What follows belongs to an exercise in optimizing a design on an open flow for small area; a production flow would make more cautious choices.
RTL that was checked went through simulation tests only; none was proved equivalent to the original.
Some runs may be left out. An edit can pass the tests and still lose a function that they never use.
Function not checked in run 7: the RTL went through the layout flow alone.
The clock cells of runs 8 to 12 come from the design's own scripts or RTL, not from TritonCTS.
The flow treats the clock pin as an ideal source. Dropping or thinning the clock tree relies on that and would not hold on a real chip.

==> design/flow/design.v <==
module counter_1000(clk,rst,statechange);
input clk,rst;
output reg [1:0] statechange;
reg [9:0] flag1;
wire last = &flag1[9:5] & flag1[3];
always @(posedge clk)
begin
    if (rst | last)
        flag1 <= 10'd0;
    else
        flag1 <= flag1 + 1'b1;
end
always @(posedge clk)
begin
    if (rst)
        statechange <= 2'd0;
    else if (last)
        statechange <= statechange + 1'b1;
end
endmodule
module TrigSignal(clk_1m,rst,trig);
input clk_1m,rst;
output trig;
reg [16:0] flag1;
wire last = flag1[16] & flag1[15] & flag1[10] & flag1[9] & flag1[7] & flag1[5];
always @(posedge clk_1m)
begin
    if (rst | last)
        flag1 <= 17'd0;
    else
        flag1 <= flag1 + 1'b1;
end
assign trig = ~(|flag1[16:4]) & (|flag1[3:0]);
endmodule
module PosCounter(clk_1m,rst,echo,dis_count);
input clk_1m,rst,echo;
output reg [15:0] dis_count;
reg [3:0] c16;
reg w;
reg [3:0] d1, d2, d3, d4, hk;
wire idle = d1[3] & d1[1];
wire e0 = ~w & hk[3] & hk[1] & d4[2] & d3[3] & d2[2] & d2[0] & (&d1[2:0]) & c16[3];
wire e1 = w & hk[3] & hk[0] & d4[0] & (&d3[2:0]) & d2[2] & d2[0] & c16[0];
wire ez = e0 | e1;
wire [31:0] ctab = 32'h21088420;
wire cy1 = ctab[{w, c16}];
wire cy2 = cy1 & d1[3] & d1[0];
wire cy3 = cy2 & d2[3] & d2[0];
wire cy4 = cy3 & d3[3] & d3[0];
wire cy5 = cy4 & d4[3] & d4[0];
always @(posedge clk_1m)
begin
    if (rst | ~echo)
    begin
        c16 <= 4'hf; w <= 1'b1;
        d1 <= 4'hf; d2 <= 4'hf; d3 <= 4'hf; d4 <= 4'hf; hk <= 4'hf;
    end
    else
    begin
        c16 <= c16 + 1'b1;
        w <= e0 | (w & ~e1);
        d1 <= ez ? 4'd0 : cy1 ? (cy2 ? 4'd0 : d1 + 1'b1) : d1;
        d2 <= ez ? 4'd0 : cy2 ? (cy3 ? 4'd0 : d2 + 1'b1) : d2;
        d3 <= ez ? 4'd0 : cy3 ? (cy4 ? 4'd0 : d3 + 1'b1) : d3;
        d4 <= ez ? 4'd0 : cy4 ? (cy5 ? 4'd0 : d4 + 1'b1) : d4;
        hk <= ez ? 4'd0 : hk + cy5;
    end
end
always @(posedge clk_1m)
begin
    if (rst)
        dis_count <= 16'd0;
    else if (~echo & ~idle)
        dis_count <= {d4, d3, d2, d1};
end
endmodule  
module Showdigit(in,LED_activating_counter,out1,out2);
input [15:0] in;
input [1:0] LED_activating_counter;
output reg [6:0] out1;
output reg [3:0] out2;
reg [3:0] outnumber;
always @(*)
begin
    case(LED_activating_counter)
    2'b00: begin out2 = 4'b0111; outnumber = in[15:12]; end
    2'b01: begin out2 = 4'b1011; outnumber = in[11:8]; end
    2'b10: begin out2 = 4'b1101; outnumber = in[7:4]; end
    default: begin out2 = 4'b1110; outnumber = in[3:0]; end
    endcase
end
always@(*)
begin
    case(outnumber)
    4'b0000: out1 = 7'b0000001;  
    4'b0001: out1 = 7'b1001111;  
    4'b0010: out1 = 7'b0010010;  
    4'b0011: out1 = 7'b0000110;  
    4'b0100: out1 = 7'b1001100;  
    4'b0101: out1 = 7'b0100100;  
    4'b0110: out1 = 7'b0100000;  
    4'b0111: out1 = 7'b0001111;  
    4'b1000: out1 = 7'b0000000;  
    4'b1001: out1 = 7'b0000100;  
    default: out1 = 7'b0000001;
    endcase
end
endmodule  
module Top(clk, rst, Trig, Echo, distance, sel);
input clk, rst, Echo;
output Trig;
output [6:0] distance;
output [3:0] sel;
wire [15:0] dis;
wire [1:0] state;
counter_1000 u3(.clk(clk), .rst(rst), .statechange(state));
TrigSignal u1(.clk_1m(clk), .rst(rst), .trig(Trig));
PosCounter u2(.clk_1m(clk), .rst(rst), .echo(Echo), .dis_count(dis));
Showdigit u4(.in(dis),.LED_activating_counter(state),.out1(distance[6:0]),.out2(sel[3:0]));
endmodule  
==> design/flow/run.sh <==
#!/bin/bash
# synth_recipe.tcl (not shown) runs the flow's synth.tcl, then flattens the netlist and writes it again
# the make line also repeats each setting of config.mk as NAME=value (left out here)
make -C /OpenROAD-flow-scripts/flow DESIGN_CONFIG=/design/flow/config.mk WORK_HOME=/design/flow/orfs CLKGATE_MAP_FILE= SYNTH_SCRIPT=/design/flow/synth_recipe.tcl finish
==> design/flow/config.mk <==
export PLATFORM = sky130hd
export DESIGN_NAME = Top
export DESIGN_NICKNAME = Top
export VERILOG_FILES = /design/flow/design.v
export SDC_FILE = /design/flow/constraint.sdc
export NUM_CORES = 4
export LEC_CHECK = 0
export CAP_MARGIN = 20
export CORE_MARGIN = 2
export CORE_UTILIZATION = 40
export PLACE_DENSITY = 0.6
export SLEW_MARGIN = 20
==> design/flow/constraint.sdc <==
create_clock -name core_clock -period 1000.0 [get_ports {clk}]
set_input_delay 200.0000 -clock core_clock [delete_from_list [all_inputs] [get_ports {clk}]]
set_output_delay 200.0000 -clock core_clock [all_outputs]
set_load 0.01 [all_outputs]
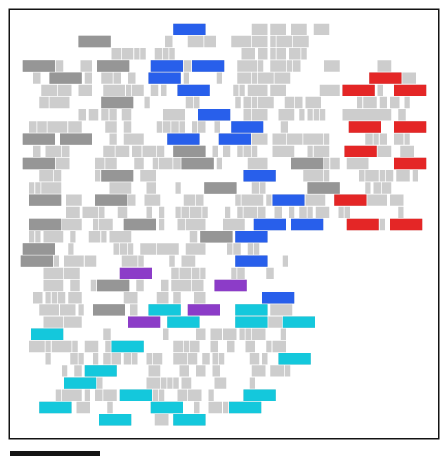
(run_1/ff_map.png)
Bar = 20 um.
Key: u1.flag1 = cyan [flops 17]; u2.d4 = purple [flops 4]; u3.flag1 = red [flops 10]; u2.dis_count = blue [flops 16]
Another 23 sequential cells are not colored.

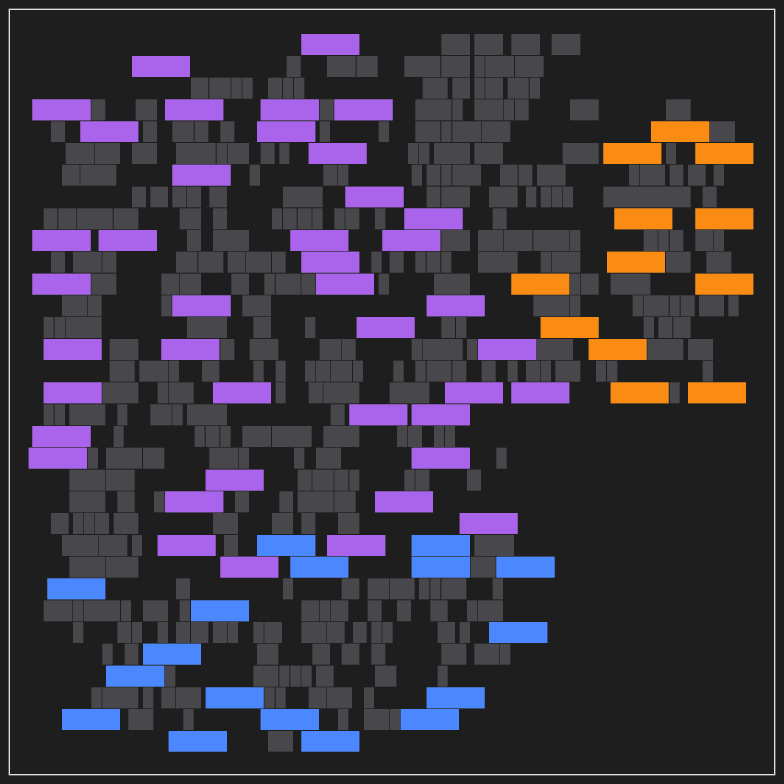
(run_1/blocks.png)
Key: u1 = blue [flops 17]; u2 = purple [flops 41]; u3 = orange [flops 12]

==> results.ini, run 1 <==
[logic_synthesis]
synth_edf_count = 0
ys_top_cells_by_count = dfxtp_1, nor2_1, nand2_1
synth.avg_cell_area_um2 = 8.532
yosys-top-cells-area = dfxtp_1, ha_1, nor2_1
synth_top_area_share_pct = 41.90
synth_fa_ha_area_share_pct = 8.979
yosys_warnings = 4
yosys.area_share.simple_pct = 24.32
synth_compound_area_share_pct = 11.56
synthXorXnorAreaFrac_pct = 7.594
synth-seq-cells = 70
yosysMostFrequentCell = dfxtp_1

[finish]
n_antenna_cell = 0
top_regs = u1.flag1: 17 flops, u2.dis_count: 16 flops, u3.flag1: 10 flops
area_growth_pct = 14.07
nNetsFinal = 438
final_cell_area_mm2 = 0.003815

[clocking]
cts_hold_buf = 0
tritoncts = built
clk_pin_slew_worst_paths_ns = 0.07
htree_levels = 3
clk_path_buf_depth = 2

[global_routing]
globalRouteTotalUtil_pct = 16.20
grt_pass1_wl_um = 11730
grt_start_max_net_pins = 25
globalRouteMet3Util_pct = 3.557
grt_pass1_vias = 2498
grt_busiest_layer = met2
gr-total-overflow = 0

[critical_path]
slowest_delay_ns = 0.56
path_class = reg -> out
cp_top_family = buffers and inverters
cp-end-kind = output port
critPathBufInv = 3
path_cells = inv_1 -> ha_1 -> a222oi_1 -> a21oi_1 -> inv_1 -> ha_1 -> mux2i_1 -> o22ai_1 -> clkdlybuf4s50_1
cp_max_fo = 5
cpMaxStageDelayCell = clkdlybuf4s50_1

[min_path]
worstHoldPathType = reg -> reg

[timing]
hold_viol = 0
holdWs_ns = 0.4483
worstMarginPinSlew_ns = 0.9763
rsz0062_at_grt = no
fmax_mhz = 4.932

[floorplanning]
io_pins = 15
fp.coreArea_mm2 = 0.008175
rows = 33
die_area_mm2 = 0.009109
initial_utilization_pct = 40.91
die_w_um = 95.44
die_y_um = 95.44

[routing]
drt-initial-drc-count = 94
vias = 2695
drc = 0
dr.pass1.iters = 4
routed_via_density = 5.173
totalWireLength_um = 6794

[run_status]
status = finished clean

[place]
place_area_mm2 = 0.003605
port_buffers = 14

[flow_run]
max_cap_violations = 0

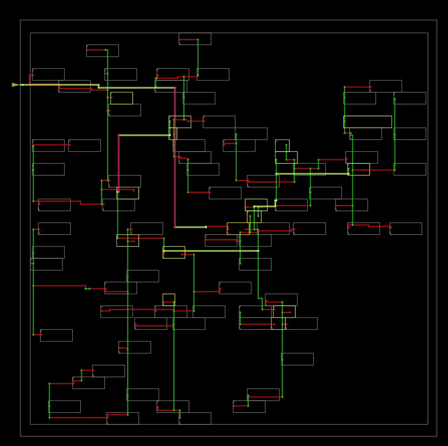
(run_1/clock_nets.png)
Clock Latency Late Sink: 0.34 ns
CTS sink cnt: 70
Setup Skew: 0.01771 ns

[run 1: final cells by class]
cell class                      instances  area [um^2]
Inverter                               17        63.81
Fill cell                             814         4360
Timing Repair Buffer                   17        162.7
Clock buffer                           10        137.6
Multi-Input combinational cell        296         1849
Sequential cell                        70         1401
Clock inverter                          6        68.82
Tap cell                              105        131.4
[run 1: metrics by stage]
stage	util [%]	setup WS, ns	std cells
2_1_floorplan	-	798.28	392
3_3_place_gp	44.09	797.73	505
3_5_place_dp	44.09	797.64	505
4_1_cts	46.62	797.26	521
5_1_grt	46.66	797.07	521
6_report	46.66	797.25	521
[run 1: metal layers]
metal / part of all wire, % / up-vias
met5: 0 / -
met4: 1.0 / 0
met3: 2.8 / 6
met2: 48 / 32
met1: 48 / 1262
li1: - / 1395
[run 1: path summary, 6_finish.rpt]
| path | startpoint | to | slack (ns) | depth (start not counted) |
|---|---|---|---|---|
| max | u3.statechange[0] | distance[2] | 797.25 | 9 |
| min | u3.flag1[9] | u3.flag1[9] | 0.45 | 2 |
| max reg2reg | u2.c16[0] | u2.hk[2] | 997.54 | 9 |
| min reg2reg | u3.flag1[9] | u3.flag1[9] | 0.45 | 2 |
==> run_1/closeup.png <==
Bar = 20 um. Region (0, 45) to (50, 95) um. Cells in gray, sequential cells in the stronger gray; small squares are vias.
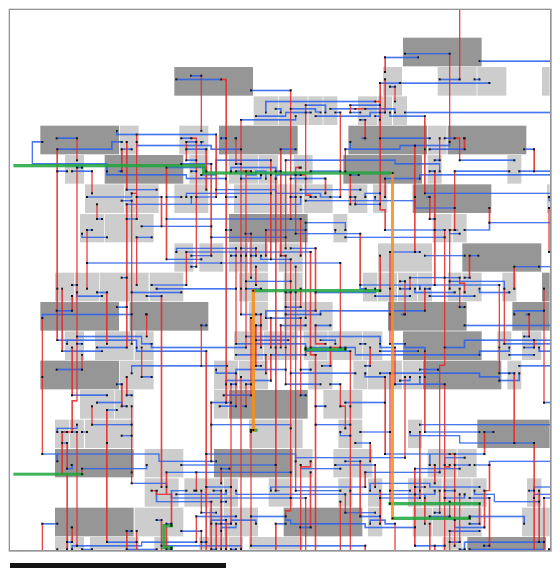

==> run 2: changes to the inputs <==
--- a/design/flow/design.v
+++ b/design/flow/design.v
@@ -1,17 +1,11 @@
 module counter_1000(clk,rst,statechange);
 input clk,rst;
 output reg [1:0] statechange;
-reg [9:0] flag1;
-wire last = &flag1[9:5] & flag1[3];
+reg [9:0] lf;
+wire last = lf == 10'h164;
 always @(posedge clk)
 begin
-    if (rst | last)
-        flag1 <= 10'd0;
-    else
-        flag1 <= flag1 + 1'b1;
-end
-always @(posedge clk)
-begin
+    lf <= (rst | last) ? 10'd0 : {lf[8:0], ~(lf[9] ^ lf[6])};
     if (rst)
         statechange <= 2'd0;
     else if (last)
@@ -20,17 +14,17 @@
 endmodule
 module TrigSignal(clk_1m,rst,trig);
 input clk_1m,rst;
-output trig;
-reg [16:0] flag1;
-wire last = flag1[16] & flag1[15] & flag1[10] & flag1[9] & flag1[7] & flag1[5];
+output reg trig;
+reg [16:0] lf;
+reg z;                  
+wire last = (lf[16:0] & 17'h1ffef) == 17'h0a8c7;
+wire clr  = rst | last;
 always @(posedge clk_1m)
 begin
-    if (rst | last)
-        flag1 <= 17'd0;
-    else
-        flag1 <= flag1 + 1'b1;
+    lf   <= clr ? 17'd0 : {lf[15:0], ~(lf[16] ^ lf[13])};
+    z    <= clr;
+    trig <= ~rst & (z | (trig & lf[0]));
 end
-assign trig = ~(|flag1[16:4]) & (|flag1[3:0]);
 endmodule
 module PosCounter(clk_1m,rst,echo,dis_count);
 input clk_1m,rst,echo;
@@ -41,30 +35,40 @@
 wire idle = d1[3] & d1[1];
 wire e0 = ~w & hk[3] & hk[1] & d4[2] & d3[3] & d2[2] & d2[0] & (&d1[2:0]) & c16[3];
 wire e1 = w & hk[3] & hk[0] & d4[0] & (&d3[2:0]) & d2[2] & d2[0] & c16[0];
-wire ez = e0 | e1;
+wire frc = rst | ~echo;       
+wire zc  = frc | idle;        
+wire zd  = zc | e0 | e1;      
 wire [31:0] ctab = 32'h21088420;
 wire cy1 = ctab[{w, c16}];
 wire cy2 = cy1 & d1[3] & d1[0];
 wire cy3 = cy2 & d2[3] & d2[0];
 wire cy4 = cy3 & d3[3] & d3[0];
 wire cy5 = cy4 & d4[3] & d4[0];
+function [3:0] binc;
+    input [3:0] d;
+    input ci;
+    begin
+        binc[0] = d[0] ^ ci;
+        binc[1] = d[1] ^ (ci & d[0] & ~d[3]);
+        binc[2] = d[2] ^ (ci & d[0] & d[1]);
+        binc[3] = (d[3] & ~(ci & d[0])) | (ci & d[0] & d[1] & d[2]);
+    end
+endfunction
+wire [3:0] n1 = binc(d1, cy1);
+wire [3:0] n2 = binc(d2, cy2);
+wire [3:0] n3 = binc(d3, cy3);
+wire [3:0] n4 = binc(d4, cy4);
+wire [3:0] nh = hk + cy5;
+wire [3:0] nc = c16 + 1'b1;
 always @(posedge clk_1m)
 begin
-    if (rst | ~echo)
-    begin
-        c16 <= 4'hf; w <= 1'b1;
-        d1 <= 4'hf; d2 <= 4'hf; d3 <= 4'hf; d4 <= 4'hf; hk <= 4'hf;
-    end
-    else
-    begin
-        c16 <= c16 + 1'b1;
-        w <= e0 | (w & ~e1);
-        d1 <= ez ? 4'd0 : cy1 ? (cy2 ? 4'd0 : d1 + 1'b1) : d1;
-        d2 <= ez ? 4'd0 : cy2 ? (cy3 ? 4'd0 : d2 + 1'b1) : d2;
-        d3 <= ez ? 4'd0 : cy3 ? (cy4 ? 4'd0 : d3 + 1'b1) : d3;
-        d4 <= ez ? 4'd0 : cy4 ? (cy5 ? 4'd0 : d4 + 1'b1) : d4;
-        hk <= ez ? 4'd0 : hk + cy5;
-    end
+    c16 <= zc ? 4'd0 : nc;
+    w   <= ~zc & (e0 | (w & ~e1));
+    d1  <= {frc | (~zd & n1[3]), ~zd & n1[2], frc | (~zd & n1[1]), ~zd & n1[0]};
+    d2  <= zd ? 4'd0 : n2;
+    d3  <= zd ? 4'd0 : n3;
+    d4  <= zd ? 4'd0 : n4;
+    hk  <= zd ? 4'd0 : nh;
 end
 always @(posedge clk_1m)
 begin
--- a/design/flow/config.mk
+++ b/design/flow/config.mk
@@ -8,5 +8,8 @@
 export CAP_MARGIN = 20
 export CORE_MARGIN = 2
 export CORE_UTILIZATION = 40
+export CTS_BUF_LIST = sky130_fd_sc_hd__clkbuf_16
+export CTS_CLUSTER_DIAMETER = 500
+export CTS_CLUSTER_SIZE = 100
 export PLACE_DENSITY = 0.6
 export SLEW_MARGIN = 20
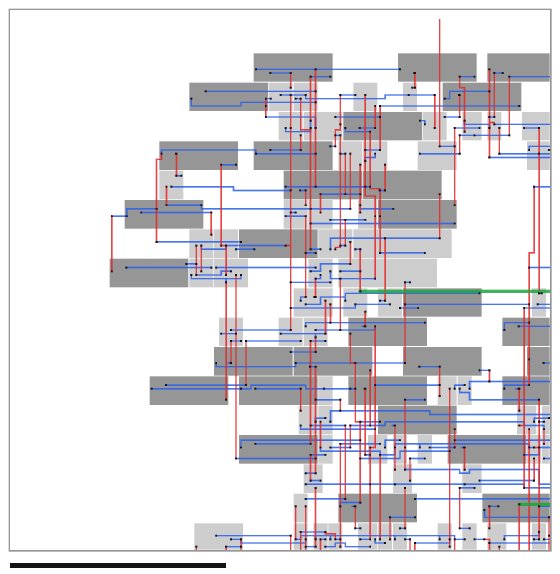
(run_2/closeup.png)
Bar = 20 um. Region (0, 41) to (50, 91) um. Cells in gray, sequential cells in the stronger gray; small squares are vias.
Key: M3 = green; M2 = red; M1 = blue
89 logic cells have their middle in the window. Most frequent: dfxtp_1 (29), nand2_1 (16), and2_1 (13). Netlist names of flops here include u1.lf (17), u2.dis_count (9). Sequential cells in the window: 29.

==> results.ini, run 2 <==
[run_status]
status = finished clean  ; unchanged

[logic_synthesis]
synthArstFlopShare_pct = 0  ; unchanged
synth.avg_cell_area_um2 = 9.361  ; was 8.532 um^2
yosys_warnings = 4  ; unchanged
ys.flop_type = dfxtp_1  ; unchanged
yosys-top-cells-area = dfxtp_1, ha_1, and2_1  ; was dfxtp_1, ha_1, nor2_1
synth-seq-cells = 72  ; was 70
yosysMostFrequentCell = dfxtp_1  ; unchanged
synth_top_area_share_pct = 48.12  ; was 41.90%
seq_area_frac_synth_pct = 48.12  ; was 41.90%
synth_edf_count = 0  ; unchanged
ys_top_cells_by_count = dfxtp_1, nand2_1, a21oi_1  ; was dfxtp_1, nor2_1, nand2_1

[place]
placed_cells = 423  ; was 505
place_area_mm2 = 0.003217  ; was 0.003605 mm^2
port_buffers = 14  ; unchanged
dp_slack_ns = 797.43  ; was 797.64 ns

[critical_path]
cp-end-kind = output port  ; unchanged
cp.required_ns = 800.00  ; about the same
slowest_delay_ns = 0.55  ; was 0.56 ns
cp_max_fo = 5  ; unchanged
cpMaxStageDelayCell = clkdlybuf4s50_1  ; unchanged
cp_top_family = compound AO/OA/AOI/OAI gates  ; was buffers and inverters
path_cells = inv_1 -> ha_1 -> a222oi_1 -> a21oi_1 -> ha_1 -> or2_2 -> a21oi_1 -> clkdlybuf4s50_1  ; was inv_1 -> ha_1 -> a222oi_1 -> a21oi_1 -> inv_1 -> ha_1 -> mux2i_1 -> o22ai_1 -> clkdlybuf4s50_1
path_class = reg -> out  ; unchanged
critPathBufInv = 2  ; was 3

[routing]
drt-initial-drc-count = 113  ; was 94
totalWireLength_um = 5292  ; was 6794 um
vias = 2094  ; was 2695
met2_length_um = 2241  ; was 3259 um
met3_length_um = 207  ; was 190 um
dr.pass1.iters = 4  ; unchanged
routed_via_density = 4.770  ; was 5.173
met1_length_um = 2804  ; was 3275 um
avgRoutedWirePerCell_um = 12.05  ; was 13.04 um
top_layer = met4  ; unchanged
drc = 0  ; unchanged

[finish]
nFillCells = 704  ; was 814
n_antenna_cell = 0  ; unchanged
area_growth_pct = 17.08  ; was 14.07%
top_regs = u1.lf: 17 flops, u2.dis_count: 16 flops, u3.lf: 10 flops  ; was u1.flag1: 17 flops, u2.dis_count: 16 flops, u3.flag1: 10 flops
final_cells = 439  ; was 521
ff_latch_area_mm2 = 0.001441  ; was 0.001401 mm^2
multi_input_area_mm2 = 0.001433  ; was 0.001849 mm^2
final_cell_area_mm2 = 0.003507  ; was 0.003815 mm^2
nNetsFinal = 361  ; was 438
final_util_pct = 48.35  ; was 46.66%
layout_commonest_cell = dfxtp_1  ; unchanged

[clocking]
tritoncts = built  ; unchanged
htree_levels = 3  ; unchanged
clk_path_buf_depth = 2  ; unchanged
cts_hold_buf = 0  ; unchanged
clk_pin_slew_worst_paths_ns = 0.06  ; was 0.07 ns
cts_sinks = 72  ; was 70
clkLatencyLatePin_ns = 0.32  ; was 0.34 ns
cts_resized = 0  ; unchanged

[global_routing]
globalRouteMet3Util_pct = 4.090  ; was 3.557%
grt_pass1_wl_um = 9439  ; was 11730 um
grt_start_max_net_pins = 32  ; was 25
grt_pass1_vias = 2017  ; was 2498
grt_busiest_layer = met2  ; unchanged
globalRouteTotalUtil_pct = 14.09  ; was 16.20%
gr-total-overflow = 0  ; unchanged

[timing]
setup_slack_ns = 797.04  ; was 797.25 ns
final_min_period_over_clock_period_pct = 20.30  ; was 20.27%
finClkSkew_ns = 0.009711  ; was 0.01771 ns
hold_viol = 0  ; unchanged
fmax_mhz = 4.927  ; was 4.932 MHz
worstMarginPinSlew_ns = 0.9191  ; was 0.9763 ns
setup_tns_ns = 0  ; unchanged
rsz0062_at_grt = no  ; unchanged
holdWs_ns = 0.4250  ; was 0.4483 ns

[floorplanning]
io_pins = 15  ; unchanged
die_area_mm2 = 0.008197  ; was 0.009109 mm^2
die_y_um = 90.54  ; was 95.44 um
initial_utilization_pct = 41.30  ; was 40.91%
rows = 31  ; was 33
fp.coreArea_mm2 = 0.007253  ; was 0.008175 mm^2
die_w_um = 90.54  ; was 95.44 um

[flow_run]
max_cap_violations = 0  ; unchanged

[min_path]
worstHoldPathType = reg -> reg  ; unchanged

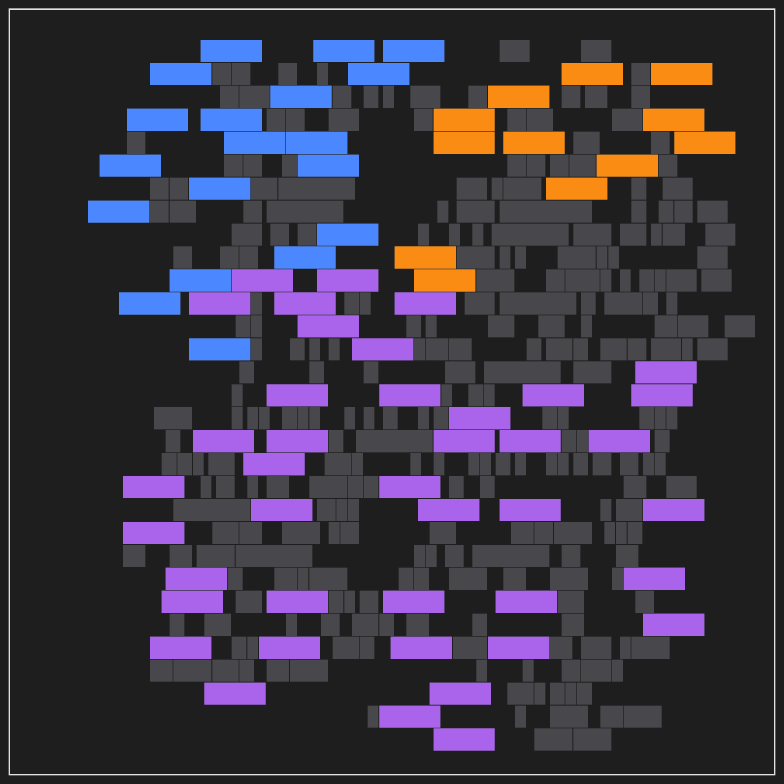
(run_2/blocks.png)
Key: u3 = orange [flops 12]; u2 = purple [flops 41]; u1 = blue [flops 19]

-- run 2: cell count changes after synthesis, sizes merged, moves of 5 or more --
cell    before  now
and2         2   22
and3         8    1
nand2       51   36
nand3       29    4
nand4        7    2
nor2        52   18
nor2b        5   14
nor3         3   13
nor3b        2   11
o211ai       8    1
o21ai       13    3
xor2        17    2
-- run 2: logic make-up after synthesis --
family | share of synthesized area (%)
and+or+nand+nor | 24.65
DFF | 48.12
AOI/OAI and AO/OA | 8.939
buffers and inverters | 4.052
adders and majority gates | 9.607
xor gates and xnor gates | 2.924
muxes | 1.713
-- run 2: area by class of cell --
cell class,instances,share of cell area [%]
tap,99,3.532
inverter,19,2.034
sequential,72,41.10
multi-input combinational,218,40.85
timing repair buffer,15,4.210
clock inverter,7,1.855
clock buffer,9,6.422
-- run 2: path summary, 6_finish.rpt --
kind	slack, ns	depth (start not counted)	from	endpoint
setup / recovery	797.04	8	u3.statechange[1]	distance[3]
setup reg to reg	997.65	10	u2.c16[0]	u2.d2[2]
hold / removal	0.42	1	u1.lf[4]	u1.lf[5]
hold reg to reg	0.42	1	u1.lf[4]	u1.lf[5]
==> run_2/cts.png <==
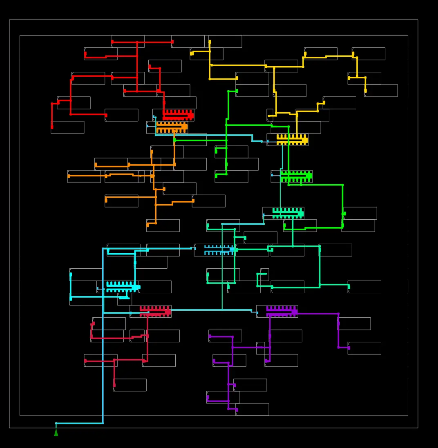

==> run 3: changes to the inputs <==
--- a/design/flow/config.mk
+++ b/design/flow/config.mk
@@ -8,8 +8,5 @@
 export CAP_MARGIN = 20
 export CORE_MARGIN = 2
 export CORE_UTILIZATION = 40
-export CTS_BUF_LIST = sky130_fd_sc_hd__clkbuf_16
-export CTS_CLUSTER_DIAMETER = 500
-export CTS_CLUSTER_SIZE = 100
 export PLACE_DENSITY = 0.6
 export SLEW_MARGIN = 20
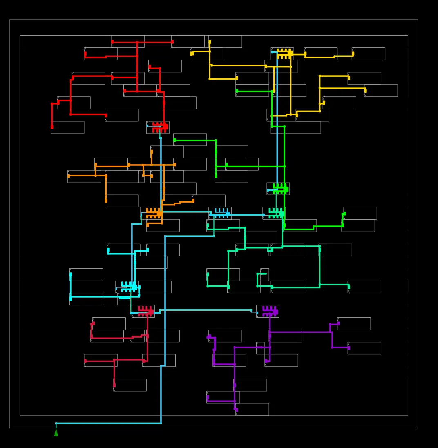
(run_3/cts.png)
CTS Buf Count: 9
Root Buffer: clkbuf_8
seq_cells: 72

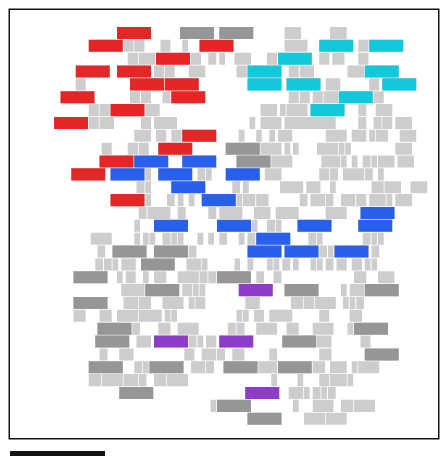
(run_3/ff_map.png)
Bar = 20 um.
Key: u1.lf = red [flops 17]; u2.d4 = purple [flops 4, where bottom middle]; u3.lf = cyan [flops 10, where top right]; u2.dis_count = blue [flops 16]

==> results.ini, run 3 <==
[run_status]
status = finished clean  ; unchanged

[clocking]
tritoncts = built  ; unchanged
clk_pin_slew_worst_paths_ns = 0.08  ; was 0.06 ns

[floorplanning]
die_w_um = 90.54  ; unchanged
die_area_mm2 = 0.008197  ; unchanged
initial_utilization_pct = 41.30  ; unchanged

[routing]
routed_via_density = 4.761  ; was 4.770
drt-initial-drc-count = 111  ; was 113
drc = 0  ; unchanged
dr.pass1.iters = 4  ; unchanged
totalWireLength_um = 5295  ; was 5292 um
vias = 2090  ; was 2094

[finish]
area_growth_pct = 13.70  ; was 17.08%
largestClassByArea = registers  ; unchanged
n_all_buffers = 15  ; unchanged
final_cell_area_mm2 = 0.003406  ; was 0.003507 mm^2
nNonClkInverters = 19  ; unchanged
buf_share_pct = 4.335  ; was 4.210%
final_util_pct = 46.96  ; was 48.35%
top_regs = u1.lf: 17 flops, u2.dis_count: 16 flops, u3.lf: 10 flops  ; unchanged
clock_cell_area_share_pct = 5.547  ; was 8.277%
nFillCells = 719  ; was 704
multi_input_area_mm2 = 0.001433  ; unchanged

[logic_synthesis]
synth_top_family_by_area = simple AND/OR/NAND/NOR gates  ; unchanged
synthArstFlopShare_pct = 0  ; unchanged
synth_top_area_share_pct = 48.12  ; unchanged
synth_compound_area_share_pct = 8.939  ; unchanged
muxShareOfSynthArea_pct = 1.713  ; unchanged
synth_fa_ha_area_share_pct = 9.607  ; unchanged
yosysMostFrequentCell = dfxtp_1  ; unchanged
synth.avg_cell_area_um2 = 9.361  ; unchanged
yosys_warnings = 4  ; unchanged
yosys-top-cells-area = dfxtp_1, ha_1, and2_1  ; unchanged
synth_edf_count = 0  ; unchanged

[critical_path]
cp-end-kind = output port  ; unchanged
cp.required_ns = 800.00  ; about the same

[timing]
final_min_period_over_clock_period_pct = 20.30  ; about the same
setup_tns_ns = 0  ; unchanged
fmax_mhz = 4.926  ; was 4.927 MHz
finClkSkew_ns = 0.009736  ; was 0.009711 ns

[global_routing]
gr-total-overflow = 0  ; unchanged
grt_pass1_wl_um = 9349  ; was 9439 um
grt_start_max_net_pins = 32  ; unchanged

[place]
placed_cells = 423  ; unchanged
port_buffers = 14  ; unchanged

-- run 3: cell counts after synthesis --
No cell type changed its count.
-- run 3: per-layer routing --
layer,track usage [%],up-vias,wire length [um]
li1,-,1103,-
met1,19.22,943,2791
met2,20.83,36,2185
met3,3.840,8,216
met4,6.923,0,102
met5,0,-,0
-- run 3: path summary, 6_finish.rpt --
check             slack [ns]              start          end  depth (start not counted)
setup / recovery      797.01  u3.statechange[1]  distance[3]                          8
setup reg to reg      997.65          u2.c16[0]     u2.d2[2]                         10
hold / removal          0.43           u1.lf[4]     u1.lf[5]                          1
hold reg to reg         0.43           u1.lf[4]     u1.lf[5]                          1
-- run 3: cells by family (layout without fill, tap and decap cells) --
kind of cell / after synthesis / count (layout)
AO/OA/AOI/OAI: 44 / 44
multiplexers: 5 / 5
AND/OR/NAND/NOR: 136 / 136
buffers and inverters: 30 / 50
adder cells (fa/ha/maj): 23 / 23
XOR/XNOR: 10 / 10
flip-flops: 72 / 72
-- run 3: critical path, cell delays in order (launching register included) --
cell and delay [ns]:
dfxtp_1 0.39, inv_1 0.08, ha_1 0.24, a222oi_1 0.40
a21oi_1 0.21, ha_1 0.35, or2_2 0.30, a21oi_1 0.14
clkdlybuf4s50_1 0.55
==> run_3/closeup.png <==
Bar = 20 um. Region (0, 41) to (50, 91) um. Cells in gray, sequential cells in the stronger gray; small squares are vias.
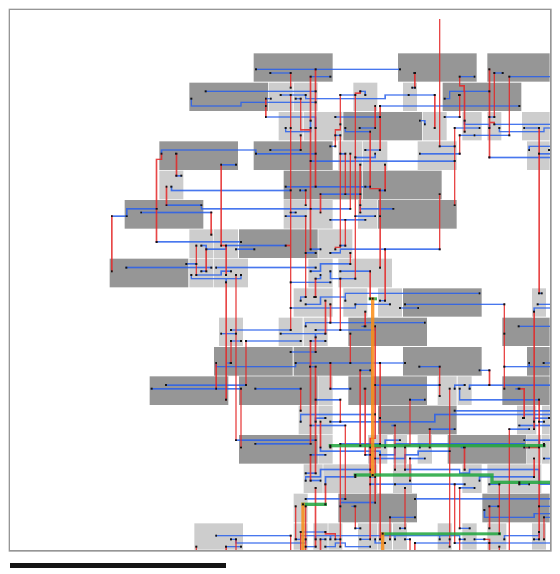

==> run 4: changes to the inputs <==
==> design/flow/flow/run.sh (new file) <==
#!/bin/bash
# Own layout flow: the standard synthesis, then an area re-mapping of the
# gates between its registers (registers untouched), then the standard ORFS
# steps with small port buffers and a single-level clock tree.
set -euo pipefail
W=$PWD
F=$W/flow
R=$W/orfs/results/$FLOW_PLATFORM/Top/base
YOSYS=$FLOW_HOME/../tools/install/yosys/bin/yosys
[[ -x $YOSYS ]] || YOSYS=yosys
export LIBFILE=$FLOW_HOME/platforms/$FLOW_PLATFORM/lib/sky130_fd_sc_hd__tt_025C_1v80.lib

# 1. standard synthesis (the standard flow's own script)
bash standard.sh "$R/1_2_yosys.v" > $W/synth_standard.log 2>&1
cp "$R/1_2_yosys.v" $W/standard_1_2_yosys.v

# 2. area re-mapping of the combinational logic
export IN_V=$W/standard_1_2_yosys.v OUT_V=$W/remapped.v ABC_SCRIPT=$F/area.abc
export ABC_DONT_USE="-dont_use sky130_fd_sc_hd__probe_p_8 -dont_use sky130_fd_sc_hd__probec_p_8 -dont_use sky130_fd_sc_hd__lpflow_*"
$YOSYS -c $F/remap.tcl > $W/remap_yosys.log 2>&1
cp $W/remapped.v "$R/1_2_yosys.v"

# 3. the rest of the standard flow
CTS="$(cat $F/cts_args.txt)"
bash standard.sh "BUFFER_PORTS_ARGS=-buffer_cell sky130_fd_sc_hd__buf_1" "CTS_ARGS=$CTS" finish > $W/layout.log 2>&1
==> design/flow/flow/area.abc (new file) <==
strash
&get -n
&deepsyn -T 60
&put
balance -l
resub -K 6 -l
rewrite -l
resub -K 6 -N 2 -l
refactor -l
resub -K 8 -l
balance -l
resub -K 8 -N 2 -l
rewrite -l
resub -K 10 -l
rewrite -z -l
resub -K 10 -N 2 -l
balance -l
resub -K 12 -l
refactor -z -l
resub -K 12 -N 2 -l
rewrite -z -l
balance -l
dch -f
amap
==> design/flow/flow/cts_args.txt (new file) <==
-sink_clustering_enable -sink_clustering_size 100 -sink_clustering_max_diameter 500 -buf_list sky130_fd_sc_hd__clkbuf_16 -root_buf sky130_fd_sc_hd__clkbuf_16 -dont_use_dummy_load -repair_clock_nets
==> design/flow/flow/remap.tcl (new file) <==
# Re-map the combinational logic of the standard synthesis netlist for area.
# Every flip-flop instance of the standard synthesis is kept as it is (same
# name, same cell); only the gates between them are re-synthesised by ABC.
yosys read_liberty -ignore_miss_func $::env(LIBFILE)
yosys blackbox sky130_fd_sc_hd__dfxtp_1
yosys read_verilog $::env(IN_V)
yosys hierarchy -top $::env(FLOW_TOP)
yosys flatten
yosys opt -purge
yosys abc -script $::env(ABC_SCRIPT) -liberty $::env(LIBFILE) {*}$::env(ABC_DONT_USE)
yosys opt_clean -purge
yosys hilomap -singleton -hicell sky130_fd_sc_hd__conb_1 HI -locell sky130_fd_sc_hd__conb_1 LO
yosys insbuf -buf sky130_fd_sc_hd__buf_1 A X
yosys opt_clean -purge
yosys write_verilog -noattr -nohex -nodec -selected $::env(OUT_V)
==> design/flow/standard.sh (new file) <==
#!/bin/bash
# synth_recipe.tcl (not shown) runs the flow's synth.tcl, then flattens the netlist and writes it again
# the make line also repeats each setting of config.mk as NAME=value (left out here)
make -C /OpenROAD-flow-scripts/flow DESIGN_CONFIG=/design/flow/config.mk WORK_HOME=/design/flow/orfs CLKGATE_MAP_FILE= SYNTH_SCRIPT=/design/flow/synth_recipe.tcl "${@:-finish}"
removed: design/flow/run.sh
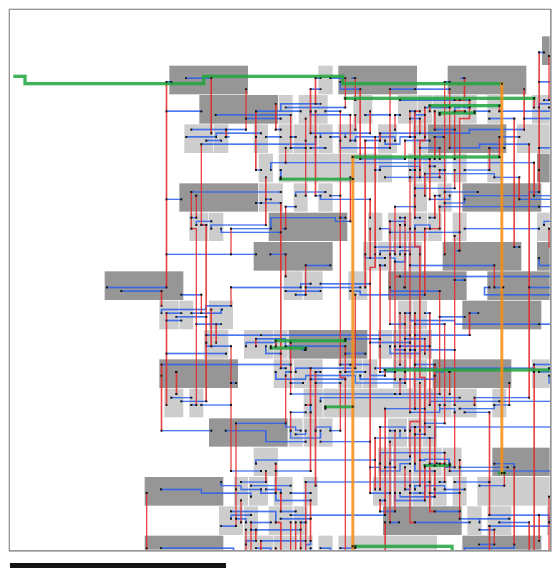
(run_4/closeup.png)
Bar = 20 um. Region (0, 34) to (50, 84) um. Cells in gray, sequential cells in the stronger gray; small squares are vias.
Key: M4 = orange; M1 = blue; M3 = green; M2 = red
Netlist names of flops here include u2.d1 (4), u2.d2 (4), u2.d3 (4). 127 logic cells have their middle in the window. Most frequent: nor2_1 (29), dfxtp_1 (23), clkinv_1 (15). Sequential cells in the window: 23.

==> results.ini, run 4 <==
[critical_path]
cp_common_cell = nor2_1
cp_num_cells = 12  ; was 8
rr_worst_depth = 18  ; was 10
cp_max_fo = 6  ; was 5
endpoint = distance[5]  ; was distance[3]
cp_top_family = compound AO/OA/AOI/OAI gates  ; unchanged
cp.required_ns = 800.00  ; about the same
slowest_delay_ns = 0.41  ; was 0.55 ns
critPathBufInv = 3  ; was 2
cpMaxStageDelayCell = dfxtp_1  ; was clkdlybuf4s50_1
start_kind = register  ; unchanged
path_cells = clkinv_1 -> nand2_1 -> o22ai_1 -> a31oi_1 -> o21ai_0 -> nor2_1 -> nor2_1 -> a211o_1 -> o21ai_0 -> clkinv_1 -> nor2_1 -> buf_1  ; was inv_1 -> ha_1 -> a222oi_1 -> a21oi_1 -> ha_1 -> or2_2 -> a21oi_1 -> clkdlybuf4s50_1
timing.rr.end = u2.hk[3]  ; was u2.d2[2]
rrSetupSlack_ns = 996.85  ; was 997.65 ns
cp-startpoint = u3.statechange[1]  ; unchanged
path_class = reg -> out  ; unchanged
worstReg2RegStart = u2.c16[0]  ; unchanged
crit_arrival_ns = 2.65  ; was 2.99 ns
cp-end-kind = output port  ; unchanged

[timing]
slew_headroom_pct = 39.88  ; was 38.09%
final_min_period_over_clock_period_pct = 20.26  ; was 20.30%
final_max_slew_viol_count = 0  ; unchanged
fmax_mhz = 4.935  ; was 4.926 MHz
worstMarginPinSlew_ns = 0.8950  ; was 0.9286 ns
rsz0062_at_grt = no  ; unchanged
finClkSkew_ns = 0.01083  ; was 0.009736 ns
holdWs_ns = 0.4194  ; was 0.4258 ns
setup_tns_ns = 0  ; unchanged
finalCriticalPeriod_ns = 202.65  ; was 202.99 ns
hold_viol = 0  ; unchanged
final-setup-viol-count = 0  ; unchanged

[finish]
layout_commonest_cell = dfxtp_1  ; unchanged
top_regs = u1.lf: 17 flops, u2.dis_count: 16 flops, u3.lf: 10 flops  ; unchanged
final_util_pct = 47.16  ; was 46.96%
final_cell_mix = dfxtp_1, nor2_1, clkinv_1  ; was dfxtp_1, nand2_1, a21oi_1
area_growth_pct = 14.80  ; was 13.70%
final_cells = 411  ; was 439
nNetsFinal = 339  ; was 361
largest-register = u1.lf  ; unchanged
n_antenna_cell = 0  ; unchanged

[routing]
routed_via_density = 5.032  ; was 4.761
drt-initial-drc-count = 89  ; was 111
vias = 2068  ; was 2090
avgRoutedWirePerCell_um = 12.09  ; was 12.06 um
dr.pass1.iters = 4  ; unchanged
drc = 0  ; unchanged
totalWireLength_um = 4970  ; was 5295 um

[clocking]
cts_hold_buf = 0  ; unchanged
htree_levels = 3  ; unchanged
clockRootBuffer = clkbuf_16  ; was clkbuf_8
tritoncts = built  ; unchanged
cts_resized = 0  ; unchanged
cts_sinks = 72  ; unchanged
clkLatencyLatePin_ns = 0.33  ; was 0.34 ns
numCtsBuffers = 9  ; unchanged
clk_path_buf_depth = 2  ; unchanged
cts_setup_buffers = 0  ; unchanged
clk_pin_slew_worst_paths_ns = 0.05  ; was 0.08 ns

[floorplanning]
initial_utilization_pct = 41.08  ; was 41.30%
die_w_um = 84.29  ; was 90.54 um
io_pins = 15  ; unchanged
fp.coreArea_mm2 = 0.006277  ; was 0.007253 mm^2
rows = 29  ; was 31
die_y_um = 84.29  ; was 90.54 um
die_area_mm2 = 0.007105  ; was 0.008197 mm^2

[run_status]
status = finished clean  ; unchanged

[place]
placed_cells = 402  ; was 423
port_buffers = 14  ; unchanged
hpwl_um = 3584  ; was 3717 um

[global_routing]
grt_pass1_wl_um = 8756  ; was 9349 um
antenna_found_initial = 0  ; unchanged
gr-total-overflow = 0  ; unchanged
grt_start_max_net_pins = 20  ; was 32
grt_pass1_vias = 1914  ; was 2012
globalRouteTotalUtil_pct = 15.64  ; was 14.19%

[min_path]
hp-start = u1.lf[12]  ; was u1.lf[4]
worstHoldPathType = reg -> reg  ; unchanged

[logic_synthesis]
synthesis.area_mm2 = 0.002579  ; was 0.002995 mm^2
synth.avg_cell_area_um2 = 8.318  ; was 9.361 um^2
synthCells = 310  ; was 320
yosys_warnings = 4  ; unchanged

[flow_run]
max_cap_violations = 0  ; unchanged

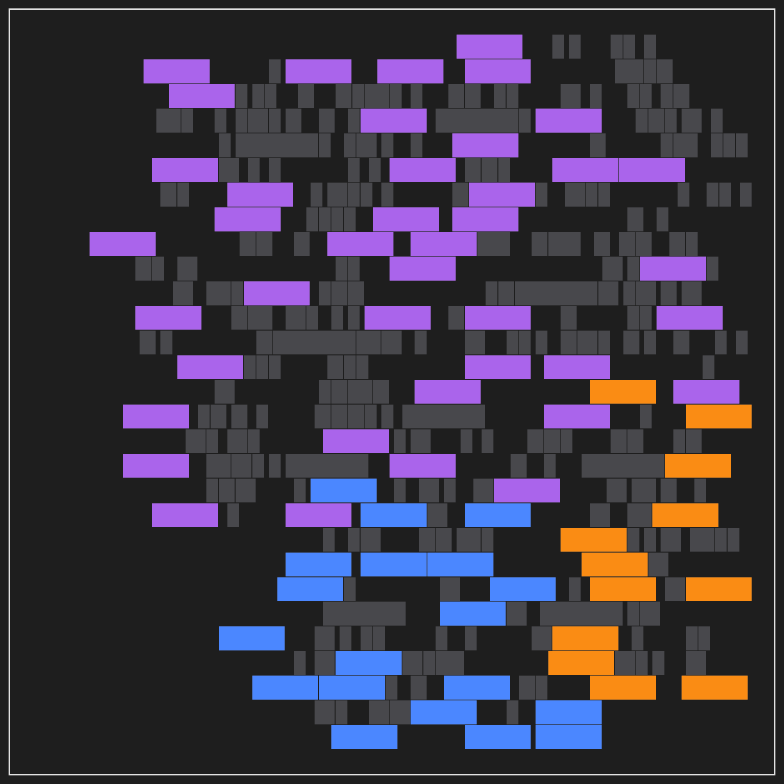
(run_4/blocks.png)
Key: u2 = purple [flops 41]; u3 = orange [flops 12]; u1 = blue [flops 19, where bottom middle]

==> run 4: tightest hold or removal path, stage by stage (launching register included) <==
cell and delay [ns]:
dfxtp_1 0.29, clkinv_1 0.05, nor2_1 0.04
==> run 4: through the flow <==
| stage | area [um^2] | setup slack [ns] |
|---|---|---|
| after floorplan | 2579 | 797.87 |
| after CTS | 2960 | 797.36 |
| after global placement | 2735 | 797.69 |
| after detailed placement | 2735 | 797.54 |
| final | 2960 | 797.35 |
| after global routing | 2960 | 796.99 |
==> run 4: area by class of cell <==
type / instances / area [um^2]
clock buffers: 9 / 225.2
flip-flops and latches: 72 / 1441
multi-input cells: 196 / 979.7
fillers: 625 / 3317
inverters: 42 / 157.7
well taps: 77 / 96.34
repair buffers: 15 / 60.06
==> run 4: how the worst min path moves through the flow <==
stage,end,cells past startpoint
2_1_floorplan,u3.lf[5],2
3_3_place_gp,u1.lf[13],2
3_5_place_dp,u1.lf[13],2
4_1_cts,u1.lf[13],2
5_1_grt,u1.lf[13],2
6_report,u1.lf[13],2
==> run 4: layer usage <==
metal	GRT usage (%)	part of all wire, %
met4	8.358	2.5
met5	0	0
met2	23.88	44
met3	4.720	4.2
met1	19.88	50
==> run_4/clock_nets.png <==
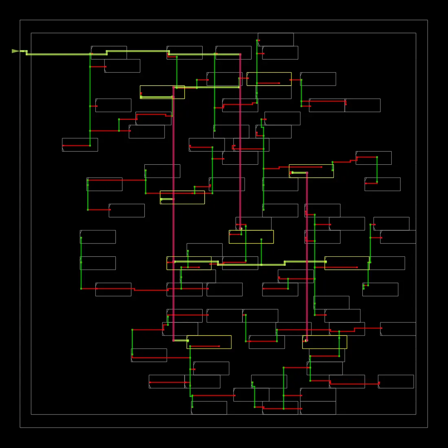

==> run 5: changes to the inputs <==
--- a/design/flow/flow/run.sh
+++ b/design/flow/flow/run.sh
@@ -1,7 +1,7 @@
 #!/bin/bash
 # Own layout flow: the standard synthesis, then an area re-mapping of the
 # gates between its registers (registers untouched), then the standard ORFS
-# steps with small port buffers and a single-level clock tree.
+# steps with small port buffers and small clock buffers.
 set -euo pipefail
 W=$PWD
 F=$W/flow
==> design/flow/flow/cts_args.txt (replaced) <==
-sink_clustering_enable -buf_list {sky130_fd_sc_hd__clkbuf_2 sky130_fd_sc_hd__clkbuf_4} -root_buf sky130_fd_sc_hd__clkbuf_8 -dont_use_dummy_load -repair_clock_nets
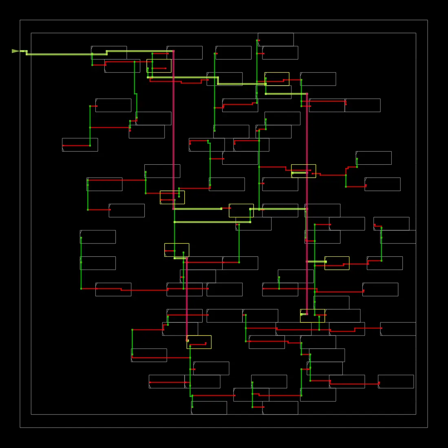
(run_5/clock_nets.png)
CTS sink cnt: 72
Setup Skew: 0.01696 ns
Layout clock buffers: 9

==> results.ini, run 5 <==
[floorplanning]
die_y_um = 84.29  ; unchanged
io_pins = 15  ; unchanged
initial_utilization_pct = 41.08  ; unchanged
rows = 29  ; unchanged

[finish]
final_cells = 411  ; unchanged
area_growth_pct = 10.87  ; was 14.80%
n_antenna_cell = 0  ; unchanged
layout_commonest_cell = dfxtp_1  ; unchanged
top_regs = u1.lf: 17 flops, u2.dis_count: 16 flops, u3.lf: 10 flops  ; unchanged
nFillCells = 631  ; was 625
final_cell_mix = dfxtp_1, nor2_1, clkinv_1  ; unchanged
nNetsFinal = 339  ; unchanged
largest-register = u1.lf  ; unchanged

[global_routing]
antenna_found_initial = 0  ; unchanged
grt_use_met2_pct = 23.16  ; was 23.88%
grt_busiest_layer = met2  ; unchanged
use_met1_pct = 20.02  ; was 19.88%
globalRouteTotalUtil_pct = 15.36  ; was 15.64%

[critical_path]
path_class = reg -> out  ; unchanged
timing.rr.end = u2.hk[3]  ; unchanged
cp-end-kind = output port  ; unchanged
crit_arrival_ns = 2.67  ; was 2.65 ns
worstReg2RegStart = u2.c16[0]  ; unchanged
cp_common_cell = nor2_1  ; unchanged
slowest_delay_ns = 0.42  ; was 0.41 ns
cp_max_fo = 6  ; unchanged
cp.required_ns = 800.00  ; about the same
endpoint = distance[5]  ; unchanged
cp_top_family = compound AO/OA/AOI/OAI gates  ; unchanged
critPathBufInv = 3  ; unchanged
cpMaxStageDelayCell = dfxtp_1  ; unchanged

[place]
placed_cells = 402  ; unchanged
port_buffers = 14  ; unchanged
hpwl_um = 3584  ; unchanged

[min_path]
worstHoldPathType = reg -> reg  ; unchanged
hold_end = u1.lf[13]  ; unchanged
hp-start = u1.lf[12]  ; unchanged
min_path_cells = 2  ; unchanged

[clocking]
htree_levels = 3  ; unchanged
tritoncts = built  ; unchanged
numCtsBuffers = 9  ; unchanged
clkLatencyLatePin_ns = 0.34  ; was 0.33 ns
clockRootBuffer = clkbuf_8  ; was clkbuf_16
cts_resized = 0  ; unchanged

[logic_synthesis]
synthCells = 310  ; unchanged
synthesis.area_mm2 = 0.002579  ; unchanged
yosys_warnings = 4  ; unchanged

[routing]
totalWireLength_um = 4881  ; was 4970 um
routed_via_density = 5.017  ; was 5.032
met3_length_um = 213  ; was 207 um
top_layer = met4  ; unchanged
drt-initial-drc-count = 83  ; was 89
met2_length_um = 2101  ; was 2178 um

[timing]
final_max_slew_viol_count = 0  ; unchanged
slew_headroom_pct = 40.23  ; was 39.88%
setup_tns_ns = 0  ; unchanged
final-setup-viol-count = 0  ; unchanged
rsz0062_at_grt = no  ; unchanged
hold_viol = 0  ; unchanged
worstMarginPinSlew_ns = 0.8897  ; was 0.8950 ns

[flow_run]
max_cap_violations = 0  ; unchanged

[run_status]
status = finished clean  ; unchanged

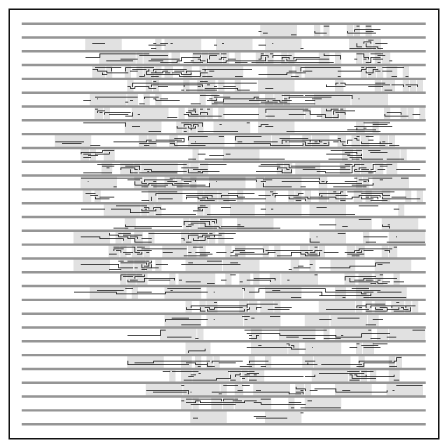
(run_5/m1.png)
Supply wires on this layer in gray. Cells faint in the background.
The layer carries 2470 um of wire. The wires run mostly horizontal. The layer holds 51% of the routed length.

-- run 5: cell count changes in the layout (fill, tap and decap cells not counted) --
cell,change
clkbuf_16,-9
clkbuf_8,+9
-- run 5: worst min-delay path, cell delays in order, from the launching register on --
cell	delay, ns
dfxtp_1	0.30
clkinv_1	0.05
nor2_1	0.04
-- run 5: area by class of cell --
cell class                      count  area, um^2  share of cell area [%]
Clock buffer                        9       123.9                   4.333
Inverter                           42       157.7                   5.514
Multi-Input combinational cell    196       979.7                   34.27
Sequential cell                    72        1441                   50.42
Tap cell                           77       96.34                   3.370
Timing Repair Buffer               15       60.06                   2.101
-- run 5: metrics by stage --
step	setup slack, ns	util (%)	hold WS [ns]	area, um^2
2_1_floorplan	797.87	-	0.3975	2579
3_3_place_gp	797.69	43.57	0.4109	2735
3_5_place_dp	797.54	43.57	0.4143	2735
4_1_cts	797.33	45.55	0.4245	2859
5_1_grt	796.96	45.55	0.4468	2859
6_report	797.33	45.55	0.4213	2859
==> run 6: changes to the inputs <==
--- a/design/flow/flow/run.sh
+++ b/design/flow/flow/run.sh
@@ -1,7 +1,7 @@
 #!/bin/bash
 # Own layout flow: the standard synthesis, then an area re-mapping of the
 # gates between its registers (registers untouched), then the standard ORFS
-# steps with small port buffers and small clock buffers.
+# steps with small port buffers and a single clock buffer.
 set -euo pipefail
 W=$PWD
 F=$W/flow
@@ -21,5 +21,5 @@
 cp $W/remapped.v "$R/1_2_yosys.v"
 
 # 3. the rest of the standard flow
-CTS="$(cat $F/cts_args.txt)"
-bash standard.sh "BUFFER_PORTS_ARGS=-buffer_cell sky130_fd_sc_hd__buf_1" "CTS_ARGS=$CTS" finish > $W/layout.log 2>&1
+export CLOCK_ROOT_BUF=$(cat $F/clock_buf.txt)
+bash standard.sh "BUFFER_PORTS_ARGS=-buffer_cell sky130_fd_sc_hd__buf_1" "PRE_CTS_TCL=$F/pre_cts.tcl" finish > $W/layout.log 2>&1
==> design/flow/flow/clock_buf.txt (new file) <==
sky130_fd_sc_hd__clkbuf_16
==> design/flow/flow/pre_cts.tcl (new file) <==
# Clock distribution for this small design: a single clock buffer at the
# centre of the core drives every register clock pin (all registers see the
# same clock), in place of TritonCTS's H-tree of leaf buffers.
set block [ord::get_db_block]
set core [$block getCoreArea]
set dbu [[ord::get_db_tech] getDbUnitsPerMicron]
set cx [expr {([$core xMin] + [$core xMax]) / 2.0 / $dbu}]
set cy [expr {([$core yMin] + [$core yMax]) / 2.0 / $dbu}]
insert_buffer -buffer_cell $::env(CLOCK_ROOT_BUF) -net clk -location [list $cx $cy] \
  -buffer_name clkbuf_root -net_name clk_root
global_connect
[$block findNet clk] setSigType CLOCK
[$block findNet clk_root] setSigType CLOCK
# the tree is complete: clock_tree_synthesis has nothing left to do
rename clock_tree_synthesis ""
proc clock_tree_synthesis {args} {
  puts "clock tree: single buffer clkbuf_root ($::env(CLOCK_ROOT_BUF))"
}
removed: design/flow/flow/cts_args.txt
==> results.ini, run 6 <==
[run_status]
status = aborted with a tool error  ; was finished clean
lastStage = 4_1_cts
stop_error = Error: cts.tcl, 6 invalid command name "NULL"

[floorplanning]
die_y_um = 84.29  ; unchanged
io_pins = 15  ; unchanged
die_w_um = 84.29  ; unchanged
rows = 29  ; unchanged
initial_utilization_pct = 41.08  ; unchanged

[place]
hpwl_um = 3584  ; unchanged
dp_slack_ns = 797.54  ; unchanged
port_buffers = 14  ; unchanged
gp_congestion = 0.7552  ; unchanged
placed_cells = 402  ; unchanged

[logic_synthesis]
synth.avg_cell_area_um2 = 8.318  ; unchanged
synthesis.area_mm2 = 0.002579  ; unchanged
yosys_warnings = 4  ; unchanged
synthCells = 310  ; unchanged

## run 6: worst min-delay path by stage
stage	from	end	slack, ns	depth (start not counted)
2_1_floorplan	u3.lf[4]	u3.lf[5]	0.40	2
3_3_place_gp	u1.lf[12]	u1.lf[13]	0.41	2
3_5_place_dp	u1.lf[12]	u1.lf[13]	0.41	2
## run 6: through the flow
| stage | hold slack (ns) | cell area, um^2 |
|---|---|---|
| 3_5_place_dp | 0.4143 | 2735 |
| 3_3_place_gp | 0.4109 | 2735 |
| 2_1_floorplan | 0.3975 | 2579 |
==> run 7: changes to the inputs <==
==> design/flow/design.v (replaced) <==
module counter_1000(clk,rst,clkout,statechange);
input clk,rst;
output clkout;
output [1:0] statechange;
reg clkout;
reg [9:0] flag1;
reg [1:0] statechange;
always @(posedge clk) 
begin   
    if(rst)
        begin
            flag1<=0;
            clkout<=1'b1;
        end
	else if(flag1<500) 
		begin
			flag1<=flag1+1;
			clkout<=1'b1;
		end 
	else if(flag1<1000)
		begin
			flag1<=flag1+1;
			clkout<=1'b0;
        end
    else if(flag1==1000)
        begin
            flag1<=0;
            clkout<=1'b1;
		end
end
always @(posedge clk)
begin 
    if(rst)
        statechange <= 0;
    else if(flag1==1000)
    begin
        if(statechange<3)
            statechange <= statechange + 1;
        else
            statechange <= 0;
    end
end
endmodule
module TrigSignal(clk_1m,rst,trig);
input clk_1m,rst;
output trig;
reg trig;
reg [16:0]flag1;
always @(posedge clk_1m) 
begin   
    if(rst)
        begin
            flag1<=0;
            trig<=1'b0;
        end
	else if(flag1<15) 
		begin
			flag1<=flag1+1;
			trig<=1'b1;
		end 
	else if(flag1<100000)
		begin
			flag1<=flag1+1;
			trig<=1'b0;
        end
    else if(flag1==100000)
        begin
            flag1<=0;
            trig<=1'b0;
		end
end
endmodule 
module PosCounter(clk_1m,rst,echo,dis_count);
input clk_1m,rst,echo;
output [19:0] dis_count;
reg [19:0] dis_count;
reg [19:0] count;
reg [19:0] countfinal;
always@(posedge clk_1m)
begin 
    if(rst)
    begin
        dis_count <= 0;
        count <= 0;
        countfinal <= 0;
    end
    else if(echo == 1'b1)
    begin
        count <= count+1;
        countfinal <= count;
    end
    else 
    begin
        dis_count <= countfinal *120 >> 6;
        count <= 0;
    end
end 
endmodule  
module Showdigit(in,LED_activating_counter,out1,out2);
input [19:0] in;
input [1:0] LED_activating_counter;
output reg [6:0] out1;
output reg [3:0] out2;
reg [3:0] outnumber;
always @(*)
begin
    case(LED_activating_counter)
    2'b00: 
    begin
        out2 = 4'b0111; 
        outnumber = (in / 10000)%10; 
    end
    2'b01: 
    begin
        out2 = 4'b1011; 
        outnumber = (in / 1000)%10; 
    end
    2'b10: 
    begin
        out2 = 4'b1101; 
        outnumber = ((in / 100)%10); 
    end
    2'b11: 
    begin
        out2 = 4'b1110; 
        outnumber = ((in / 10)%10); 
    end
    default: begin out2 = 4'b1111; outnumber = 4'b0000; end
    endcase
end
always@(*)
begin
    case(outnumber)
    4'b0000: out1 = 7'b0000001;  
    4'b0001: out1 = 7'b1001111;  
    4'b0010: out1 = 7'b0010010;  
    4'b0011: out1 = 7'b0000110;  
    4'b0100: out1 = 7'b1001100;  
    4'b0101: out1 = 7'b0100100;  
    4'b0110: out1 = 7'b0100000;  
    4'b0111: out1 = 7'b0001111;  
    4'b1000: out1 = 7'b0000000;  
    4'b1001: out1 = 7'b0000100;  
    default: out1 = 7'b0000001;  
    endcase
end
endmodule  
module Top(clk, rst, Trig, Echo, distance, sel);
input clk, rst, Echo;
output Trig;
output [6:0] distance;
output [3:0] sel;
wire [19:0] dis;
wire [1:0] state;
wire clk_1k;
counter_1000 u3(.clk(clk), .rst(rst), .clkout(clk_1k), .statechange(state));
TrigSignal u1(.clk_1m(clk), .rst(rst), .trig(Trig));
PosCounter u2(.clk_1m(clk), .rst(rst), .echo(Echo), .dis_count(dis));
Showdigit u4(.in(dis),.LED_activating_counter(state),.out1(distance[6:0]),.out2(sel[3:0]));
endmodule  
==> design/flow/run.sh (new file) <==
#!/bin/bash
# synth_recipe.tcl (not shown) runs the flow's synth.tcl, then flattens the netlist and writes it again
# the make line also repeats each setting of config.mk as NAME=value (left out here)
make -C /OpenROAD-flow-scripts/flow DESIGN_CONFIG=/design/flow/config.mk WORK_HOME=/design/flow/orfs CLKGATE_MAP_FILE= SYNTH_SCRIPT=/design/flow/synth_recipe.tcl finish
removed: design/flow/flow/run.sh
removed: design/flow/flow/area.abc
removed: design/flow/flow/clock_buf.txt
removed: design/flow/flow/pre_cts.tcl
removed: design/flow/flow/remap.tcl
removed: design/flow/standard.sh
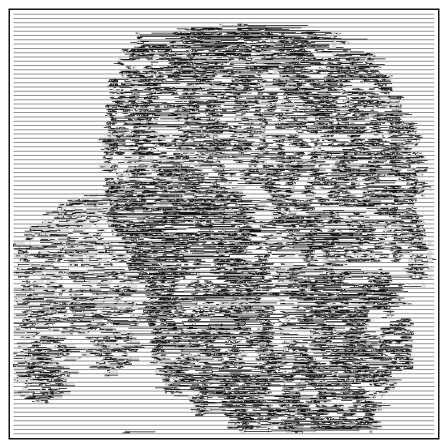
(run_7/m1.png)
Supply wires on this layer in gray. Cells faint in the background.
The wires run mostly horizontal. 4203 nets have wire on it. The layer holds 48% of the routed length. The longest straight run is 67.6 um. The layer carries 42.2 mm of wire.

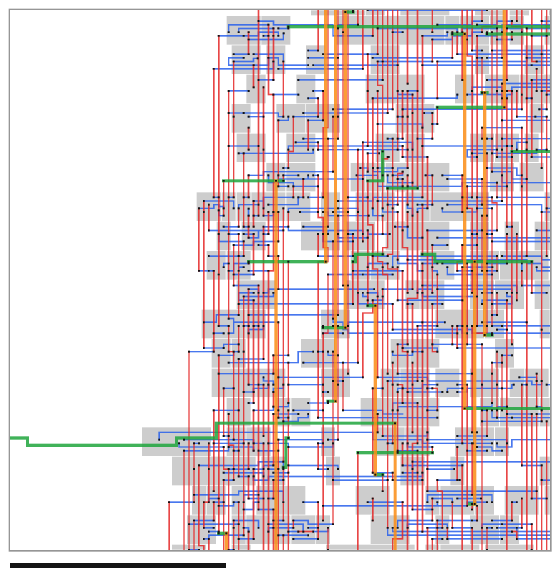
(run_7/closeup.png)
Bar = 20 um. Region (43, 179) to (93, 229) um. Cells in gray, sequential cells in the stronger gray; small squares are vias.
Key: M3 = green; M4 = orange; M1 = blue; M2 = red
136 logic cells have their middle in the window. Sequential cells in the window: 0. Most frequent: nand2_1 (13), a21oi_1 (13), nor2_1 (13).

==> results.ini, run 7 <==
[run_status]
status = finished clean  ; was aborted with a tool error

[place]
gp_congestion = 0.9194  ; was 0.7552
place_area_mm2 = 0.02979  ; was 0.002735 mm^2
port_buffers = 14  ; unchanged
hpwl_um = 68460  ; was 3584 um
placed_cells = 4926  ; was 402

[routing]
met3_length_um = 4731
met2_length_um = 38640
drc = 0
avgRoutedWirePerCell_um = 17.71
drt-initial-drc-count = 2371
totalWireLength_um = 87540
vias = 30461
dr.pass1.iters = 6
met1_length_um = 42200
routed_via_density = 6.164

[finish]
final_cell_area_mm2 = 0.03008
final_cell_mix = nor2_1, nand2_1, ha_1
final_util_pct = 42.22
final_cells = 4942
n_antenna_cell = 0
nNetsFinal = 4356

[logic_synthesis]
synth_fa_ha_area_share_pct = 17.06
ys_top_cells_by_count = nor2_1, nand2_1, ha_1
synthesis.area_mm2 = 0.02871  ; was 0.002579 mm^2
synth-seq-cells = 90
muxShareOfSynthArea_pct = 4.645
yosys-top-cells-area = ha_1, dfxtp_1, nor2_1
yosys.area_share.simple_pct = 28.29
synthXorXnorAreaFrac_pct = 7.103
synth_top_family_by_area = compound AO/OA/AOI/OAI gates
synth_compound_area_share_pct = 32.52

[critical_path]
cp-end-kind = output port
critPathBufInv = 31
cp.required_ns = 800.00
cp_top_family = compound AO/OA/AOI/OAI gates
cpMaxStageDelayCell = and3_1
rr_worst_depth = 27
rrSetupSlack_ns = 994.59
slowest_delay_ns = 0.80
start_kind = register

[floorplanning]
rows = 98  ; was 29
initial_utilization_pct = 40.30  ; was 41.08%
io_pins = 15  ; unchanged
die_area_mm2 = 0.07394
die_w_um = 271.9  ; was 84.29 um
die_y_um = 271.9  ; was 84.29 um

[global_routing]
grt_pass1_wl_um = 144600
grt_use_met2_pct = 37.19
globalRouteTotalUtil_pct = 23.05
antenna_found_initial = 0
grt_pass1_vias = 27936
globalRouteMet3Util_pct = 2.618
gr-total-overflow = 0
use_met1_pct = 32.53

[clocking]
cts_sinks = 90
cts_resized = 0
clk_path_buf_depth = 2
clockRootBuffer = clkbuf_16
clkLatencyLatePin_ns = 0.37
cts_setup_buffers = 0
numCtsBuffers = 9

[timing]
final-setup-viol-count = 0
slew_headroom_pct = 29.73
setup_tns_ns = 0
worstMarginPinSlew_ns = 1.052
finalCriticalPeriod_ns = 301.75
setup_slack_ns = 698.25

[run 7: cell type report]
type | count | area (um^2)
Clock buffer | 11 | 242.7
Clock inverter | 5 | 47.55
Fill cell | 7397 | 41160
Inverter | 132 | 498.0
Multi-Input combinational cell | 3693 | 25820
Sequential cell | 90 | 1802
Tap cell | 950 | 1189
Timing Repair Buffer | 61 | 483.0
[run 7: how the worst max path moves through the flow]
| stage | start | endpoint | slack [ns] | depth (start not counted) |
|---|---|---|---|---|
| after floorplan | u3.statechange[0] | distance[1] | 707.48 | 449 |
| after global placement | u3.statechange[0] | distance[1] | 702.31 | 418 |
| after detailed placement | u3.statechange[0] | distance[1] | 700.32 | 424 |
| after CTS | u3.statechange[0] | distance[1] | 699.52 | 423 |
| after global routing | u3.statechange[0] | distance[1] | 689.74 | 428 |
| final | u3.statechange[0] | distance[1] | 698.25 | 425 |
==> run_7/blocks.png <==
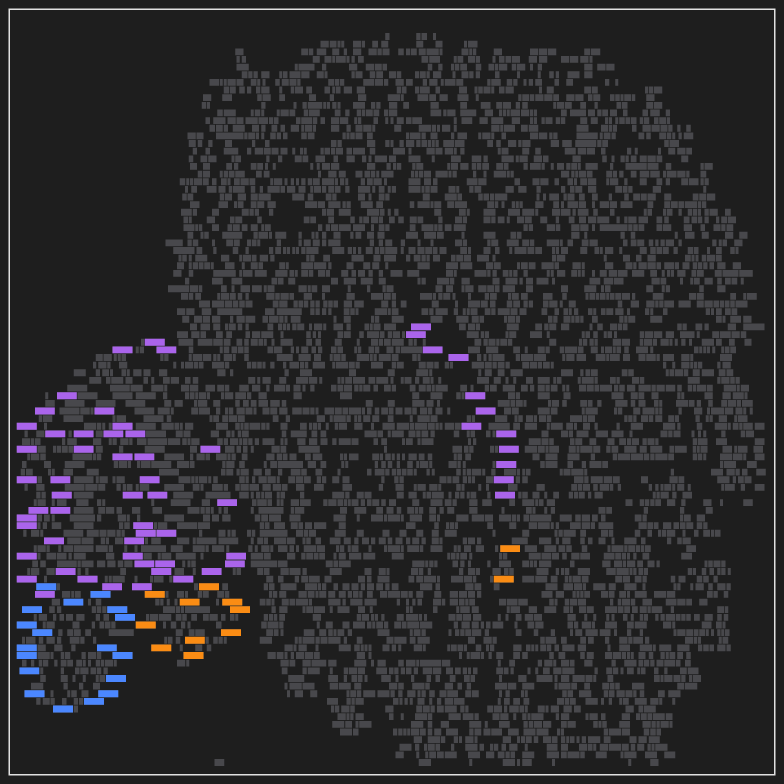

--- run 8 (changed files replaced; the others as in run 7) ---
removed: design/flow/run.sh
==> design/flow/design.v <==
module counter_1000(clk,rst,statechange,a_last);
input clk,rst;
output reg [1:0] statechange;
output a_last;
localparam [3:0] PA = 4'ha;
localparam [6:0] PB = 7'h2a;
reg [3:0] qa;
reg [6:0] qb;
wire [3:0] a = qa ^ PA;
wire [6:0] b = qb ^ PB;
assign a_last = a[0] & a[1] & a[3];                     
wire b_last = b[1] & b[2] & b[3] & b[5] & ~b[6];        
always @(posedge clk)
begin
    qa <= ((rst | a_last) ? 4'd0 : {a[2:0], ~(a[3] ^ a[0])}) ^ PA;
    qb <= ((rst | b_last) ? 7'd0 : {b[5:0], ~(b[6] ^ b[0])}) ^ PB;
    if (rst)
        statechange <= 2'd0;
    else if (a_last & b_last)
        statechange <= statechange + 1'b1;
end
endmodule
module TrigSignal(clk_1m,rst,a_last,trig);
input clk_1m,rst,a_last;
output reg trig;
localparam [13:0] P = 14'h2aaa;
reg [13:0] q;
reg z;
wire [13:0] c = q ^ P;
wire c_last = (c & 14'h3bbd) == 14'h0a88;
always @(posedge clk_1m)
begin
    q    <= ((rst | c_last) ? 14'd0 : {c[12:0], ~(c[13] ^ c[11] ^ c[3] ^ c[0])}) ^ P;
    z    <= rst | (a_last & c_last);
    trig <= ~rst & (z | (trig & ~(c[1] & c[12])));
end
endmodule
module PosCounter(clk_1m,rst,echo,dis_count);
input clk_1m,rst,echo;
output reg [15:0] dis_count;
reg [3:0] c16;
reg w;
reg [3:0] d1, d2, d3, d4, hk;
wire idle = d1[3] & d1[1];
wire e0 = ~w & hk[3] & hk[1] & d4[2] & d3[3] & d2[2] & d2[0] & (&d1[2:0]) & c16[3];
wire e1 = w & hk[3] & hk[0] & d4[0] & (&d3[2:0]) & d2[2] & d2[0] & c16[0];
wire frc = rst | ~echo;       
wire zc  = frc | idle;        
wire zd  = zc | e0 | e1;      
wire [31:0] ctab = 32'h21088420;
wire cy1 = ctab[{w, c16}];
wire cy2 = cy1 & d1[3] & d1[0];
wire cy3 = cy2 & d2[3] & d2[0];
wire cy4 = cy3 & d3[3] & d3[0];
wire cy5 = cy4 & d4[3] & d4[0];
function [3:0] binc;
    input [3:0] d;
    input ci;
    begin
        binc[0] = d[0] ^ ci;
        binc[1] = d[1] ^ (ci & d[0] & ~d[3]);
        binc[2] = d[2] ^ (ci & d[0] & d[1]);
        binc[3] = (d[3] & ~(ci & d[0])) | (ci & d[0] & d[1] & d[2]);
    end
endfunction
wire [3:0] n1 = binc(d1, cy1);
wire [3:0] n2 = binc(d2, cy2);
wire [3:0] n3 = binc(d3, cy3);
wire [3:0] n4 = binc(d4, cy4);
wire [3:0] nh = hk + cy5;
wire [3:0] nc = c16 + 1'b1;
always @(posedge clk_1m)
begin
    c16 <= zc ? 4'd0 : nc;
    w   <= ~zc & (e0 | (w & ~e1));
    d1  <= {frc | (~zd & n1[3]), ~zd & n1[2], frc | (~zd & n1[1]), ~zd & n1[0]};
    d2  <= zd ? 4'd0 : n2;
    d3  <= zd ? 4'd0 : n3;
    d4  <= zd ? 4'd0 : n4;
    hk  <= zd ? 4'd0 : nh;
end
always @(posedge clk_1m)
begin
    if (rst)
        dis_count <= 16'd0;
    else if (~echo & ~idle)
        dis_count <= {d4, d3, d2, d1};
end
endmodule  
module Showdigit(in,LED_activating_counter,out1,out2);
input [15:0] in;
input [1:0] LED_activating_counter;
output [6:0] out1;
output reg [3:0] out2;
reg [3:0] outnumber;
always @(*)
begin
    case(LED_activating_counter)
    2'b00: begin out2 = 4'b0111; outnumber = in[15:12]; end
    2'b01: begin out2 = 4'b1011; outnumber = in[11:8]; end
    2'b10: begin out2 = 4'b1101; outnumber = in[7:4]; end
    default: begin out2 = 4'b1110; outnumber = in[3:0]; end
    endcase
end
wire A = outnumber[3], B = outnumber[2], C = outnumber[1], D = outnumber[0];
wire sa = A | C | (B & D) | (~B & ~D);
wire sb = ~B | (~C & ~D) | (C & D);
wire sc = B | ~C | D;
wire sd = A | (~B & ~D) | (~B & C) | (C & ~D) | (B & ~C & D);
wire se = (~B & ~D) | (C & ~D);
wire sf = A | (~C & ~D) | (B & ~C) | (B & ~D);
wire sg = A | (~B & C) | (B & ~C) | (C & ~D);
assign out1 = ~{sa, sb, sc, sd, se, sf, sg};    
endmodule  
module Top(clk, rst, Trig, Echo, distance, sel);
input clk, rst, Echo;
output Trig;
output [6:0] distance;
output [3:0] sel;
wire [15:0] dis;
wire [1:0] state;
wire a_last;
counter_1000 u3(.clk(clk), .rst(rst), .statechange(state), .a_last(a_last));
TrigSignal u1(.clk_1m(clk), .rst(rst), .a_last(a_last), .trig(Trig));
PosCounter u2(.clk_1m(clk), .rst(rst), .echo(Echo), .dis_count(dis));
Showdigit u4(.in(dis),.LED_activating_counter(state),.out1(distance[6:0]),.out2(sel[3:0]));
endmodule  
==> design/flow/flow/run.sh <==
#!/bin/bash
# Own layout flow: the standard synthesis, then an area re-mapping of the
# gates between its registers (registers untouched), then the standard ORFS
# steps with small port buffers and a two-level clock tree of small buffers.
set -euo pipefail
W=$PWD
F=$W/flow
R=$W/orfs/results/$FLOW_PLATFORM/Top/base
YOSYS=$FLOW_HOME/../tools/install/yosys/bin/yosys
[[ -x $YOSYS ]] || YOSYS=yosys
export LIBFILE=$FLOW_HOME/platforms/$FLOW_PLATFORM/lib/sky130_fd_sc_hd__tt_025C_1v80.lib

# 1. standard synthesis (the standard flow's own script)
bash standard.sh "$R/1_2_yosys.v" > $W/synth_standard.log 2>&1
cp "$R/1_2_yosys.v" $W/standard_1_2_yosys.v

# 2. area re-mapping of the combinational logic
export IN_V=$W/standard_1_2_yosys.v OUT_V=$W/remapped.v ABC_SCRIPT=$F/area.abc
export ABC_DONT_USE="-dont_use sky130_fd_sc_hd__probe_p_8 -dont_use sky130_fd_sc_hd__probec_p_8 -dont_use sky130_fd_sc_hd__lpflow_*"
$YOSYS -c $F/remap.tcl > $W/remap_yosys.log 2>&1
cp $W/remapped.v "$R/1_2_yosys.v"

# 3. the rest of the standard flow
source $F/clock.cfg
bash standard.sh "BUFFER_PORTS_ARGS=-buffer_cell sky130_fd_sc_hd__buf_1" "PRE_CTS_TCL=$F/pre_cts.tcl" finish > $W/layout.log 2>&1
==> design/flow/flow/area.abc <==
strash
&get -n
&deepsyn -T 60
&put
balance -l
resub -K 6 -l
rewrite -l
resub -K 6 -N 2 -l
refactor -l
resub -K 8 -l
balance -l
resub -K 8 -N 2 -l
rewrite -l
resub -K 10 -l
rewrite -z -l
resub -K 10 -N 2 -l
balance -l
resub -K 12 -l
refactor -z -l
resub -K 12 -N 2 -l
rewrite -z -l
balance -l
dch -f
amap
==> design/flow/flow/clock.cfg <==
# clock tree: root buffer, leaf buffer, number of leaf buffers
export CLOCK_ROOT_BUF=sky130_fd_sc_hd__clkbuf_4
export CLOCK_LEAF_BUF=sky130_fd_sc_hd__clkbuf_4
export CLOCK_LEAVES=8
==> design/flow/flow/pre_cts.tcl <==
# Clock distribution for this small design, in place of TritonCTS: a root
# clock buffer at the centre of the registers drives a few leaf clock
# buffers, each placed at the centre of a group of nearby registers (k-means
# on register positions, at most cap registers per group) and driving that group's clock pins. Every register
# is two buffers from the clock port.
set block [ord::get_db_block]
set db [ord::get_db]
set root_master [$db findMaster $::env(CLOCK_ROOT_BUF)]
set leaf_master [$db findMaster $::env(CLOCK_LEAF_BUF)]
set nleaf $::env(CLOCK_LEAVES)
set clknet [$block findNet clk]

set sinks {}
foreach it [$clknet getITerms] {
  set loc [[$it getInst] getLocation]
  lappend sinks [list $it [lindex $loc 0] [lindex $loc 1]]
}
set n [llength $sinks]

# k-means, seeded with sinks spread along x
set sorted [lsort -real -index 1 $sinks]
set cent {}
for {set k 0} {$k < $nleaf} {incr k} {
  set s [lindex $sorted [expr {int(($k + 0.5) * $n / $nleaf)}]]
  lappend cent [list [lindex $s 1] [lindex $s 2]]
}
# capacitated k-means: each leaf drives at most cap registers
set cap [expr {($n + $nleaf - 1) / $nleaf + 1}]
for {set iter 0} {$iter < 30} {incr iter} {
  set pairs {}
  set i 0
  foreach s $sinks {
    for {set k 0} {$k < $nleaf} {incr k} {
      set c [lindex $cent $k]
      lappend pairs [list [expr {abs([lindex $s 1] - [lindex $c 0]) + abs([lindex $s 2] - [lindex $c 1])}] $i $k]
    }
    incr i
  }
  set pairs [lsort -real -index 0 $pairs]
  set owner [lrepeat $n -1]
  set fill [lrepeat $nleaf 0]
  foreach p $pairs {
    lassign $p d i k
    if {[lindex $owner $i] >= 0 || [lindex $fill $k] >= $cap} continue
    lset owner $i $k
    lset fill $k [expr {[lindex $fill $k] + 1}]
  }
  set groups {}
  for {set k 0} {$k < $nleaf} {incr k} { lappend groups {} }
  for {set i 0} {$i < $n} {incr i} {
    set k [lindex $owner $i]
    lset groups $k [concat [lindex $groups $k] [list [lindex $sinks $i]]]
  }
  set newcent {}
  for {set k 0} {$k < $nleaf} {incr k} {
    set g [lindex $groups $k]
    if {[llength $g] == 0} { lappend newcent [lindex $cent $k]; continue }
    set sx 0; set sy 0
    foreach s $g { set sx [expr {$sx + [lindex $s 1]}]; set sy [expr {$sy + [lindex $s 2]}] }
    lappend newcent [list [expr {$sx / [llength $g]}] [expr {$sy / [llength $g]}]]
  }
  set cent $newcent
}

proc place_new {block master name x y} {
  set inst [odb::dbInst_create $block $master $name]
  $inst setLocation [expr {int($x)}] [expr {int($y)}]
  $inst setPlacementStatus PLACED
  return $inst
}

# root buffer at the centre of the leaf buffers
set sx 0; set sy 0; set nl 0
for {set k 0} {$k < $nleaf} {incr k} {
  if {[llength [lindex $groups $k]] == 0} continue
  set c [lindex $cent $k]
  set sx [expr {$sx + [lindex $c 0]}]; set sy [expr {$sy + [lindex $c 1]}]; incr nl
}
set root [place_new $block $root_master clkbuf_root [expr {$sx / $nl}] [expr {$sy / $nl}]]
set rootnet [odb::dbNet_create $block clk_root]
$rootnet setSigType CLOCK
[$root findITerm A] connect $clknet
[$root findITerm X] connect $rootnet

for {set k 0} {$k < $nleaf} {incr k} {
  set g [lindex $groups $k]
  if {[llength $g] == 0} continue
  set c [lindex $cent $k]
  set leaf [place_new $block $leaf_master clkbuf_leaf_$k [lindex $c 0] [lindex $c 1]]
  set net [odb::dbNet_create $block clk_leaf_$k]
  $net setSigType CLOCK
  [$leaf findITerm A] connect $rootnet
  [$leaf findITerm X] connect $net
  foreach s $g {
    set it [lindex $s 0]
    $it disconnect
    $it connect $net
  }
  puts "clock leaf $k: [llength $g] registers"
}
global_connect
$clknet setSigType CLOCK

# the tree is complete: clock_tree_synthesis has nothing left to do
rename clock_tree_synthesis ""
proc clock_tree_synthesis {args} {
  puts "clock_tree_synthesis skipped: clock buffers already inserted"
}
==> design/flow/flow/remap.tcl <==
# Re-map the combinational logic of the standard synthesis netlist for area.
# Every flip-flop instance of the standard synthesis is kept as it is (same
# name, same cell); only the gates between them are re-synthesised by ABC.
yosys read_liberty -ignore_miss_func $::env(LIBFILE)
yosys blackbox sky130_fd_sc_hd__dfxtp_1
yosys read_verilog $::env(IN_V)
yosys hierarchy -top $::env(FLOW_TOP)
yosys flatten
yosys opt -purge
yosys abc -script $::env(ABC_SCRIPT) -liberty $::env(LIBFILE) {*}$::env(ABC_DONT_USE)
yosys opt_clean -purge
yosys hilomap -singleton -hicell sky130_fd_sc_hd__conb_1 HI -locell sky130_fd_sc_hd__conb_1 LO
yosys insbuf -buf sky130_fd_sc_hd__buf_1 A X
yosys opt_clean -purge
yosys write_verilog -noattr -nohex -nodec -selected $::env(OUT_V)
==> design/flow/standard.sh <==
#!/bin/bash
# synth_recipe.tcl (not shown) runs the flow's synth.tcl, then flattens the netlist and writes it again
# the make line also repeats each setting of config.mk as NAME=value (left out here)
make -C /OpenROAD-flow-scripts/flow DESIGN_CONFIG=/design/flow/config.mk WORK_HOME=/design/flow/orfs CLKGATE_MAP_FILE= SYNTH_SCRIPT=/design/flow/synth_recipe.tcl "${@:-finish}"
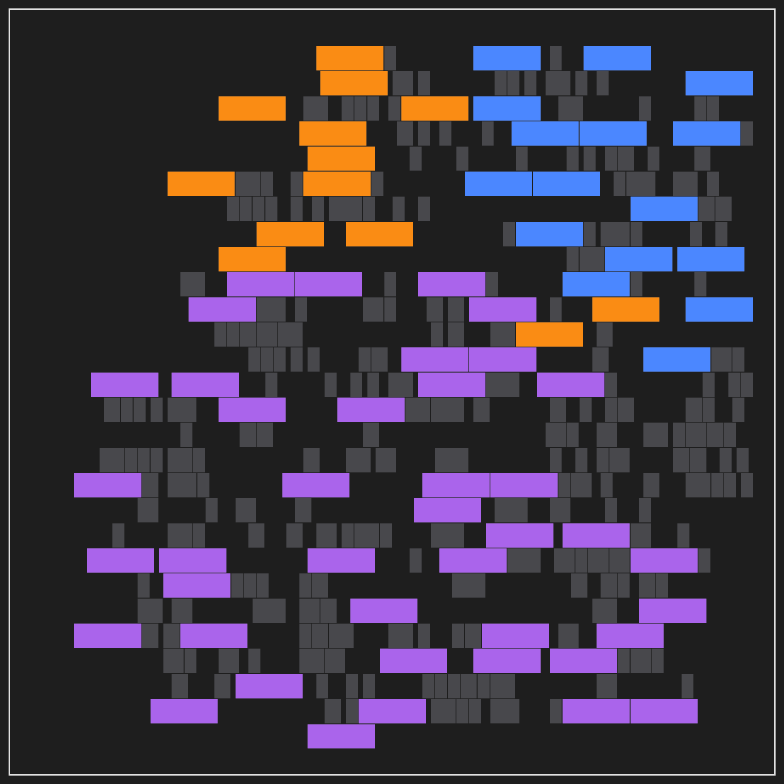
(run_8/blocks.png)
Key: u3 = orange [flops 13]; u1 = blue [flops 16, where top right]; u2 = purple [flops 41]

==> results.ini, run 8 <==
[finish]
layout_commonest_cell = dfxtp_1  ; was nor2_1
top_regs = u2.dis_count: 16 flops, u1.q: 14 flops, u3.qb: 7 flops  ; was u2.count: 20 flops, u2.countfinal: 20 flops, u2.dis_count: 20 flops
final_cell_mix = dfxtp_1, nor2_1, clkinv_1  ; was nor2_1, nand2_1, ha_1
n_antenna_cell = 0  ; unchanged
nNetsFinal = 317  ; was 4356
area_growth_pct = 8.930  ; was 4.758%
final_cells = 387  ; was 4942

[global_routing]
use_met1_pct = 19.39  ; was 32.53%
globalRouteMet3Util_pct = 1.957  ; was 2.618%
grt_pass1_vias = 1691  ; was 27936
grt_pass1_wl_um = 7714  ; was 144600 um
gr-total-overflow = 0  ; unchanged
globalRouteTotalUtil_pct = 13.89  ; was 23.05%
grt_busiest_layer = met2  ; unchanged
grt_use_met2_pct = 22.74  ; was 37.19%

[min_path]
hp-start = u1.q[6]  ; was u2.count[0]
min_path_cells = 1  ; unchanged
hold_end = u1.q[7]  ; was u2.count[0]

[critical_path]
rrSetupSlack_ns = 996.95  ; was 994.59 ns
cp.required_ns = 800.00  ; about the same
start_kind = register  ; unchanged
cpMaxStageDelayCell = dfxtp_1  ; was and3_1
cp_common_cell = nor2b_1  ; was o21a_1
timing.rr.end = u2.hk[3]  ; was u2.dis_count[19]
cp_max_fo = 5  ; was 30
endpoint = distance[6]  ; was distance[1]
cp_num_cells = 10  ; was 425
path_class = reg -> out  ; unchanged
cp-startpoint = u3.statechange[0]  ; unchanged
cp_top_family = compound AO/OA/AOI/OAI gates  ; unchanged
rr_worst_depth = 16  ; was 27
worstReg2RegStart = u2.c16[0]  ; was u2.countfinal[1]
critPathBufInv = 2  ; was 31

[routing]
avgRoutedWirePerCell_um = 12.33  ; was 17.71 um
drc = 0  ; unchanged
top_layer = met4  ; unchanged
met1_length_um = 2468  ; was 42200 um
totalWireLength_um = 4772  ; was 87540 um
drt-initial-drc-count = 84  ; was 2371
met3_length_um = 190  ; was 4731 um
dr.pass1.iters = 4  ; was 6
vias = 1954  ; was 30461

[place]
placed_cells = 378  ; was 4926
gp_congestion = 0.7626  ; was 0.9194
port_buffers = 14  ; unchanged
hpwl_um = 3516  ; was 68460 um

[timing]
final-setup-viol-count = 0  ; unchanged
final_max_slew_viol_count = 0  ; unchanged
finalCriticalPeriod_ns = 202.44  ; was 301.75 ns
setup_tns_ns = 0  ; unchanged
fmax_mhz = 4.940  ; was 3.314 MHz
finClkSkew_ns = 0.02275  ; was 0.01613 ns
setup_slack_ns = 797.56  ; was 698.25 ns
worstMarginPinSlew_ns = 0.9478  ; was 1.052 ns
rsz0062_at_grt = no  ; unchanged
final_min_period_over_clock_period_pct = 20.24  ; was 30.17%
slew_headroom_pct = 36.33  ; was 29.73%

[flow_run]
max_cap_violations = 0  ; unchanged

[logic_synthesis]
synthesis.area_mm2 = 0.002480  ; was 0.02871 mm^2
synth.avg_cell_area_um2 = 8.611  ; was 7.053 um^2
yosys_warnings = 4  ; unchanged
synthCells = 288  ; was 4071

[floorplanning]
die_y_um = 82.74  ; was 271.9 um
die_w_um = 82.74  ; was 271.9 um
fp.coreArea_mm2 = 0.005956  ; was 0.07124 mm^2

[clocking]
cts_resized = 0  ; unchanged
clkLatencyLatePin_ns = 0.42  ; was 0.37 ns

[run_status]
status = finished clean  ; unchanged

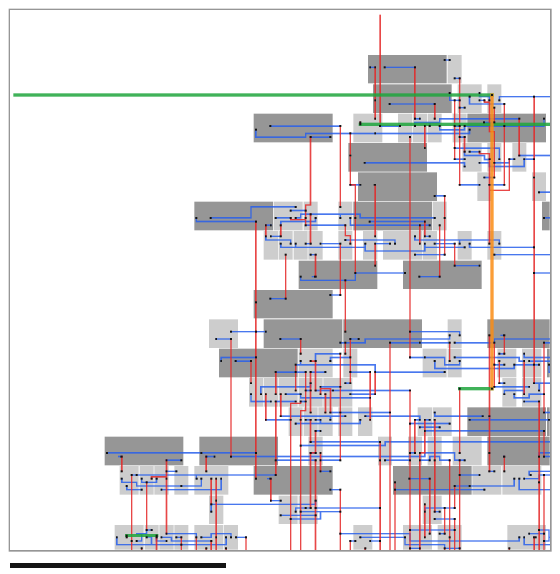
(run_8/closeup.png)
Bar = 20 um. Region (0, 33) to (50, 83) um. Cells in gray, sequential cells in the stronger gray; small squares are vias.
Key: M3 = green; M2 = red; M1 = blue; M4 = orange
Sequential cells in the window: 21. Netlist names of flops here include u3.qb (7), u2.d1 (4), u3.qa (4). Most frequent: nor2_1 (21), dfxtp_1 (21). 96 logic cells have their middle in the window.

==> run 8: cell count changes in the layout (fill, tap and decap cells not counted), moves of 85 or more <==
cell and change:
xor2_1 -85, o21ai_0 -155, ha_1 -329, nor3_1 -227, o31ai_1 -133, o21a_1 -176
xnor2_1 -146, nand2_1 -347, nor2_1 -385, nand3_1 -121, inv_1 -128, a21oi_1 -269
==> run 8: through the flow <==
step                      area, um^2  utilization [%]  hold slack, ns
after global routing            2701            45.36          0.3928
after CTS                       2701            45.36          0.3509
after global placement          2634            44.22          0.3450
after floorplan                 2480                -          0.3434
final                           2701            45.36          0.3709
after detailed placement        2634            44.22          0.3509
==> run 8: cell type report <==
class	instances	area [um^2]
sequential	70	1401
inverter	36	135.1
tap	75	93.84
timing repair buffer	15	60.06
multi-input combinational	182	943.4
buffer	9	67.56
fill	609	3254
==> run 8: worst reg2reg max path: cells and delay by family, from the launching register on <==
family          cells  cell delay (ns)
compound gates      3             0.79
buf+inv             3             0.32
flops               1             0.41
simple gates       10             1.44
==> run_8/m1.png <==
Supply wires on this layer in gray. Cells faint in the background.
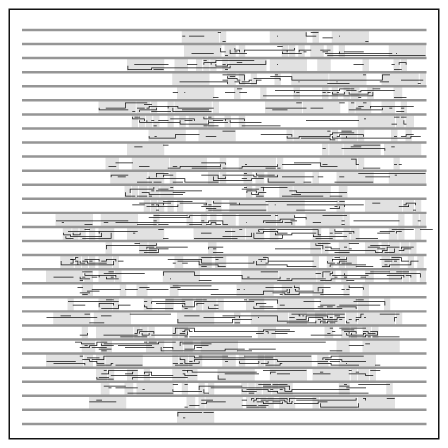

==> run 9: changes to the inputs <==
==> design/flow/flow/clock.cfg (replaced) <==
# clock tree: root buffer, leaf buffer, number of leaf buffers
export CLOCK_ROOT_BUF=sky130_fd_sc_hd__clkbuf_4
export CLOCK_LEAF_BUF=sky130_fd_sc_hd__clkbuf_4
export CLOCK_LEAVES=7
--- a/design/flow/flow/pre_cts.tcl
+++ b/design/flow/flow/pre_cts.tcl
@@ -1,8 +1,9 @@
 # Clock distribution for this small design, in place of TritonCTS: a root
 # clock buffer at the centre of the registers drives a few leaf clock
-# buffers, each placed at the centre of a group of nearby registers (k-means
-# on register positions, at most cap registers per group) and driving that group's clock pins. Every register
-# is two buffers from the clock port.
+# buffers. Each leaf buffer sits at the centre of a group of nearby
+# registers (k-means on register positions, at most cap registers per group)
+# and drives that group's clock pins. Every register is two buffers from the
+# clock port.
 set block [ord::get_db_block]
 set db [ord::get_db]
 set root_master [$db findMaster $::env(CLOCK_ROOT_BUF)]
--- a/design/flow/config.mk
+++ b/design/flow/config.mk
@@ -7,6 +7,6 @@
 export LEC_CHECK = 0
 export CAP_MARGIN = 20
 export CORE_MARGIN = 2
-export CORE_UTILIZATION = 40
-export PLACE_DENSITY = 0.6
+export CORE_UTILIZATION = 70
+export PLACE_DENSITY = 0.85
 export SLEW_MARGIN = 20
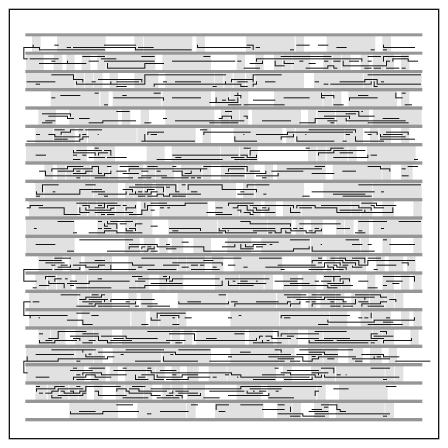
(run_9/m1.png)
Supply wires on this layer in gray. Cells faint in the background.
The wires run mostly horizontal. The longest straight run is 19.3 um. 297 nets have wire on it.

==> results.ini, run 9 <==
[floorplanning]
io_pins = 15  ; unchanged
die_w_um = 63.52  ; was 82.74 um
fp.coreArea_mm2 = 0.003363  ; was 0.005956 mm^2
die_area_mm2 = 0.004035  ; was 0.006846 mm^2
initial_utilization_pct = 73.74  ; was 41.64%
rows = 21  ; was 28

[finish]
n_antenna_cell = 0  ; unchanged
top_regs = u2.dis_count: 16 flops, u1.q: 14 flops, u3.qb: 7 flops  ; unchanged
nFillCells = 254  ; was 609
multi_input_area_um2 = 943.4  ; unchanged
nNetsFinal = 316  ; was 317
layout_commonest_cell = dfxtp_1  ; unchanged
largest-register = u2.dis_count  ; unchanged
final_cell_mix = dfxtp_1, nor2_1, clkinv_1  ; unchanged

[timing]
final-setup-viol-count = 0  ; unchanged
final_max_slew_viol_count = 0  ; unchanged
finalCriticalPeriod_ns = 202.42  ; was 202.44 ns
setup_slack_ns = 797.58  ; was 797.56 ns
finClkSkew_ns = 0.02480  ; was 0.02275 ns
rsz0062_at_grt = no  ; unchanged
hold_viol = 0  ; unchanged

[routing]
drc = 0  ; unchanged
met1_length_um = 2205  ; was 2468 um
vias = 2028  ; was 1954
drt-initial-drc-count = 125  ; was 84
dr.pass1.iters = 4  ; unchanged
met2_length_um = 2161  ; was 2028 um
top_layer = met4  ; unchanged

[global_routing]
globalRouteTotalUtil_pct = 25.42  ; was 13.89%
use_met1_pct = 35.65  ; was 19.39%
gr-total-overflow = 0  ; unchanged
antenna_found_initial = 0  ; unchanged
grt_use_met2_pct = 43.16  ; was 22.74%

[clocking]
cts_setup_buffers = 0  ; unchanged
clkLatencyLatePin_ns = 0.39  ; was 0.42 ns
cts_resized = 0  ; unchanged
cts_hold_buf = 0  ; unchanged
clk_pin_slew_worst_paths_ns = 0.10  ; about the same

[critical_path]
path_cells = clkinv_1 -> nand2_1 -> o22ai_1 -> a31oi_1 -> o21ai_0 -> a21boi_0 -> nor2b_1 -> nor3_1 -> nor2b_1 -> buf_1  ; unchanged
cpMaxStageDelayCell = dfxtp_1  ; unchanged
start_kind = register  ; unchanged
cp_common_cell = nor2b_1  ; unchanged
slowest_delay_ns = 0.39  ; about the same
cp_max_fo = 5  ; unchanged

[place]
place_area_mm2 = 0.002597  ; was 0.002634 mm^2
gp_congestion = 0.8365  ; was 0.7626
port_buffers = 14  ; unchanged

[run_status]
status = finished clean  ; unchanged

[logic_synthesis]
synthCells = 288  ; unchanged
synth.avg_cell_area_um2 = 8.611  ; unchanged

[flow_run]
max_cap_violations = 0  ; unchanged

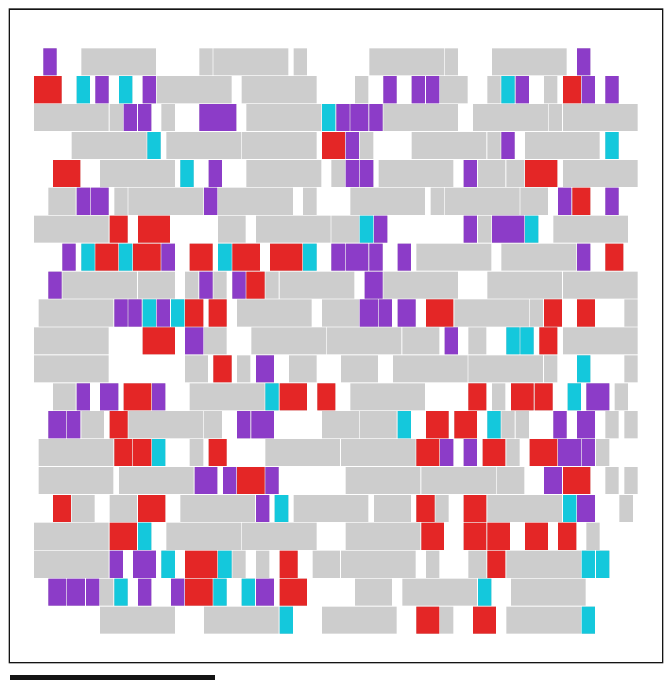
(run_9/gates.png)
Bar = 20 um.
Key: inv cells = cyan [cells 36, where spread over the die]; nor cells = purple [cells 78, where spread over the die]; aoi and oai cells = red [cells 57]

==> run 9: cell types whose count changed in the layout (fill, tap and decap cells not counted), sizes merged <==
cell,previous run,this run
clkbuf,9,8
==> run 9: per-stage QoR <==
step                      instances  util [%]  hold WS, ns
final                           357     79.02       0.3700
after global routing            357     79.02       0.3974
after CTS                       357     79.02       0.3510
after detailed placement        349     77.23       0.3533
after global placement          349     77.23       0.3451
after floorplan                 288         -       0.3434
==> run 9: worst max-delay path, delay by kind of cell, from the launching register on <==
kind	cells	cell delay (ns)
compound gates	4	0.74
buf+inv	2	0.28
flops	1	0.39
simple gates	4	0.61
==> run 9: final cells by class <==
type,instances,share of cell area (%)
plain buffers,8,2.260
repair buffers,15,2.260
multi-input cells,182,35.50
flip-flops and latches,70,52.73
well taps,46,2.166
inverters,36,5.085
==> run 9: final timing paths <==
kind	startpoint	endpoint	slack, ns	cells after the start
worst max-delay path	u3.statechange[0]	distance[6]	797.58	10
worst min-delay path	u3.qb[4]	u3.qb[5]	0.37	1
worst max register to register	u2.c16[0]	u2.hk[3]	996.93	16
worst min register to register	u3.qb[4]	u3.qb[5]	0.37	1
==> run_9/clock_nets.png <==
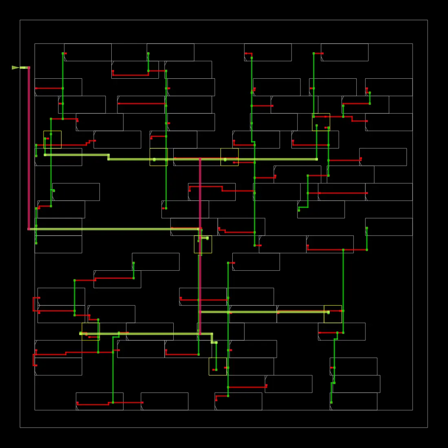

==> run 10: changes to the inputs <==
==> design/flow/flow/clock.cfg (replaced) <==
# clock tree: root buffer, leaf buffer, number of leaf buffers
export CLOCK_ROOT_BUF=sky130_fd_sc_hd__clkbuf_2
export CLOCK_LEAF_BUF=sky130_fd_sc_hd__clkbuf_4
export CLOCK_LEAVES=6
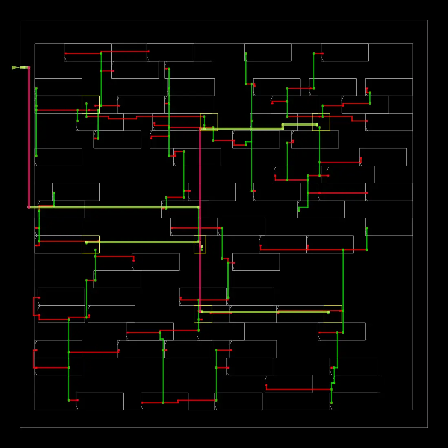
(run_10/clock_nets.png)
seq_cells: 70
Clock Latency Late Sink: 0.43 ns
Setup Skew: 0.02924 ns

==> results.ini, run 10 <==
[run_status]
status = finished clean  ; unchanged

[global_routing]
grt_pass1_vias = 1932  ; was 1941
gr-total-overflow = 0  ; unchanged
grt_pass1_wl_um = 8528  ; was 8611 um
antenna_found_initial = 0  ; unchanged
globalRouteTotalUtil_pct = 25.22  ; was 25.42%
grt_start_max_net_pins = 18  ; unchanged

[logic_synthesis]
synthCells = 288  ; unchanged
yosys_warnings = 4  ; unchanged
synth.avg_cell_area_um2 = 8.611  ; unchanged
synthesis.area_mm2 = 0.002480  ; unchanged

[place]
dp_slack_ns = 797.81  ; unchanged
gp_congestion = 0.8365  ; unchanged
port_buffers = 14  ; unchanged
place_area_mm2 = 0.002597  ; unchanged
hpwl_um = 3539  ; unchanged
placed_cells = 349  ; unchanged

[critical_path]
cp-end-kind = output port  ; unchanged
cp_max_fo = 5  ; unchanged
critPathBufInv = 2  ; unchanged
cp_top_family = compound AO/OA/AOI/OAI gates  ; unchanged
start_kind = register  ; unchanged
cp.required_ns = 800.00  ; about the same
cp_common_cell = nor2b_1  ; unchanged
path_class = reg -> out  ; unchanged
slowest_delay_ns = 0.40  ; was 0.39 ns
rr_worst_depth = 16  ; unchanged
cpMaxStageDelayCell = dfxtp_1  ; unchanged
path_cells = clkinv_1 -> nand2_1 -> o22ai_1 -> a31oi_1 -> o21ai_0 -> a21boi_0 -> nor2b_1 -> nor3_1 -> nor2b_1 -> buf_1  ; unchanged
crit_arrival_ns = 2.46  ; was 2.42 ns
cp_num_cells = 10  ; unchanged

[routing]
vias = 2021  ; was 2028
totalWireLength_um = 4596  ; was 4656 um
dr.pass1.iters = 4  ; unchanged
drc = 0  ; unchanged
drtAntennaViolNets = 0  ; unchanged
routed_via_density = 5.677  ; was 5.681
drt-initial-drc-count = 124  ; was 125
avgRoutedWirePerCell_um = 12.91  ; was 13.04 um

[floorplanning]
die_y_um = 63.52  ; unchanged
fp.coreArea_mm2 = 0.003363  ; unchanged
die_w_um = 63.52  ; unchanged
rows = 21  ; unchanged
io_pins = 15  ; unchanged
initial_utilization_pct = 73.74  ; unchanged
die_area_mm2 = 0.004035  ; unchanged

[min_path]
worstHoldPathType = reg -> reg  ; unchanged
min_path_cells = 1  ; unchanged

[timing]
finalCriticalPeriod_ns = 202.46  ; was 202.42 ns
setup_tns_ns = 0  ; unchanged
final-setup-viol-count = 0  ; unchanged
holdWs_ns = 0.3705  ; was 0.3700 ns
setup_slack_ns = 797.54  ; was 797.58 ns
final_max_slew_viol_count = 0  ; unchanged
rsz0062_at_grt = no  ; unchanged
hold_viol = 0  ; unchanged
worstMarginPinSlew_ns = 0.8679  ; was 0.8813 ns
slew_headroom_pct = 41.69  ; was 40.79%
fmax_mhz = 4.939  ; was 4.940 MHz
final_min_period_over_clock_period_pct = 20.25  ; was 20.24%

[finish]
top_regs = u2.dis_count: 16 flops, u1.q: 14 flops, u3.qb: 7 flops  ; unchanged
final_util_pct = 78.72  ; was 79.02%
final_cells = 356  ; was 357
nNetsFinal = 315  ; was 316
n_antenna_cell = 0  ; unchanged
final_cell_area_mm2 = 0.002648  ; was 0.002658 mm^2
area_growth_pct = 6.761  ; was 7.165%
drive_gt1_share_pct = 2.581  ; was 2.894%
largest_reg_flops = 16  ; unchanged
final_cell_mix = dfxtp_1, nor2_1, clkinv_1  ; unchanged
largest-register = u2.dis_count  ; unchanged
layout_commonest_cell = dfxtp_1  ; unchanged

[clocking]
cts_hold_buf = 0  ; unchanged
cts_setup_buffers = 0  ; unchanged
cts_resized = 0  ; unchanged
clk_pin_slew_worst_paths_ns = 0.12  ; was 0.10 ns

[flow_run]
max_cap_violations = 0  ; unchanged

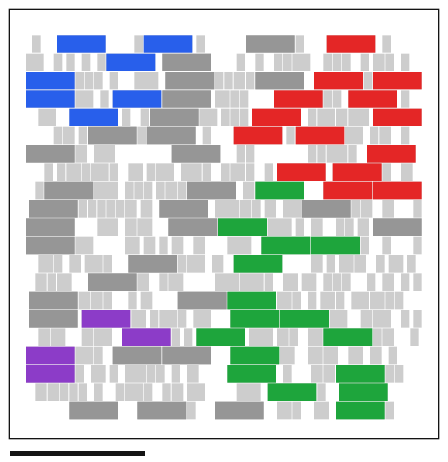
(run_10/ff_map.png)
Bar = 20 um.
Key: u3.qb = blue [flops 7, where top left]; u2.d4 = purple [flops 4, where bottom left]; u2.dis_count = green [flops 16]; u1.q = red [flops 14, where top right]
Another 29 sequential cells are not colored.

==> run 10: changes by cell type in the layout (fill, tap and decap cells not counted), sizes merged <==
cell,change
clkbuf,-1
==> run 10: path summary, 6_finish.rpt <==
path	start	slack (ns)	endpoint
hold reg to reg	u3.qb[4]	0.37	u3.qb[5]
hold / removal	u3.qb[4]	0.37	u3.qb[5]
setup / recovery	u3.statechange[0]	797.54	distance[6]
setup reg to reg	u2.c16[0]	996.92	u2.hk[3]
==> run 10: area by class of cell <==
class                   count  area [um^2]
flip-flops and latches     70         1401
multi-input cells         182        943.4
fillers                   254        715.7
inverters                  36        135.1
repair buffers             15        60.06
well taps                  46        57.56
plain buffers               7        50.05
==> run 10: per-layer routing <==
| layer | share of wire (%) | vias up | GRT usage, % |
|---|---|---|---|
| li1 | - | 1054 | - |
| met1 | 48 | 921 | 35.72 |
| met2 | 46 | 37 | 42.63 |
| met3 | 3.7 | 9 | 1.964 |
| met4 | 1.8 | 0 | 4.891 |
| met5 | 0 | - | 0 |
==> run_10/blocks.png <==
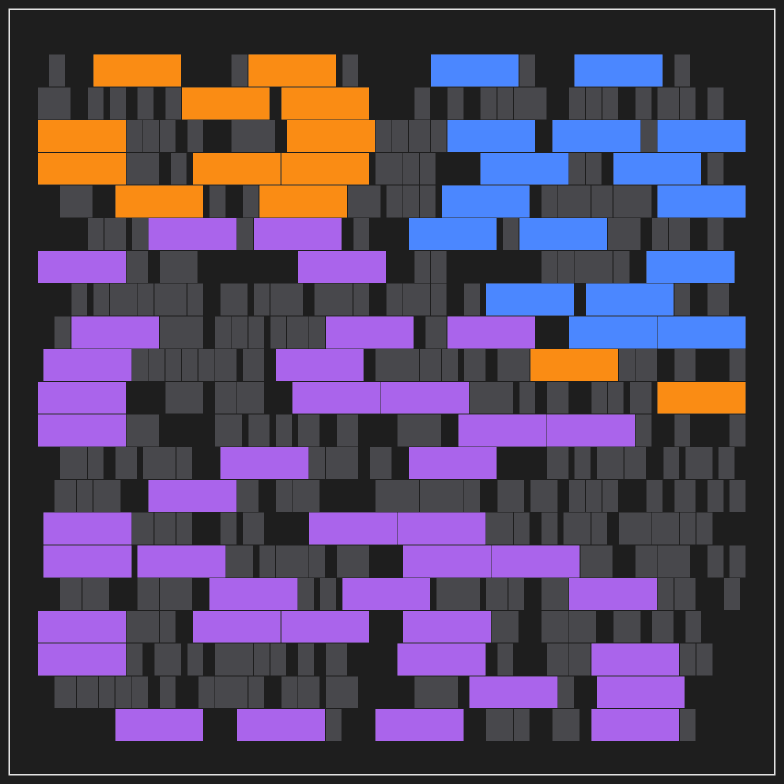

==> run 11: changes to the inputs <==
==> design/flow/flow/clock.cfg (replaced) <==
# clock tree: root buffer, leaf buffer, number of leaf buffers
export CLOCK_ROOT_BUF=sky130_fd_sc_hd__clkbuf_2
export CLOCK_LEAF_BUF=sky130_fd_sc_hd__clkbuf_4
export CLOCK_LEAVES=7
==> design/flow/config.mk (replaced) <==
export PLATFORM = sky130hd
export DESIGN_NAME = Top
export DESIGN_NICKNAME = Top
export VERILOG_FILES = /design/flow/design.v
export SDC_FILE = /design/flow/constraint.sdc
export NUM_CORES = 4
export LEC_CHECK = 0
export CAP_MARGIN = 0
export CORE_MARGIN = 2
export CORE_UTILIZATION = 70
export GPL_TIMING_DRIVEN = 0
export PLACE_DENSITY = 0.85
export SLEW_MARGIN = 0
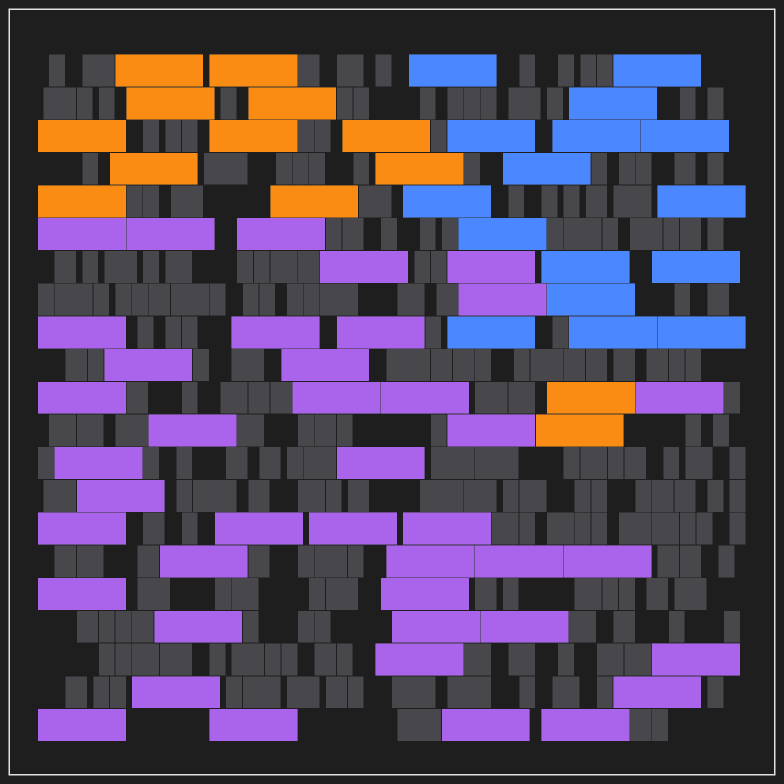
(run_11/blocks.png)
Key: u3 = orange [flops 13]; u2 = purple [flops 41]; u1 = blue [flops 16]

==> results.ini, run 11 <==
[critical_path]
cp_top_family = compound AO/OA/AOI/OAI gates  ; unchanged
slowest_delay_ns = 0.45  ; was 0.40 ns
crit_arrival_ns = 2.46  ; about the same
timing.rr.end = u2.hk[3]  ; unchanged
start_kind = register  ; unchanged
cpMaxStageDelayCell = dfxtp_1  ; unchanged
worstReg2RegStart = u2.c16[0]  ; unchanged
critPathBufInv = 2  ; unchanged

[finish]
largest-register = u2.dis_count  ; unchanged
top_regs = u2.dis_count: 16 flops, u1.q: 14 flops, u3.qb: 7 flops  ; unchanged
n_antenna_cell = 0  ; unchanged
ff_latch_area_mm2 = 0.001401  ; unchanged
multi_input_area_um2 = 943.4  ; unchanged
drive_gt1_share_pct = 2.581  ; unchanged
nFillCells = 269  ; was 254
final_cell_mix = dfxtp_1, nor2_1, clkinv_1  ; unchanged

[routing]
drtAntennaViolNets = 0  ; unchanged
drt-initial-drc-count = 96  ; was 124
routed_via_density = 5.654  ; was 5.677

[timing]
final-setup-viol-count = 0  ; unchanged
final_max_slew_viol_count = 0  ; unchanged
slew_headroom_pct = 24.25  ; was 41.69%
hold_viol = 0  ; unchanged

[floorplanning]
initial_utilization_pct = 73.74  ; unchanged
fp.coreArea_mm2 = 0.003363  ; unchanged
die_w_um = 63.52  ; unchanged

[global_routing]
globalRouteTotalUtil_pct = 23.87  ; was 25.22%
grt_pass1_wl_um = 7969  ; was 8528 um
grt_pass1_vias = 1893  ; was 1932
grt_start_max_net_pins = 18  ; unchanged
use_met1_pct = 31.75  ; was 35.72%
grt_busiest_layer = met2  ; unchanged

[run_status]
status = finished clean  ; unchanged

[min_path]
worstHoldPathType = reg -> reg  ; unchanged
hp-start = u3.qb[4]  ; unchanged
hold_end = u3.qb[5]  ; unchanged
min_path_cells = 1  ; unchanged

[logic_synthesis]
synthCells = 288  ; unchanged
yosys_warnings = 4  ; unchanged

[clocking]
cts_hold_buf = 0  ; unchanged
cts_setup_buffers = 0  ; unchanged

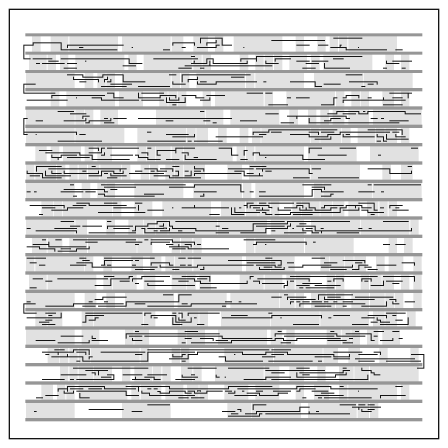
(run_11/m1.png)
Supply wires on this layer in gray. Cells faint in the background.
The longest straight run is 17.9 um. The layer carries 2200 um of wire. 297 nets have wire on it.

==> run 11: final cells by class <==
class / count / area share (%)
Timing Repair Buffer: 14 / 1.985
Sequential cell: 70 / 52.93
Multi-Input combinational cell: 182 / 35.63
Tap cell: 46 / 2.174
Buffer: 8 / 2.174
Inverter: 36 / 5.104
==> run 11: stage by stage <==
stage	instance area (um^2)	setup WS, ns	cells	util (%)
2_1_floorplan	2480	798.10	288	-
3_5_place_dp	2590	797.65	348	77.01
6_report	2648	797.54	356	78.72
5_1_grt	2648	797.26	356	78.72
4_1_cts	2648	797.66	356	78.72
3_3_place_gp	2590	797.76	348	77.01
==> run 11: worst max path at each step <==
stage / from / end / slack (ns) / cells after the start
after CTS: rst / u2.d1[1] / 797.66 / 7
after floorplan: u3.statechange[1] / distance[6] / 798.10 / 8
after global placement: rst / u2.d3[2] / 797.76 / 7
final: u3.statechange[1] / distance[6] / 797.54 / 10
after detailed placement: rst / u2.d1[1] / 797.65 / 7
after global routing: u3.statechange[1] / distance[6] / 797.26 / 10
==> run_11/ff_map.png <==
Bar = 20 um.
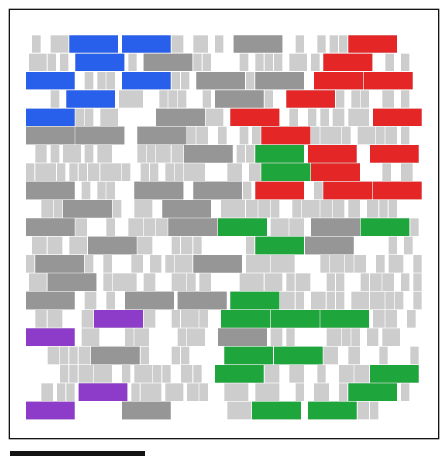

==> run 12: changes to the inputs <==
==> design/flow/flow/clock.cfg (replaced) <==
# clock tree: root buffer, leaf buffer, number of leaf buffers
export CLOCK_ROOT_BUF=sky130_fd_sc_hd__clkbuf_4
export CLOCK_LEAF_BUF=sky130_fd_sc_hd__clkbuf_4
export CLOCK_LEAVES=8
==> design/flow/config.mk (replaced) <==
export PLATFORM = sky130hd
export DESIGN_NAME = Top
export DESIGN_NICKNAME = Top
export VERILOG_FILES = /design/flow/design.v
export SDC_FILE = /design/flow/constraint.sdc
export NUM_CORES = 4
export LEC_CHECK = 0
export CAP_MARGIN = 20
export CORE_MARGIN = 2
export CORE_UTILIZATION = 40
export PLACE_DENSITY = 0.6
export SLEW_MARGIN = 20
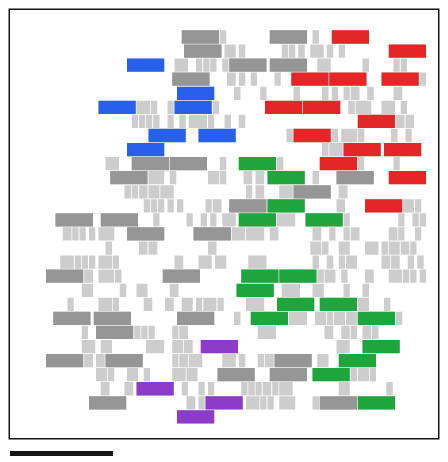
(run_12/ff_map.png)
Bar = 20 um.
Key: u3.qb = blue [flops 7]; u2.d4 = purple [flops 4, where bottom middle]; u2.dis_count = green [flops 16]; u1.q = red [flops 14, where top right]
Another 29 sequential cells are not colored.

==> results.ini, run 12 <==
[routing]
avgRoutedWirePerCell_um = 12.33  ; was 12.99 um
vias = 1954  ; was 2013
drc = 0  ; unchanged
drt-initial-drc-count = 84  ; was 96
drtAntennaViolNets = 0  ; unchanged
met2_length_um = 2028  ; was 2142 um
totalWireLength_um = 4772  ; was 4624 um
met3_length_um = 190  ; was 207 um
dr.pass1.iters = 4  ; unchanged
met1_length_um = 2468  ; was 2204 um
routed_via_density = 5.049  ; was 5.654
top_layer = met4  ; unchanged

[global_routing]
grt_pass1_vias = 1691  ; was 1893
gr-total-overflow = 0  ; unchanged
globalRouteTotalUtil_pct = 13.89  ; was 23.87%
antenna_found_initial = 0  ; unchanged
grt_pass1_wl_um = 7714  ; was 7969 um
grt_start_max_net_pins = 18  ; unchanged

[finish]
drive_gt1_share_pct = 3.205  ; was 2.581%
largest_reg_flops = 16  ; unchanged
final_cell_area_mm2 = 0.002701  ; was 0.002648 mm^2
layout_commonest_cell = dfxtp_1  ; unchanged
nNetsFinal = 317  ; was 315
top_regs = u2.dis_count: 16 flops, u1.q: 14 flops, u3.qb: 7 flops  ; unchanged
area_growth_pct = 8.930  ; was 6.761%
final_cell_mix = dfxtp_1, nor2_1, clkinv_1  ; unchanged
largest-register = u2.dis_count  ; unchanged
final_cells = 387  ; was 356
final_util_pct = 45.36  ; was 78.72%
n_antenna_cell = 0  ; unchanged

[place]
port_buffers = 14  ; unchanged
dp_slack_ns = 797.62  ; was 797.65 ns
placed_cells = 378  ; was 348
place_area_mm2 = 0.002634  ; was 0.002590 mm^2
hpwl_um = 3516  ; was 3428 um
gp_congestion = 0.7626  ; was 0.8381

[timing]
setup_slack_ns = 797.56  ; was 797.54 ns
setup_tns_ns = 0  ; unchanged
hold_viol = 0  ; unchanged
final_min_period_over_clock_period_pct = 20.24  ; was 20.25%
final_max_slew_viol_count = 0  ; unchanged
slew_headroom_pct = 36.33  ; was 24.25%
final-setup-viol-count = 0  ; unchanged
rsz0062_at_grt = no  ; unchanged
finalCriticalPeriod_ns = 202.44  ; was 202.46 ns
fmax_mhz = 4.940  ; was 4.939 MHz
holdWs_ns = 0.3709  ; was 0.3689 ns
worstMarginPinSlew_ns = 0.9478  ; was 1.122 ns

[floorplanning]
die_w_um = 82.74  ; was 63.52 um
rows = 28  ; was 21
io_pins = 15  ; unchanged
die_area_mm2 = 0.006846  ; was 0.004035 mm^2
die_y_um = 82.74  ; was 63.52 um
fp.coreArea_mm2 = 0.005956  ; was 0.003363 mm^2
initial_utilization_pct = 41.64  ; was 73.74%

[critical_path]
crit_arrival_ns = 2.44  ; was 2.46 ns
cp-end-kind = output port  ; unchanged
start_kind = register  ; unchanged
cp.required_ns = 800.00  ; about the same
path_class = reg -> out  ; unchanged
cp_max_fo = 5  ; was 7

[clocking]
cts_hold_buf = 0  ; unchanged
cts_setup_buffers = 0  ; unchanged
cts_resized = 0  ; unchanged
clk_pin_slew_worst_paths_ns = 0.10  ; was 0.11 ns

[flow_run]
max_cap_violations = 0  ; unchanged

[logic_synthesis]
yosys_warnings = 4  ; unchanged
synth.avg_cell_area_um2 = 8.611  ; unchanged
synthesis.area_mm2 = 0.002480  ; unchanged
synthCells = 288  ; unchanged

[run_status]
status = finished clean  ; unchanged

[min_path]
worstHoldPathType = reg -> reg  ; unchanged

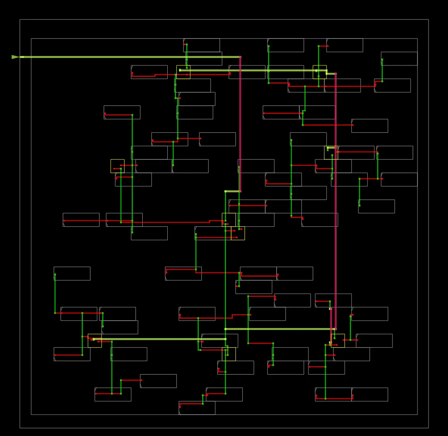
(run_12/clock_nets.png)
Clock Latency Late Sink: 0.42 ns
Setup Skew: 0.02275 ns

==> run 12: area by class of cell <==
cell class	instances	area [um^2]
repair buffers	15	60.06
flip-flops and latches	70	1401
well taps	75	93.84
multi-input cells	182	943.4
inverters	36	135.1
plain buffers	9	67.56
fillers	609	3254
==> run 12: layer usage <==
| layer | track usage (%) | up-vias |
|---|---|---|
| li1 | - | 1049 |
| met1 | 19.39 | 870 |
| met2 | 22.74 | 28 |
| met3 | 1.957 | 7 |
| met4 | 3.279 | 0 |
| met5 | 0 | - |
==> run 12: path summary, 6_finish.rpt <==
| kind | cells past startpoint | slack [ns] | start | endpoint |
|---|---|---|---|---|
| setup / recovery | 10 | 797.56 | u3.statechange[0] | distance[6] |
| hold / removal | 1 | 0.37 | u1.q[6] | u1.q[7] |
| setup reg to reg | 16 | 996.95 | u2.c16[0] | u2.hk[3] |
| hold reg to reg | 1 | 0.37 | u1.q[6] | u1.q[7] |
==> run 12: worst max-delay path, stage by stage (launching register included) <==
cell	delay, ns
dfxtp_1	0.39
clkinv_1	0.17
nand2_1	0.18
o22ai_1	0.10
a31oi_1	0.13
o21ai_0	0.17
a21boi_0	0.34
nor2b_1	0.20
nor3_1	0.08
nor2b_1	0.13
buf_1	0.13

==> layout pictures side by side <==
Clock wiring as the flow saved it.
image #1
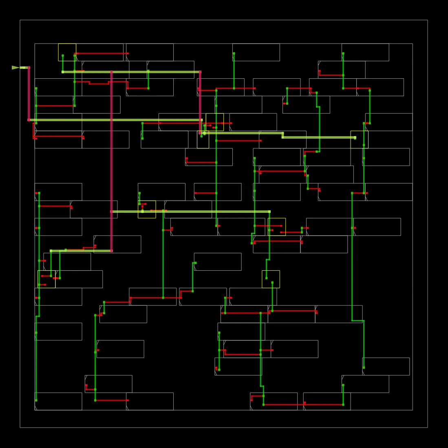
image #2
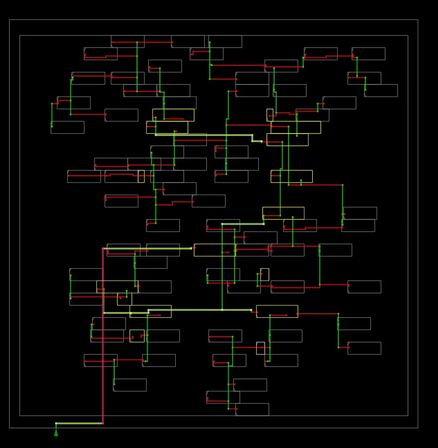
image #3
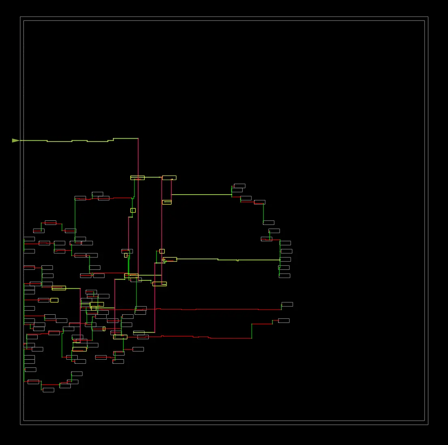
image #4
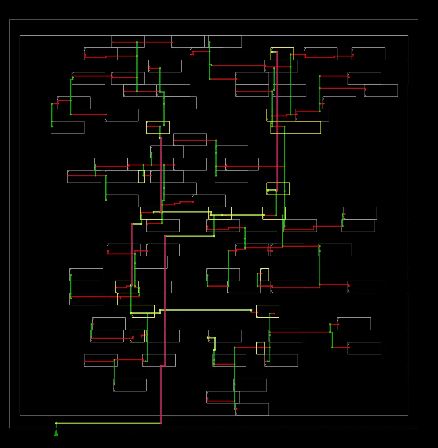
Run 2 is image #2.
Run 3 is image #4.
Run 11 is image #1.
Run 7 is image #3.
The one with the most sequential cells is image #3.


## Gallery

Clock tree branches.
shot_01.png
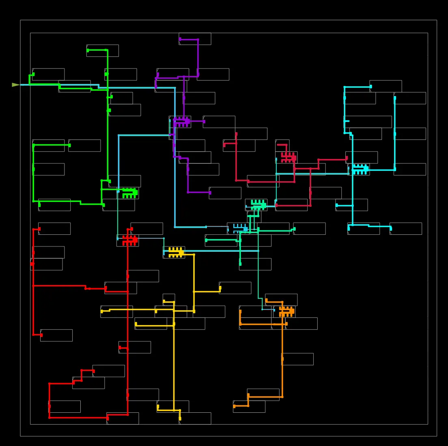
shot_02.png
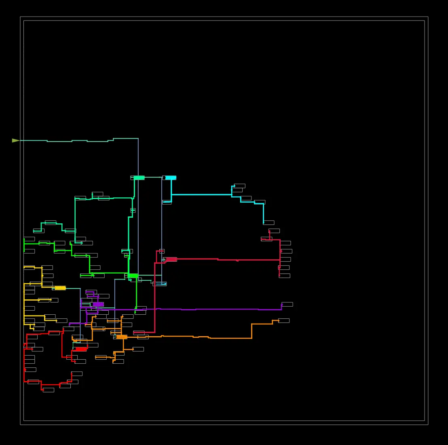
shot_03.png
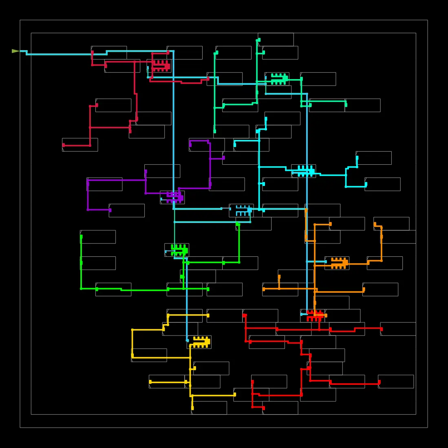
shot_02.png is run 7.
shot_01.png is run 1.
shot_03.png is run 5.

==> afterwards: timing with drivers on the ports <==
The results above use ideal ports. As a check the final layouts listed here were re-extracted and re-timed, cells and wires unchanged.
Step 1: set_driving_cell puts a clkbuf_16 on clk and a buf_2 on each other input, an assumption about the parent block.
Step 2 adds t to the input delays and takes it off the output delays; t is the mean of the earliest and latest rising clock arrival at the registers after step 1. Input paths then give back, and output paths get back, about the clock's delay inside the block.
a / b / c = ideal ports / drivers / drivers and shift; a / b = the first two.
run | t, ns | setup slack, ns | worst setup path after step 2 | cell pins on the clock port's net
run 1 | 0.363 | 797.253 / 797.221 / 797.584 | register to output | 1
run 2 | 0.348 | 797.035 / 797.003 / 797.351 | register to output | 1
run 3 | 0.364 | 797.013 / 796.984 / 797.348 | register to output | 1
run 4 | 0.357 | 797.353 / 797.318 / 797.532 | input to register | 1
run 5 | 0.363 | 797.334 / 797.304 / 797.527 | input to register | 1
run 7 | 0.414 | 698.254 / 698.201 / 698.615 | register to output | 1
run 8 | 0.435 | 797.562 / 797.535 / 797.681 | input to register | 1
run 9 | 0.398 | 797.584 / 797.562 / 797.779 | input to register | 1
run 10 | 0.438 | 797.538 / 797.515 / 797.809 | input to register | 1
run 11 | 0.463 | 797.540 / 797.521 / 797.642 | input to register | 1
run 12 | 0.435 | 797.562 / 797.535 / 797.681 | input to register | 1
After both steps setup and hold are still met in every run listed.
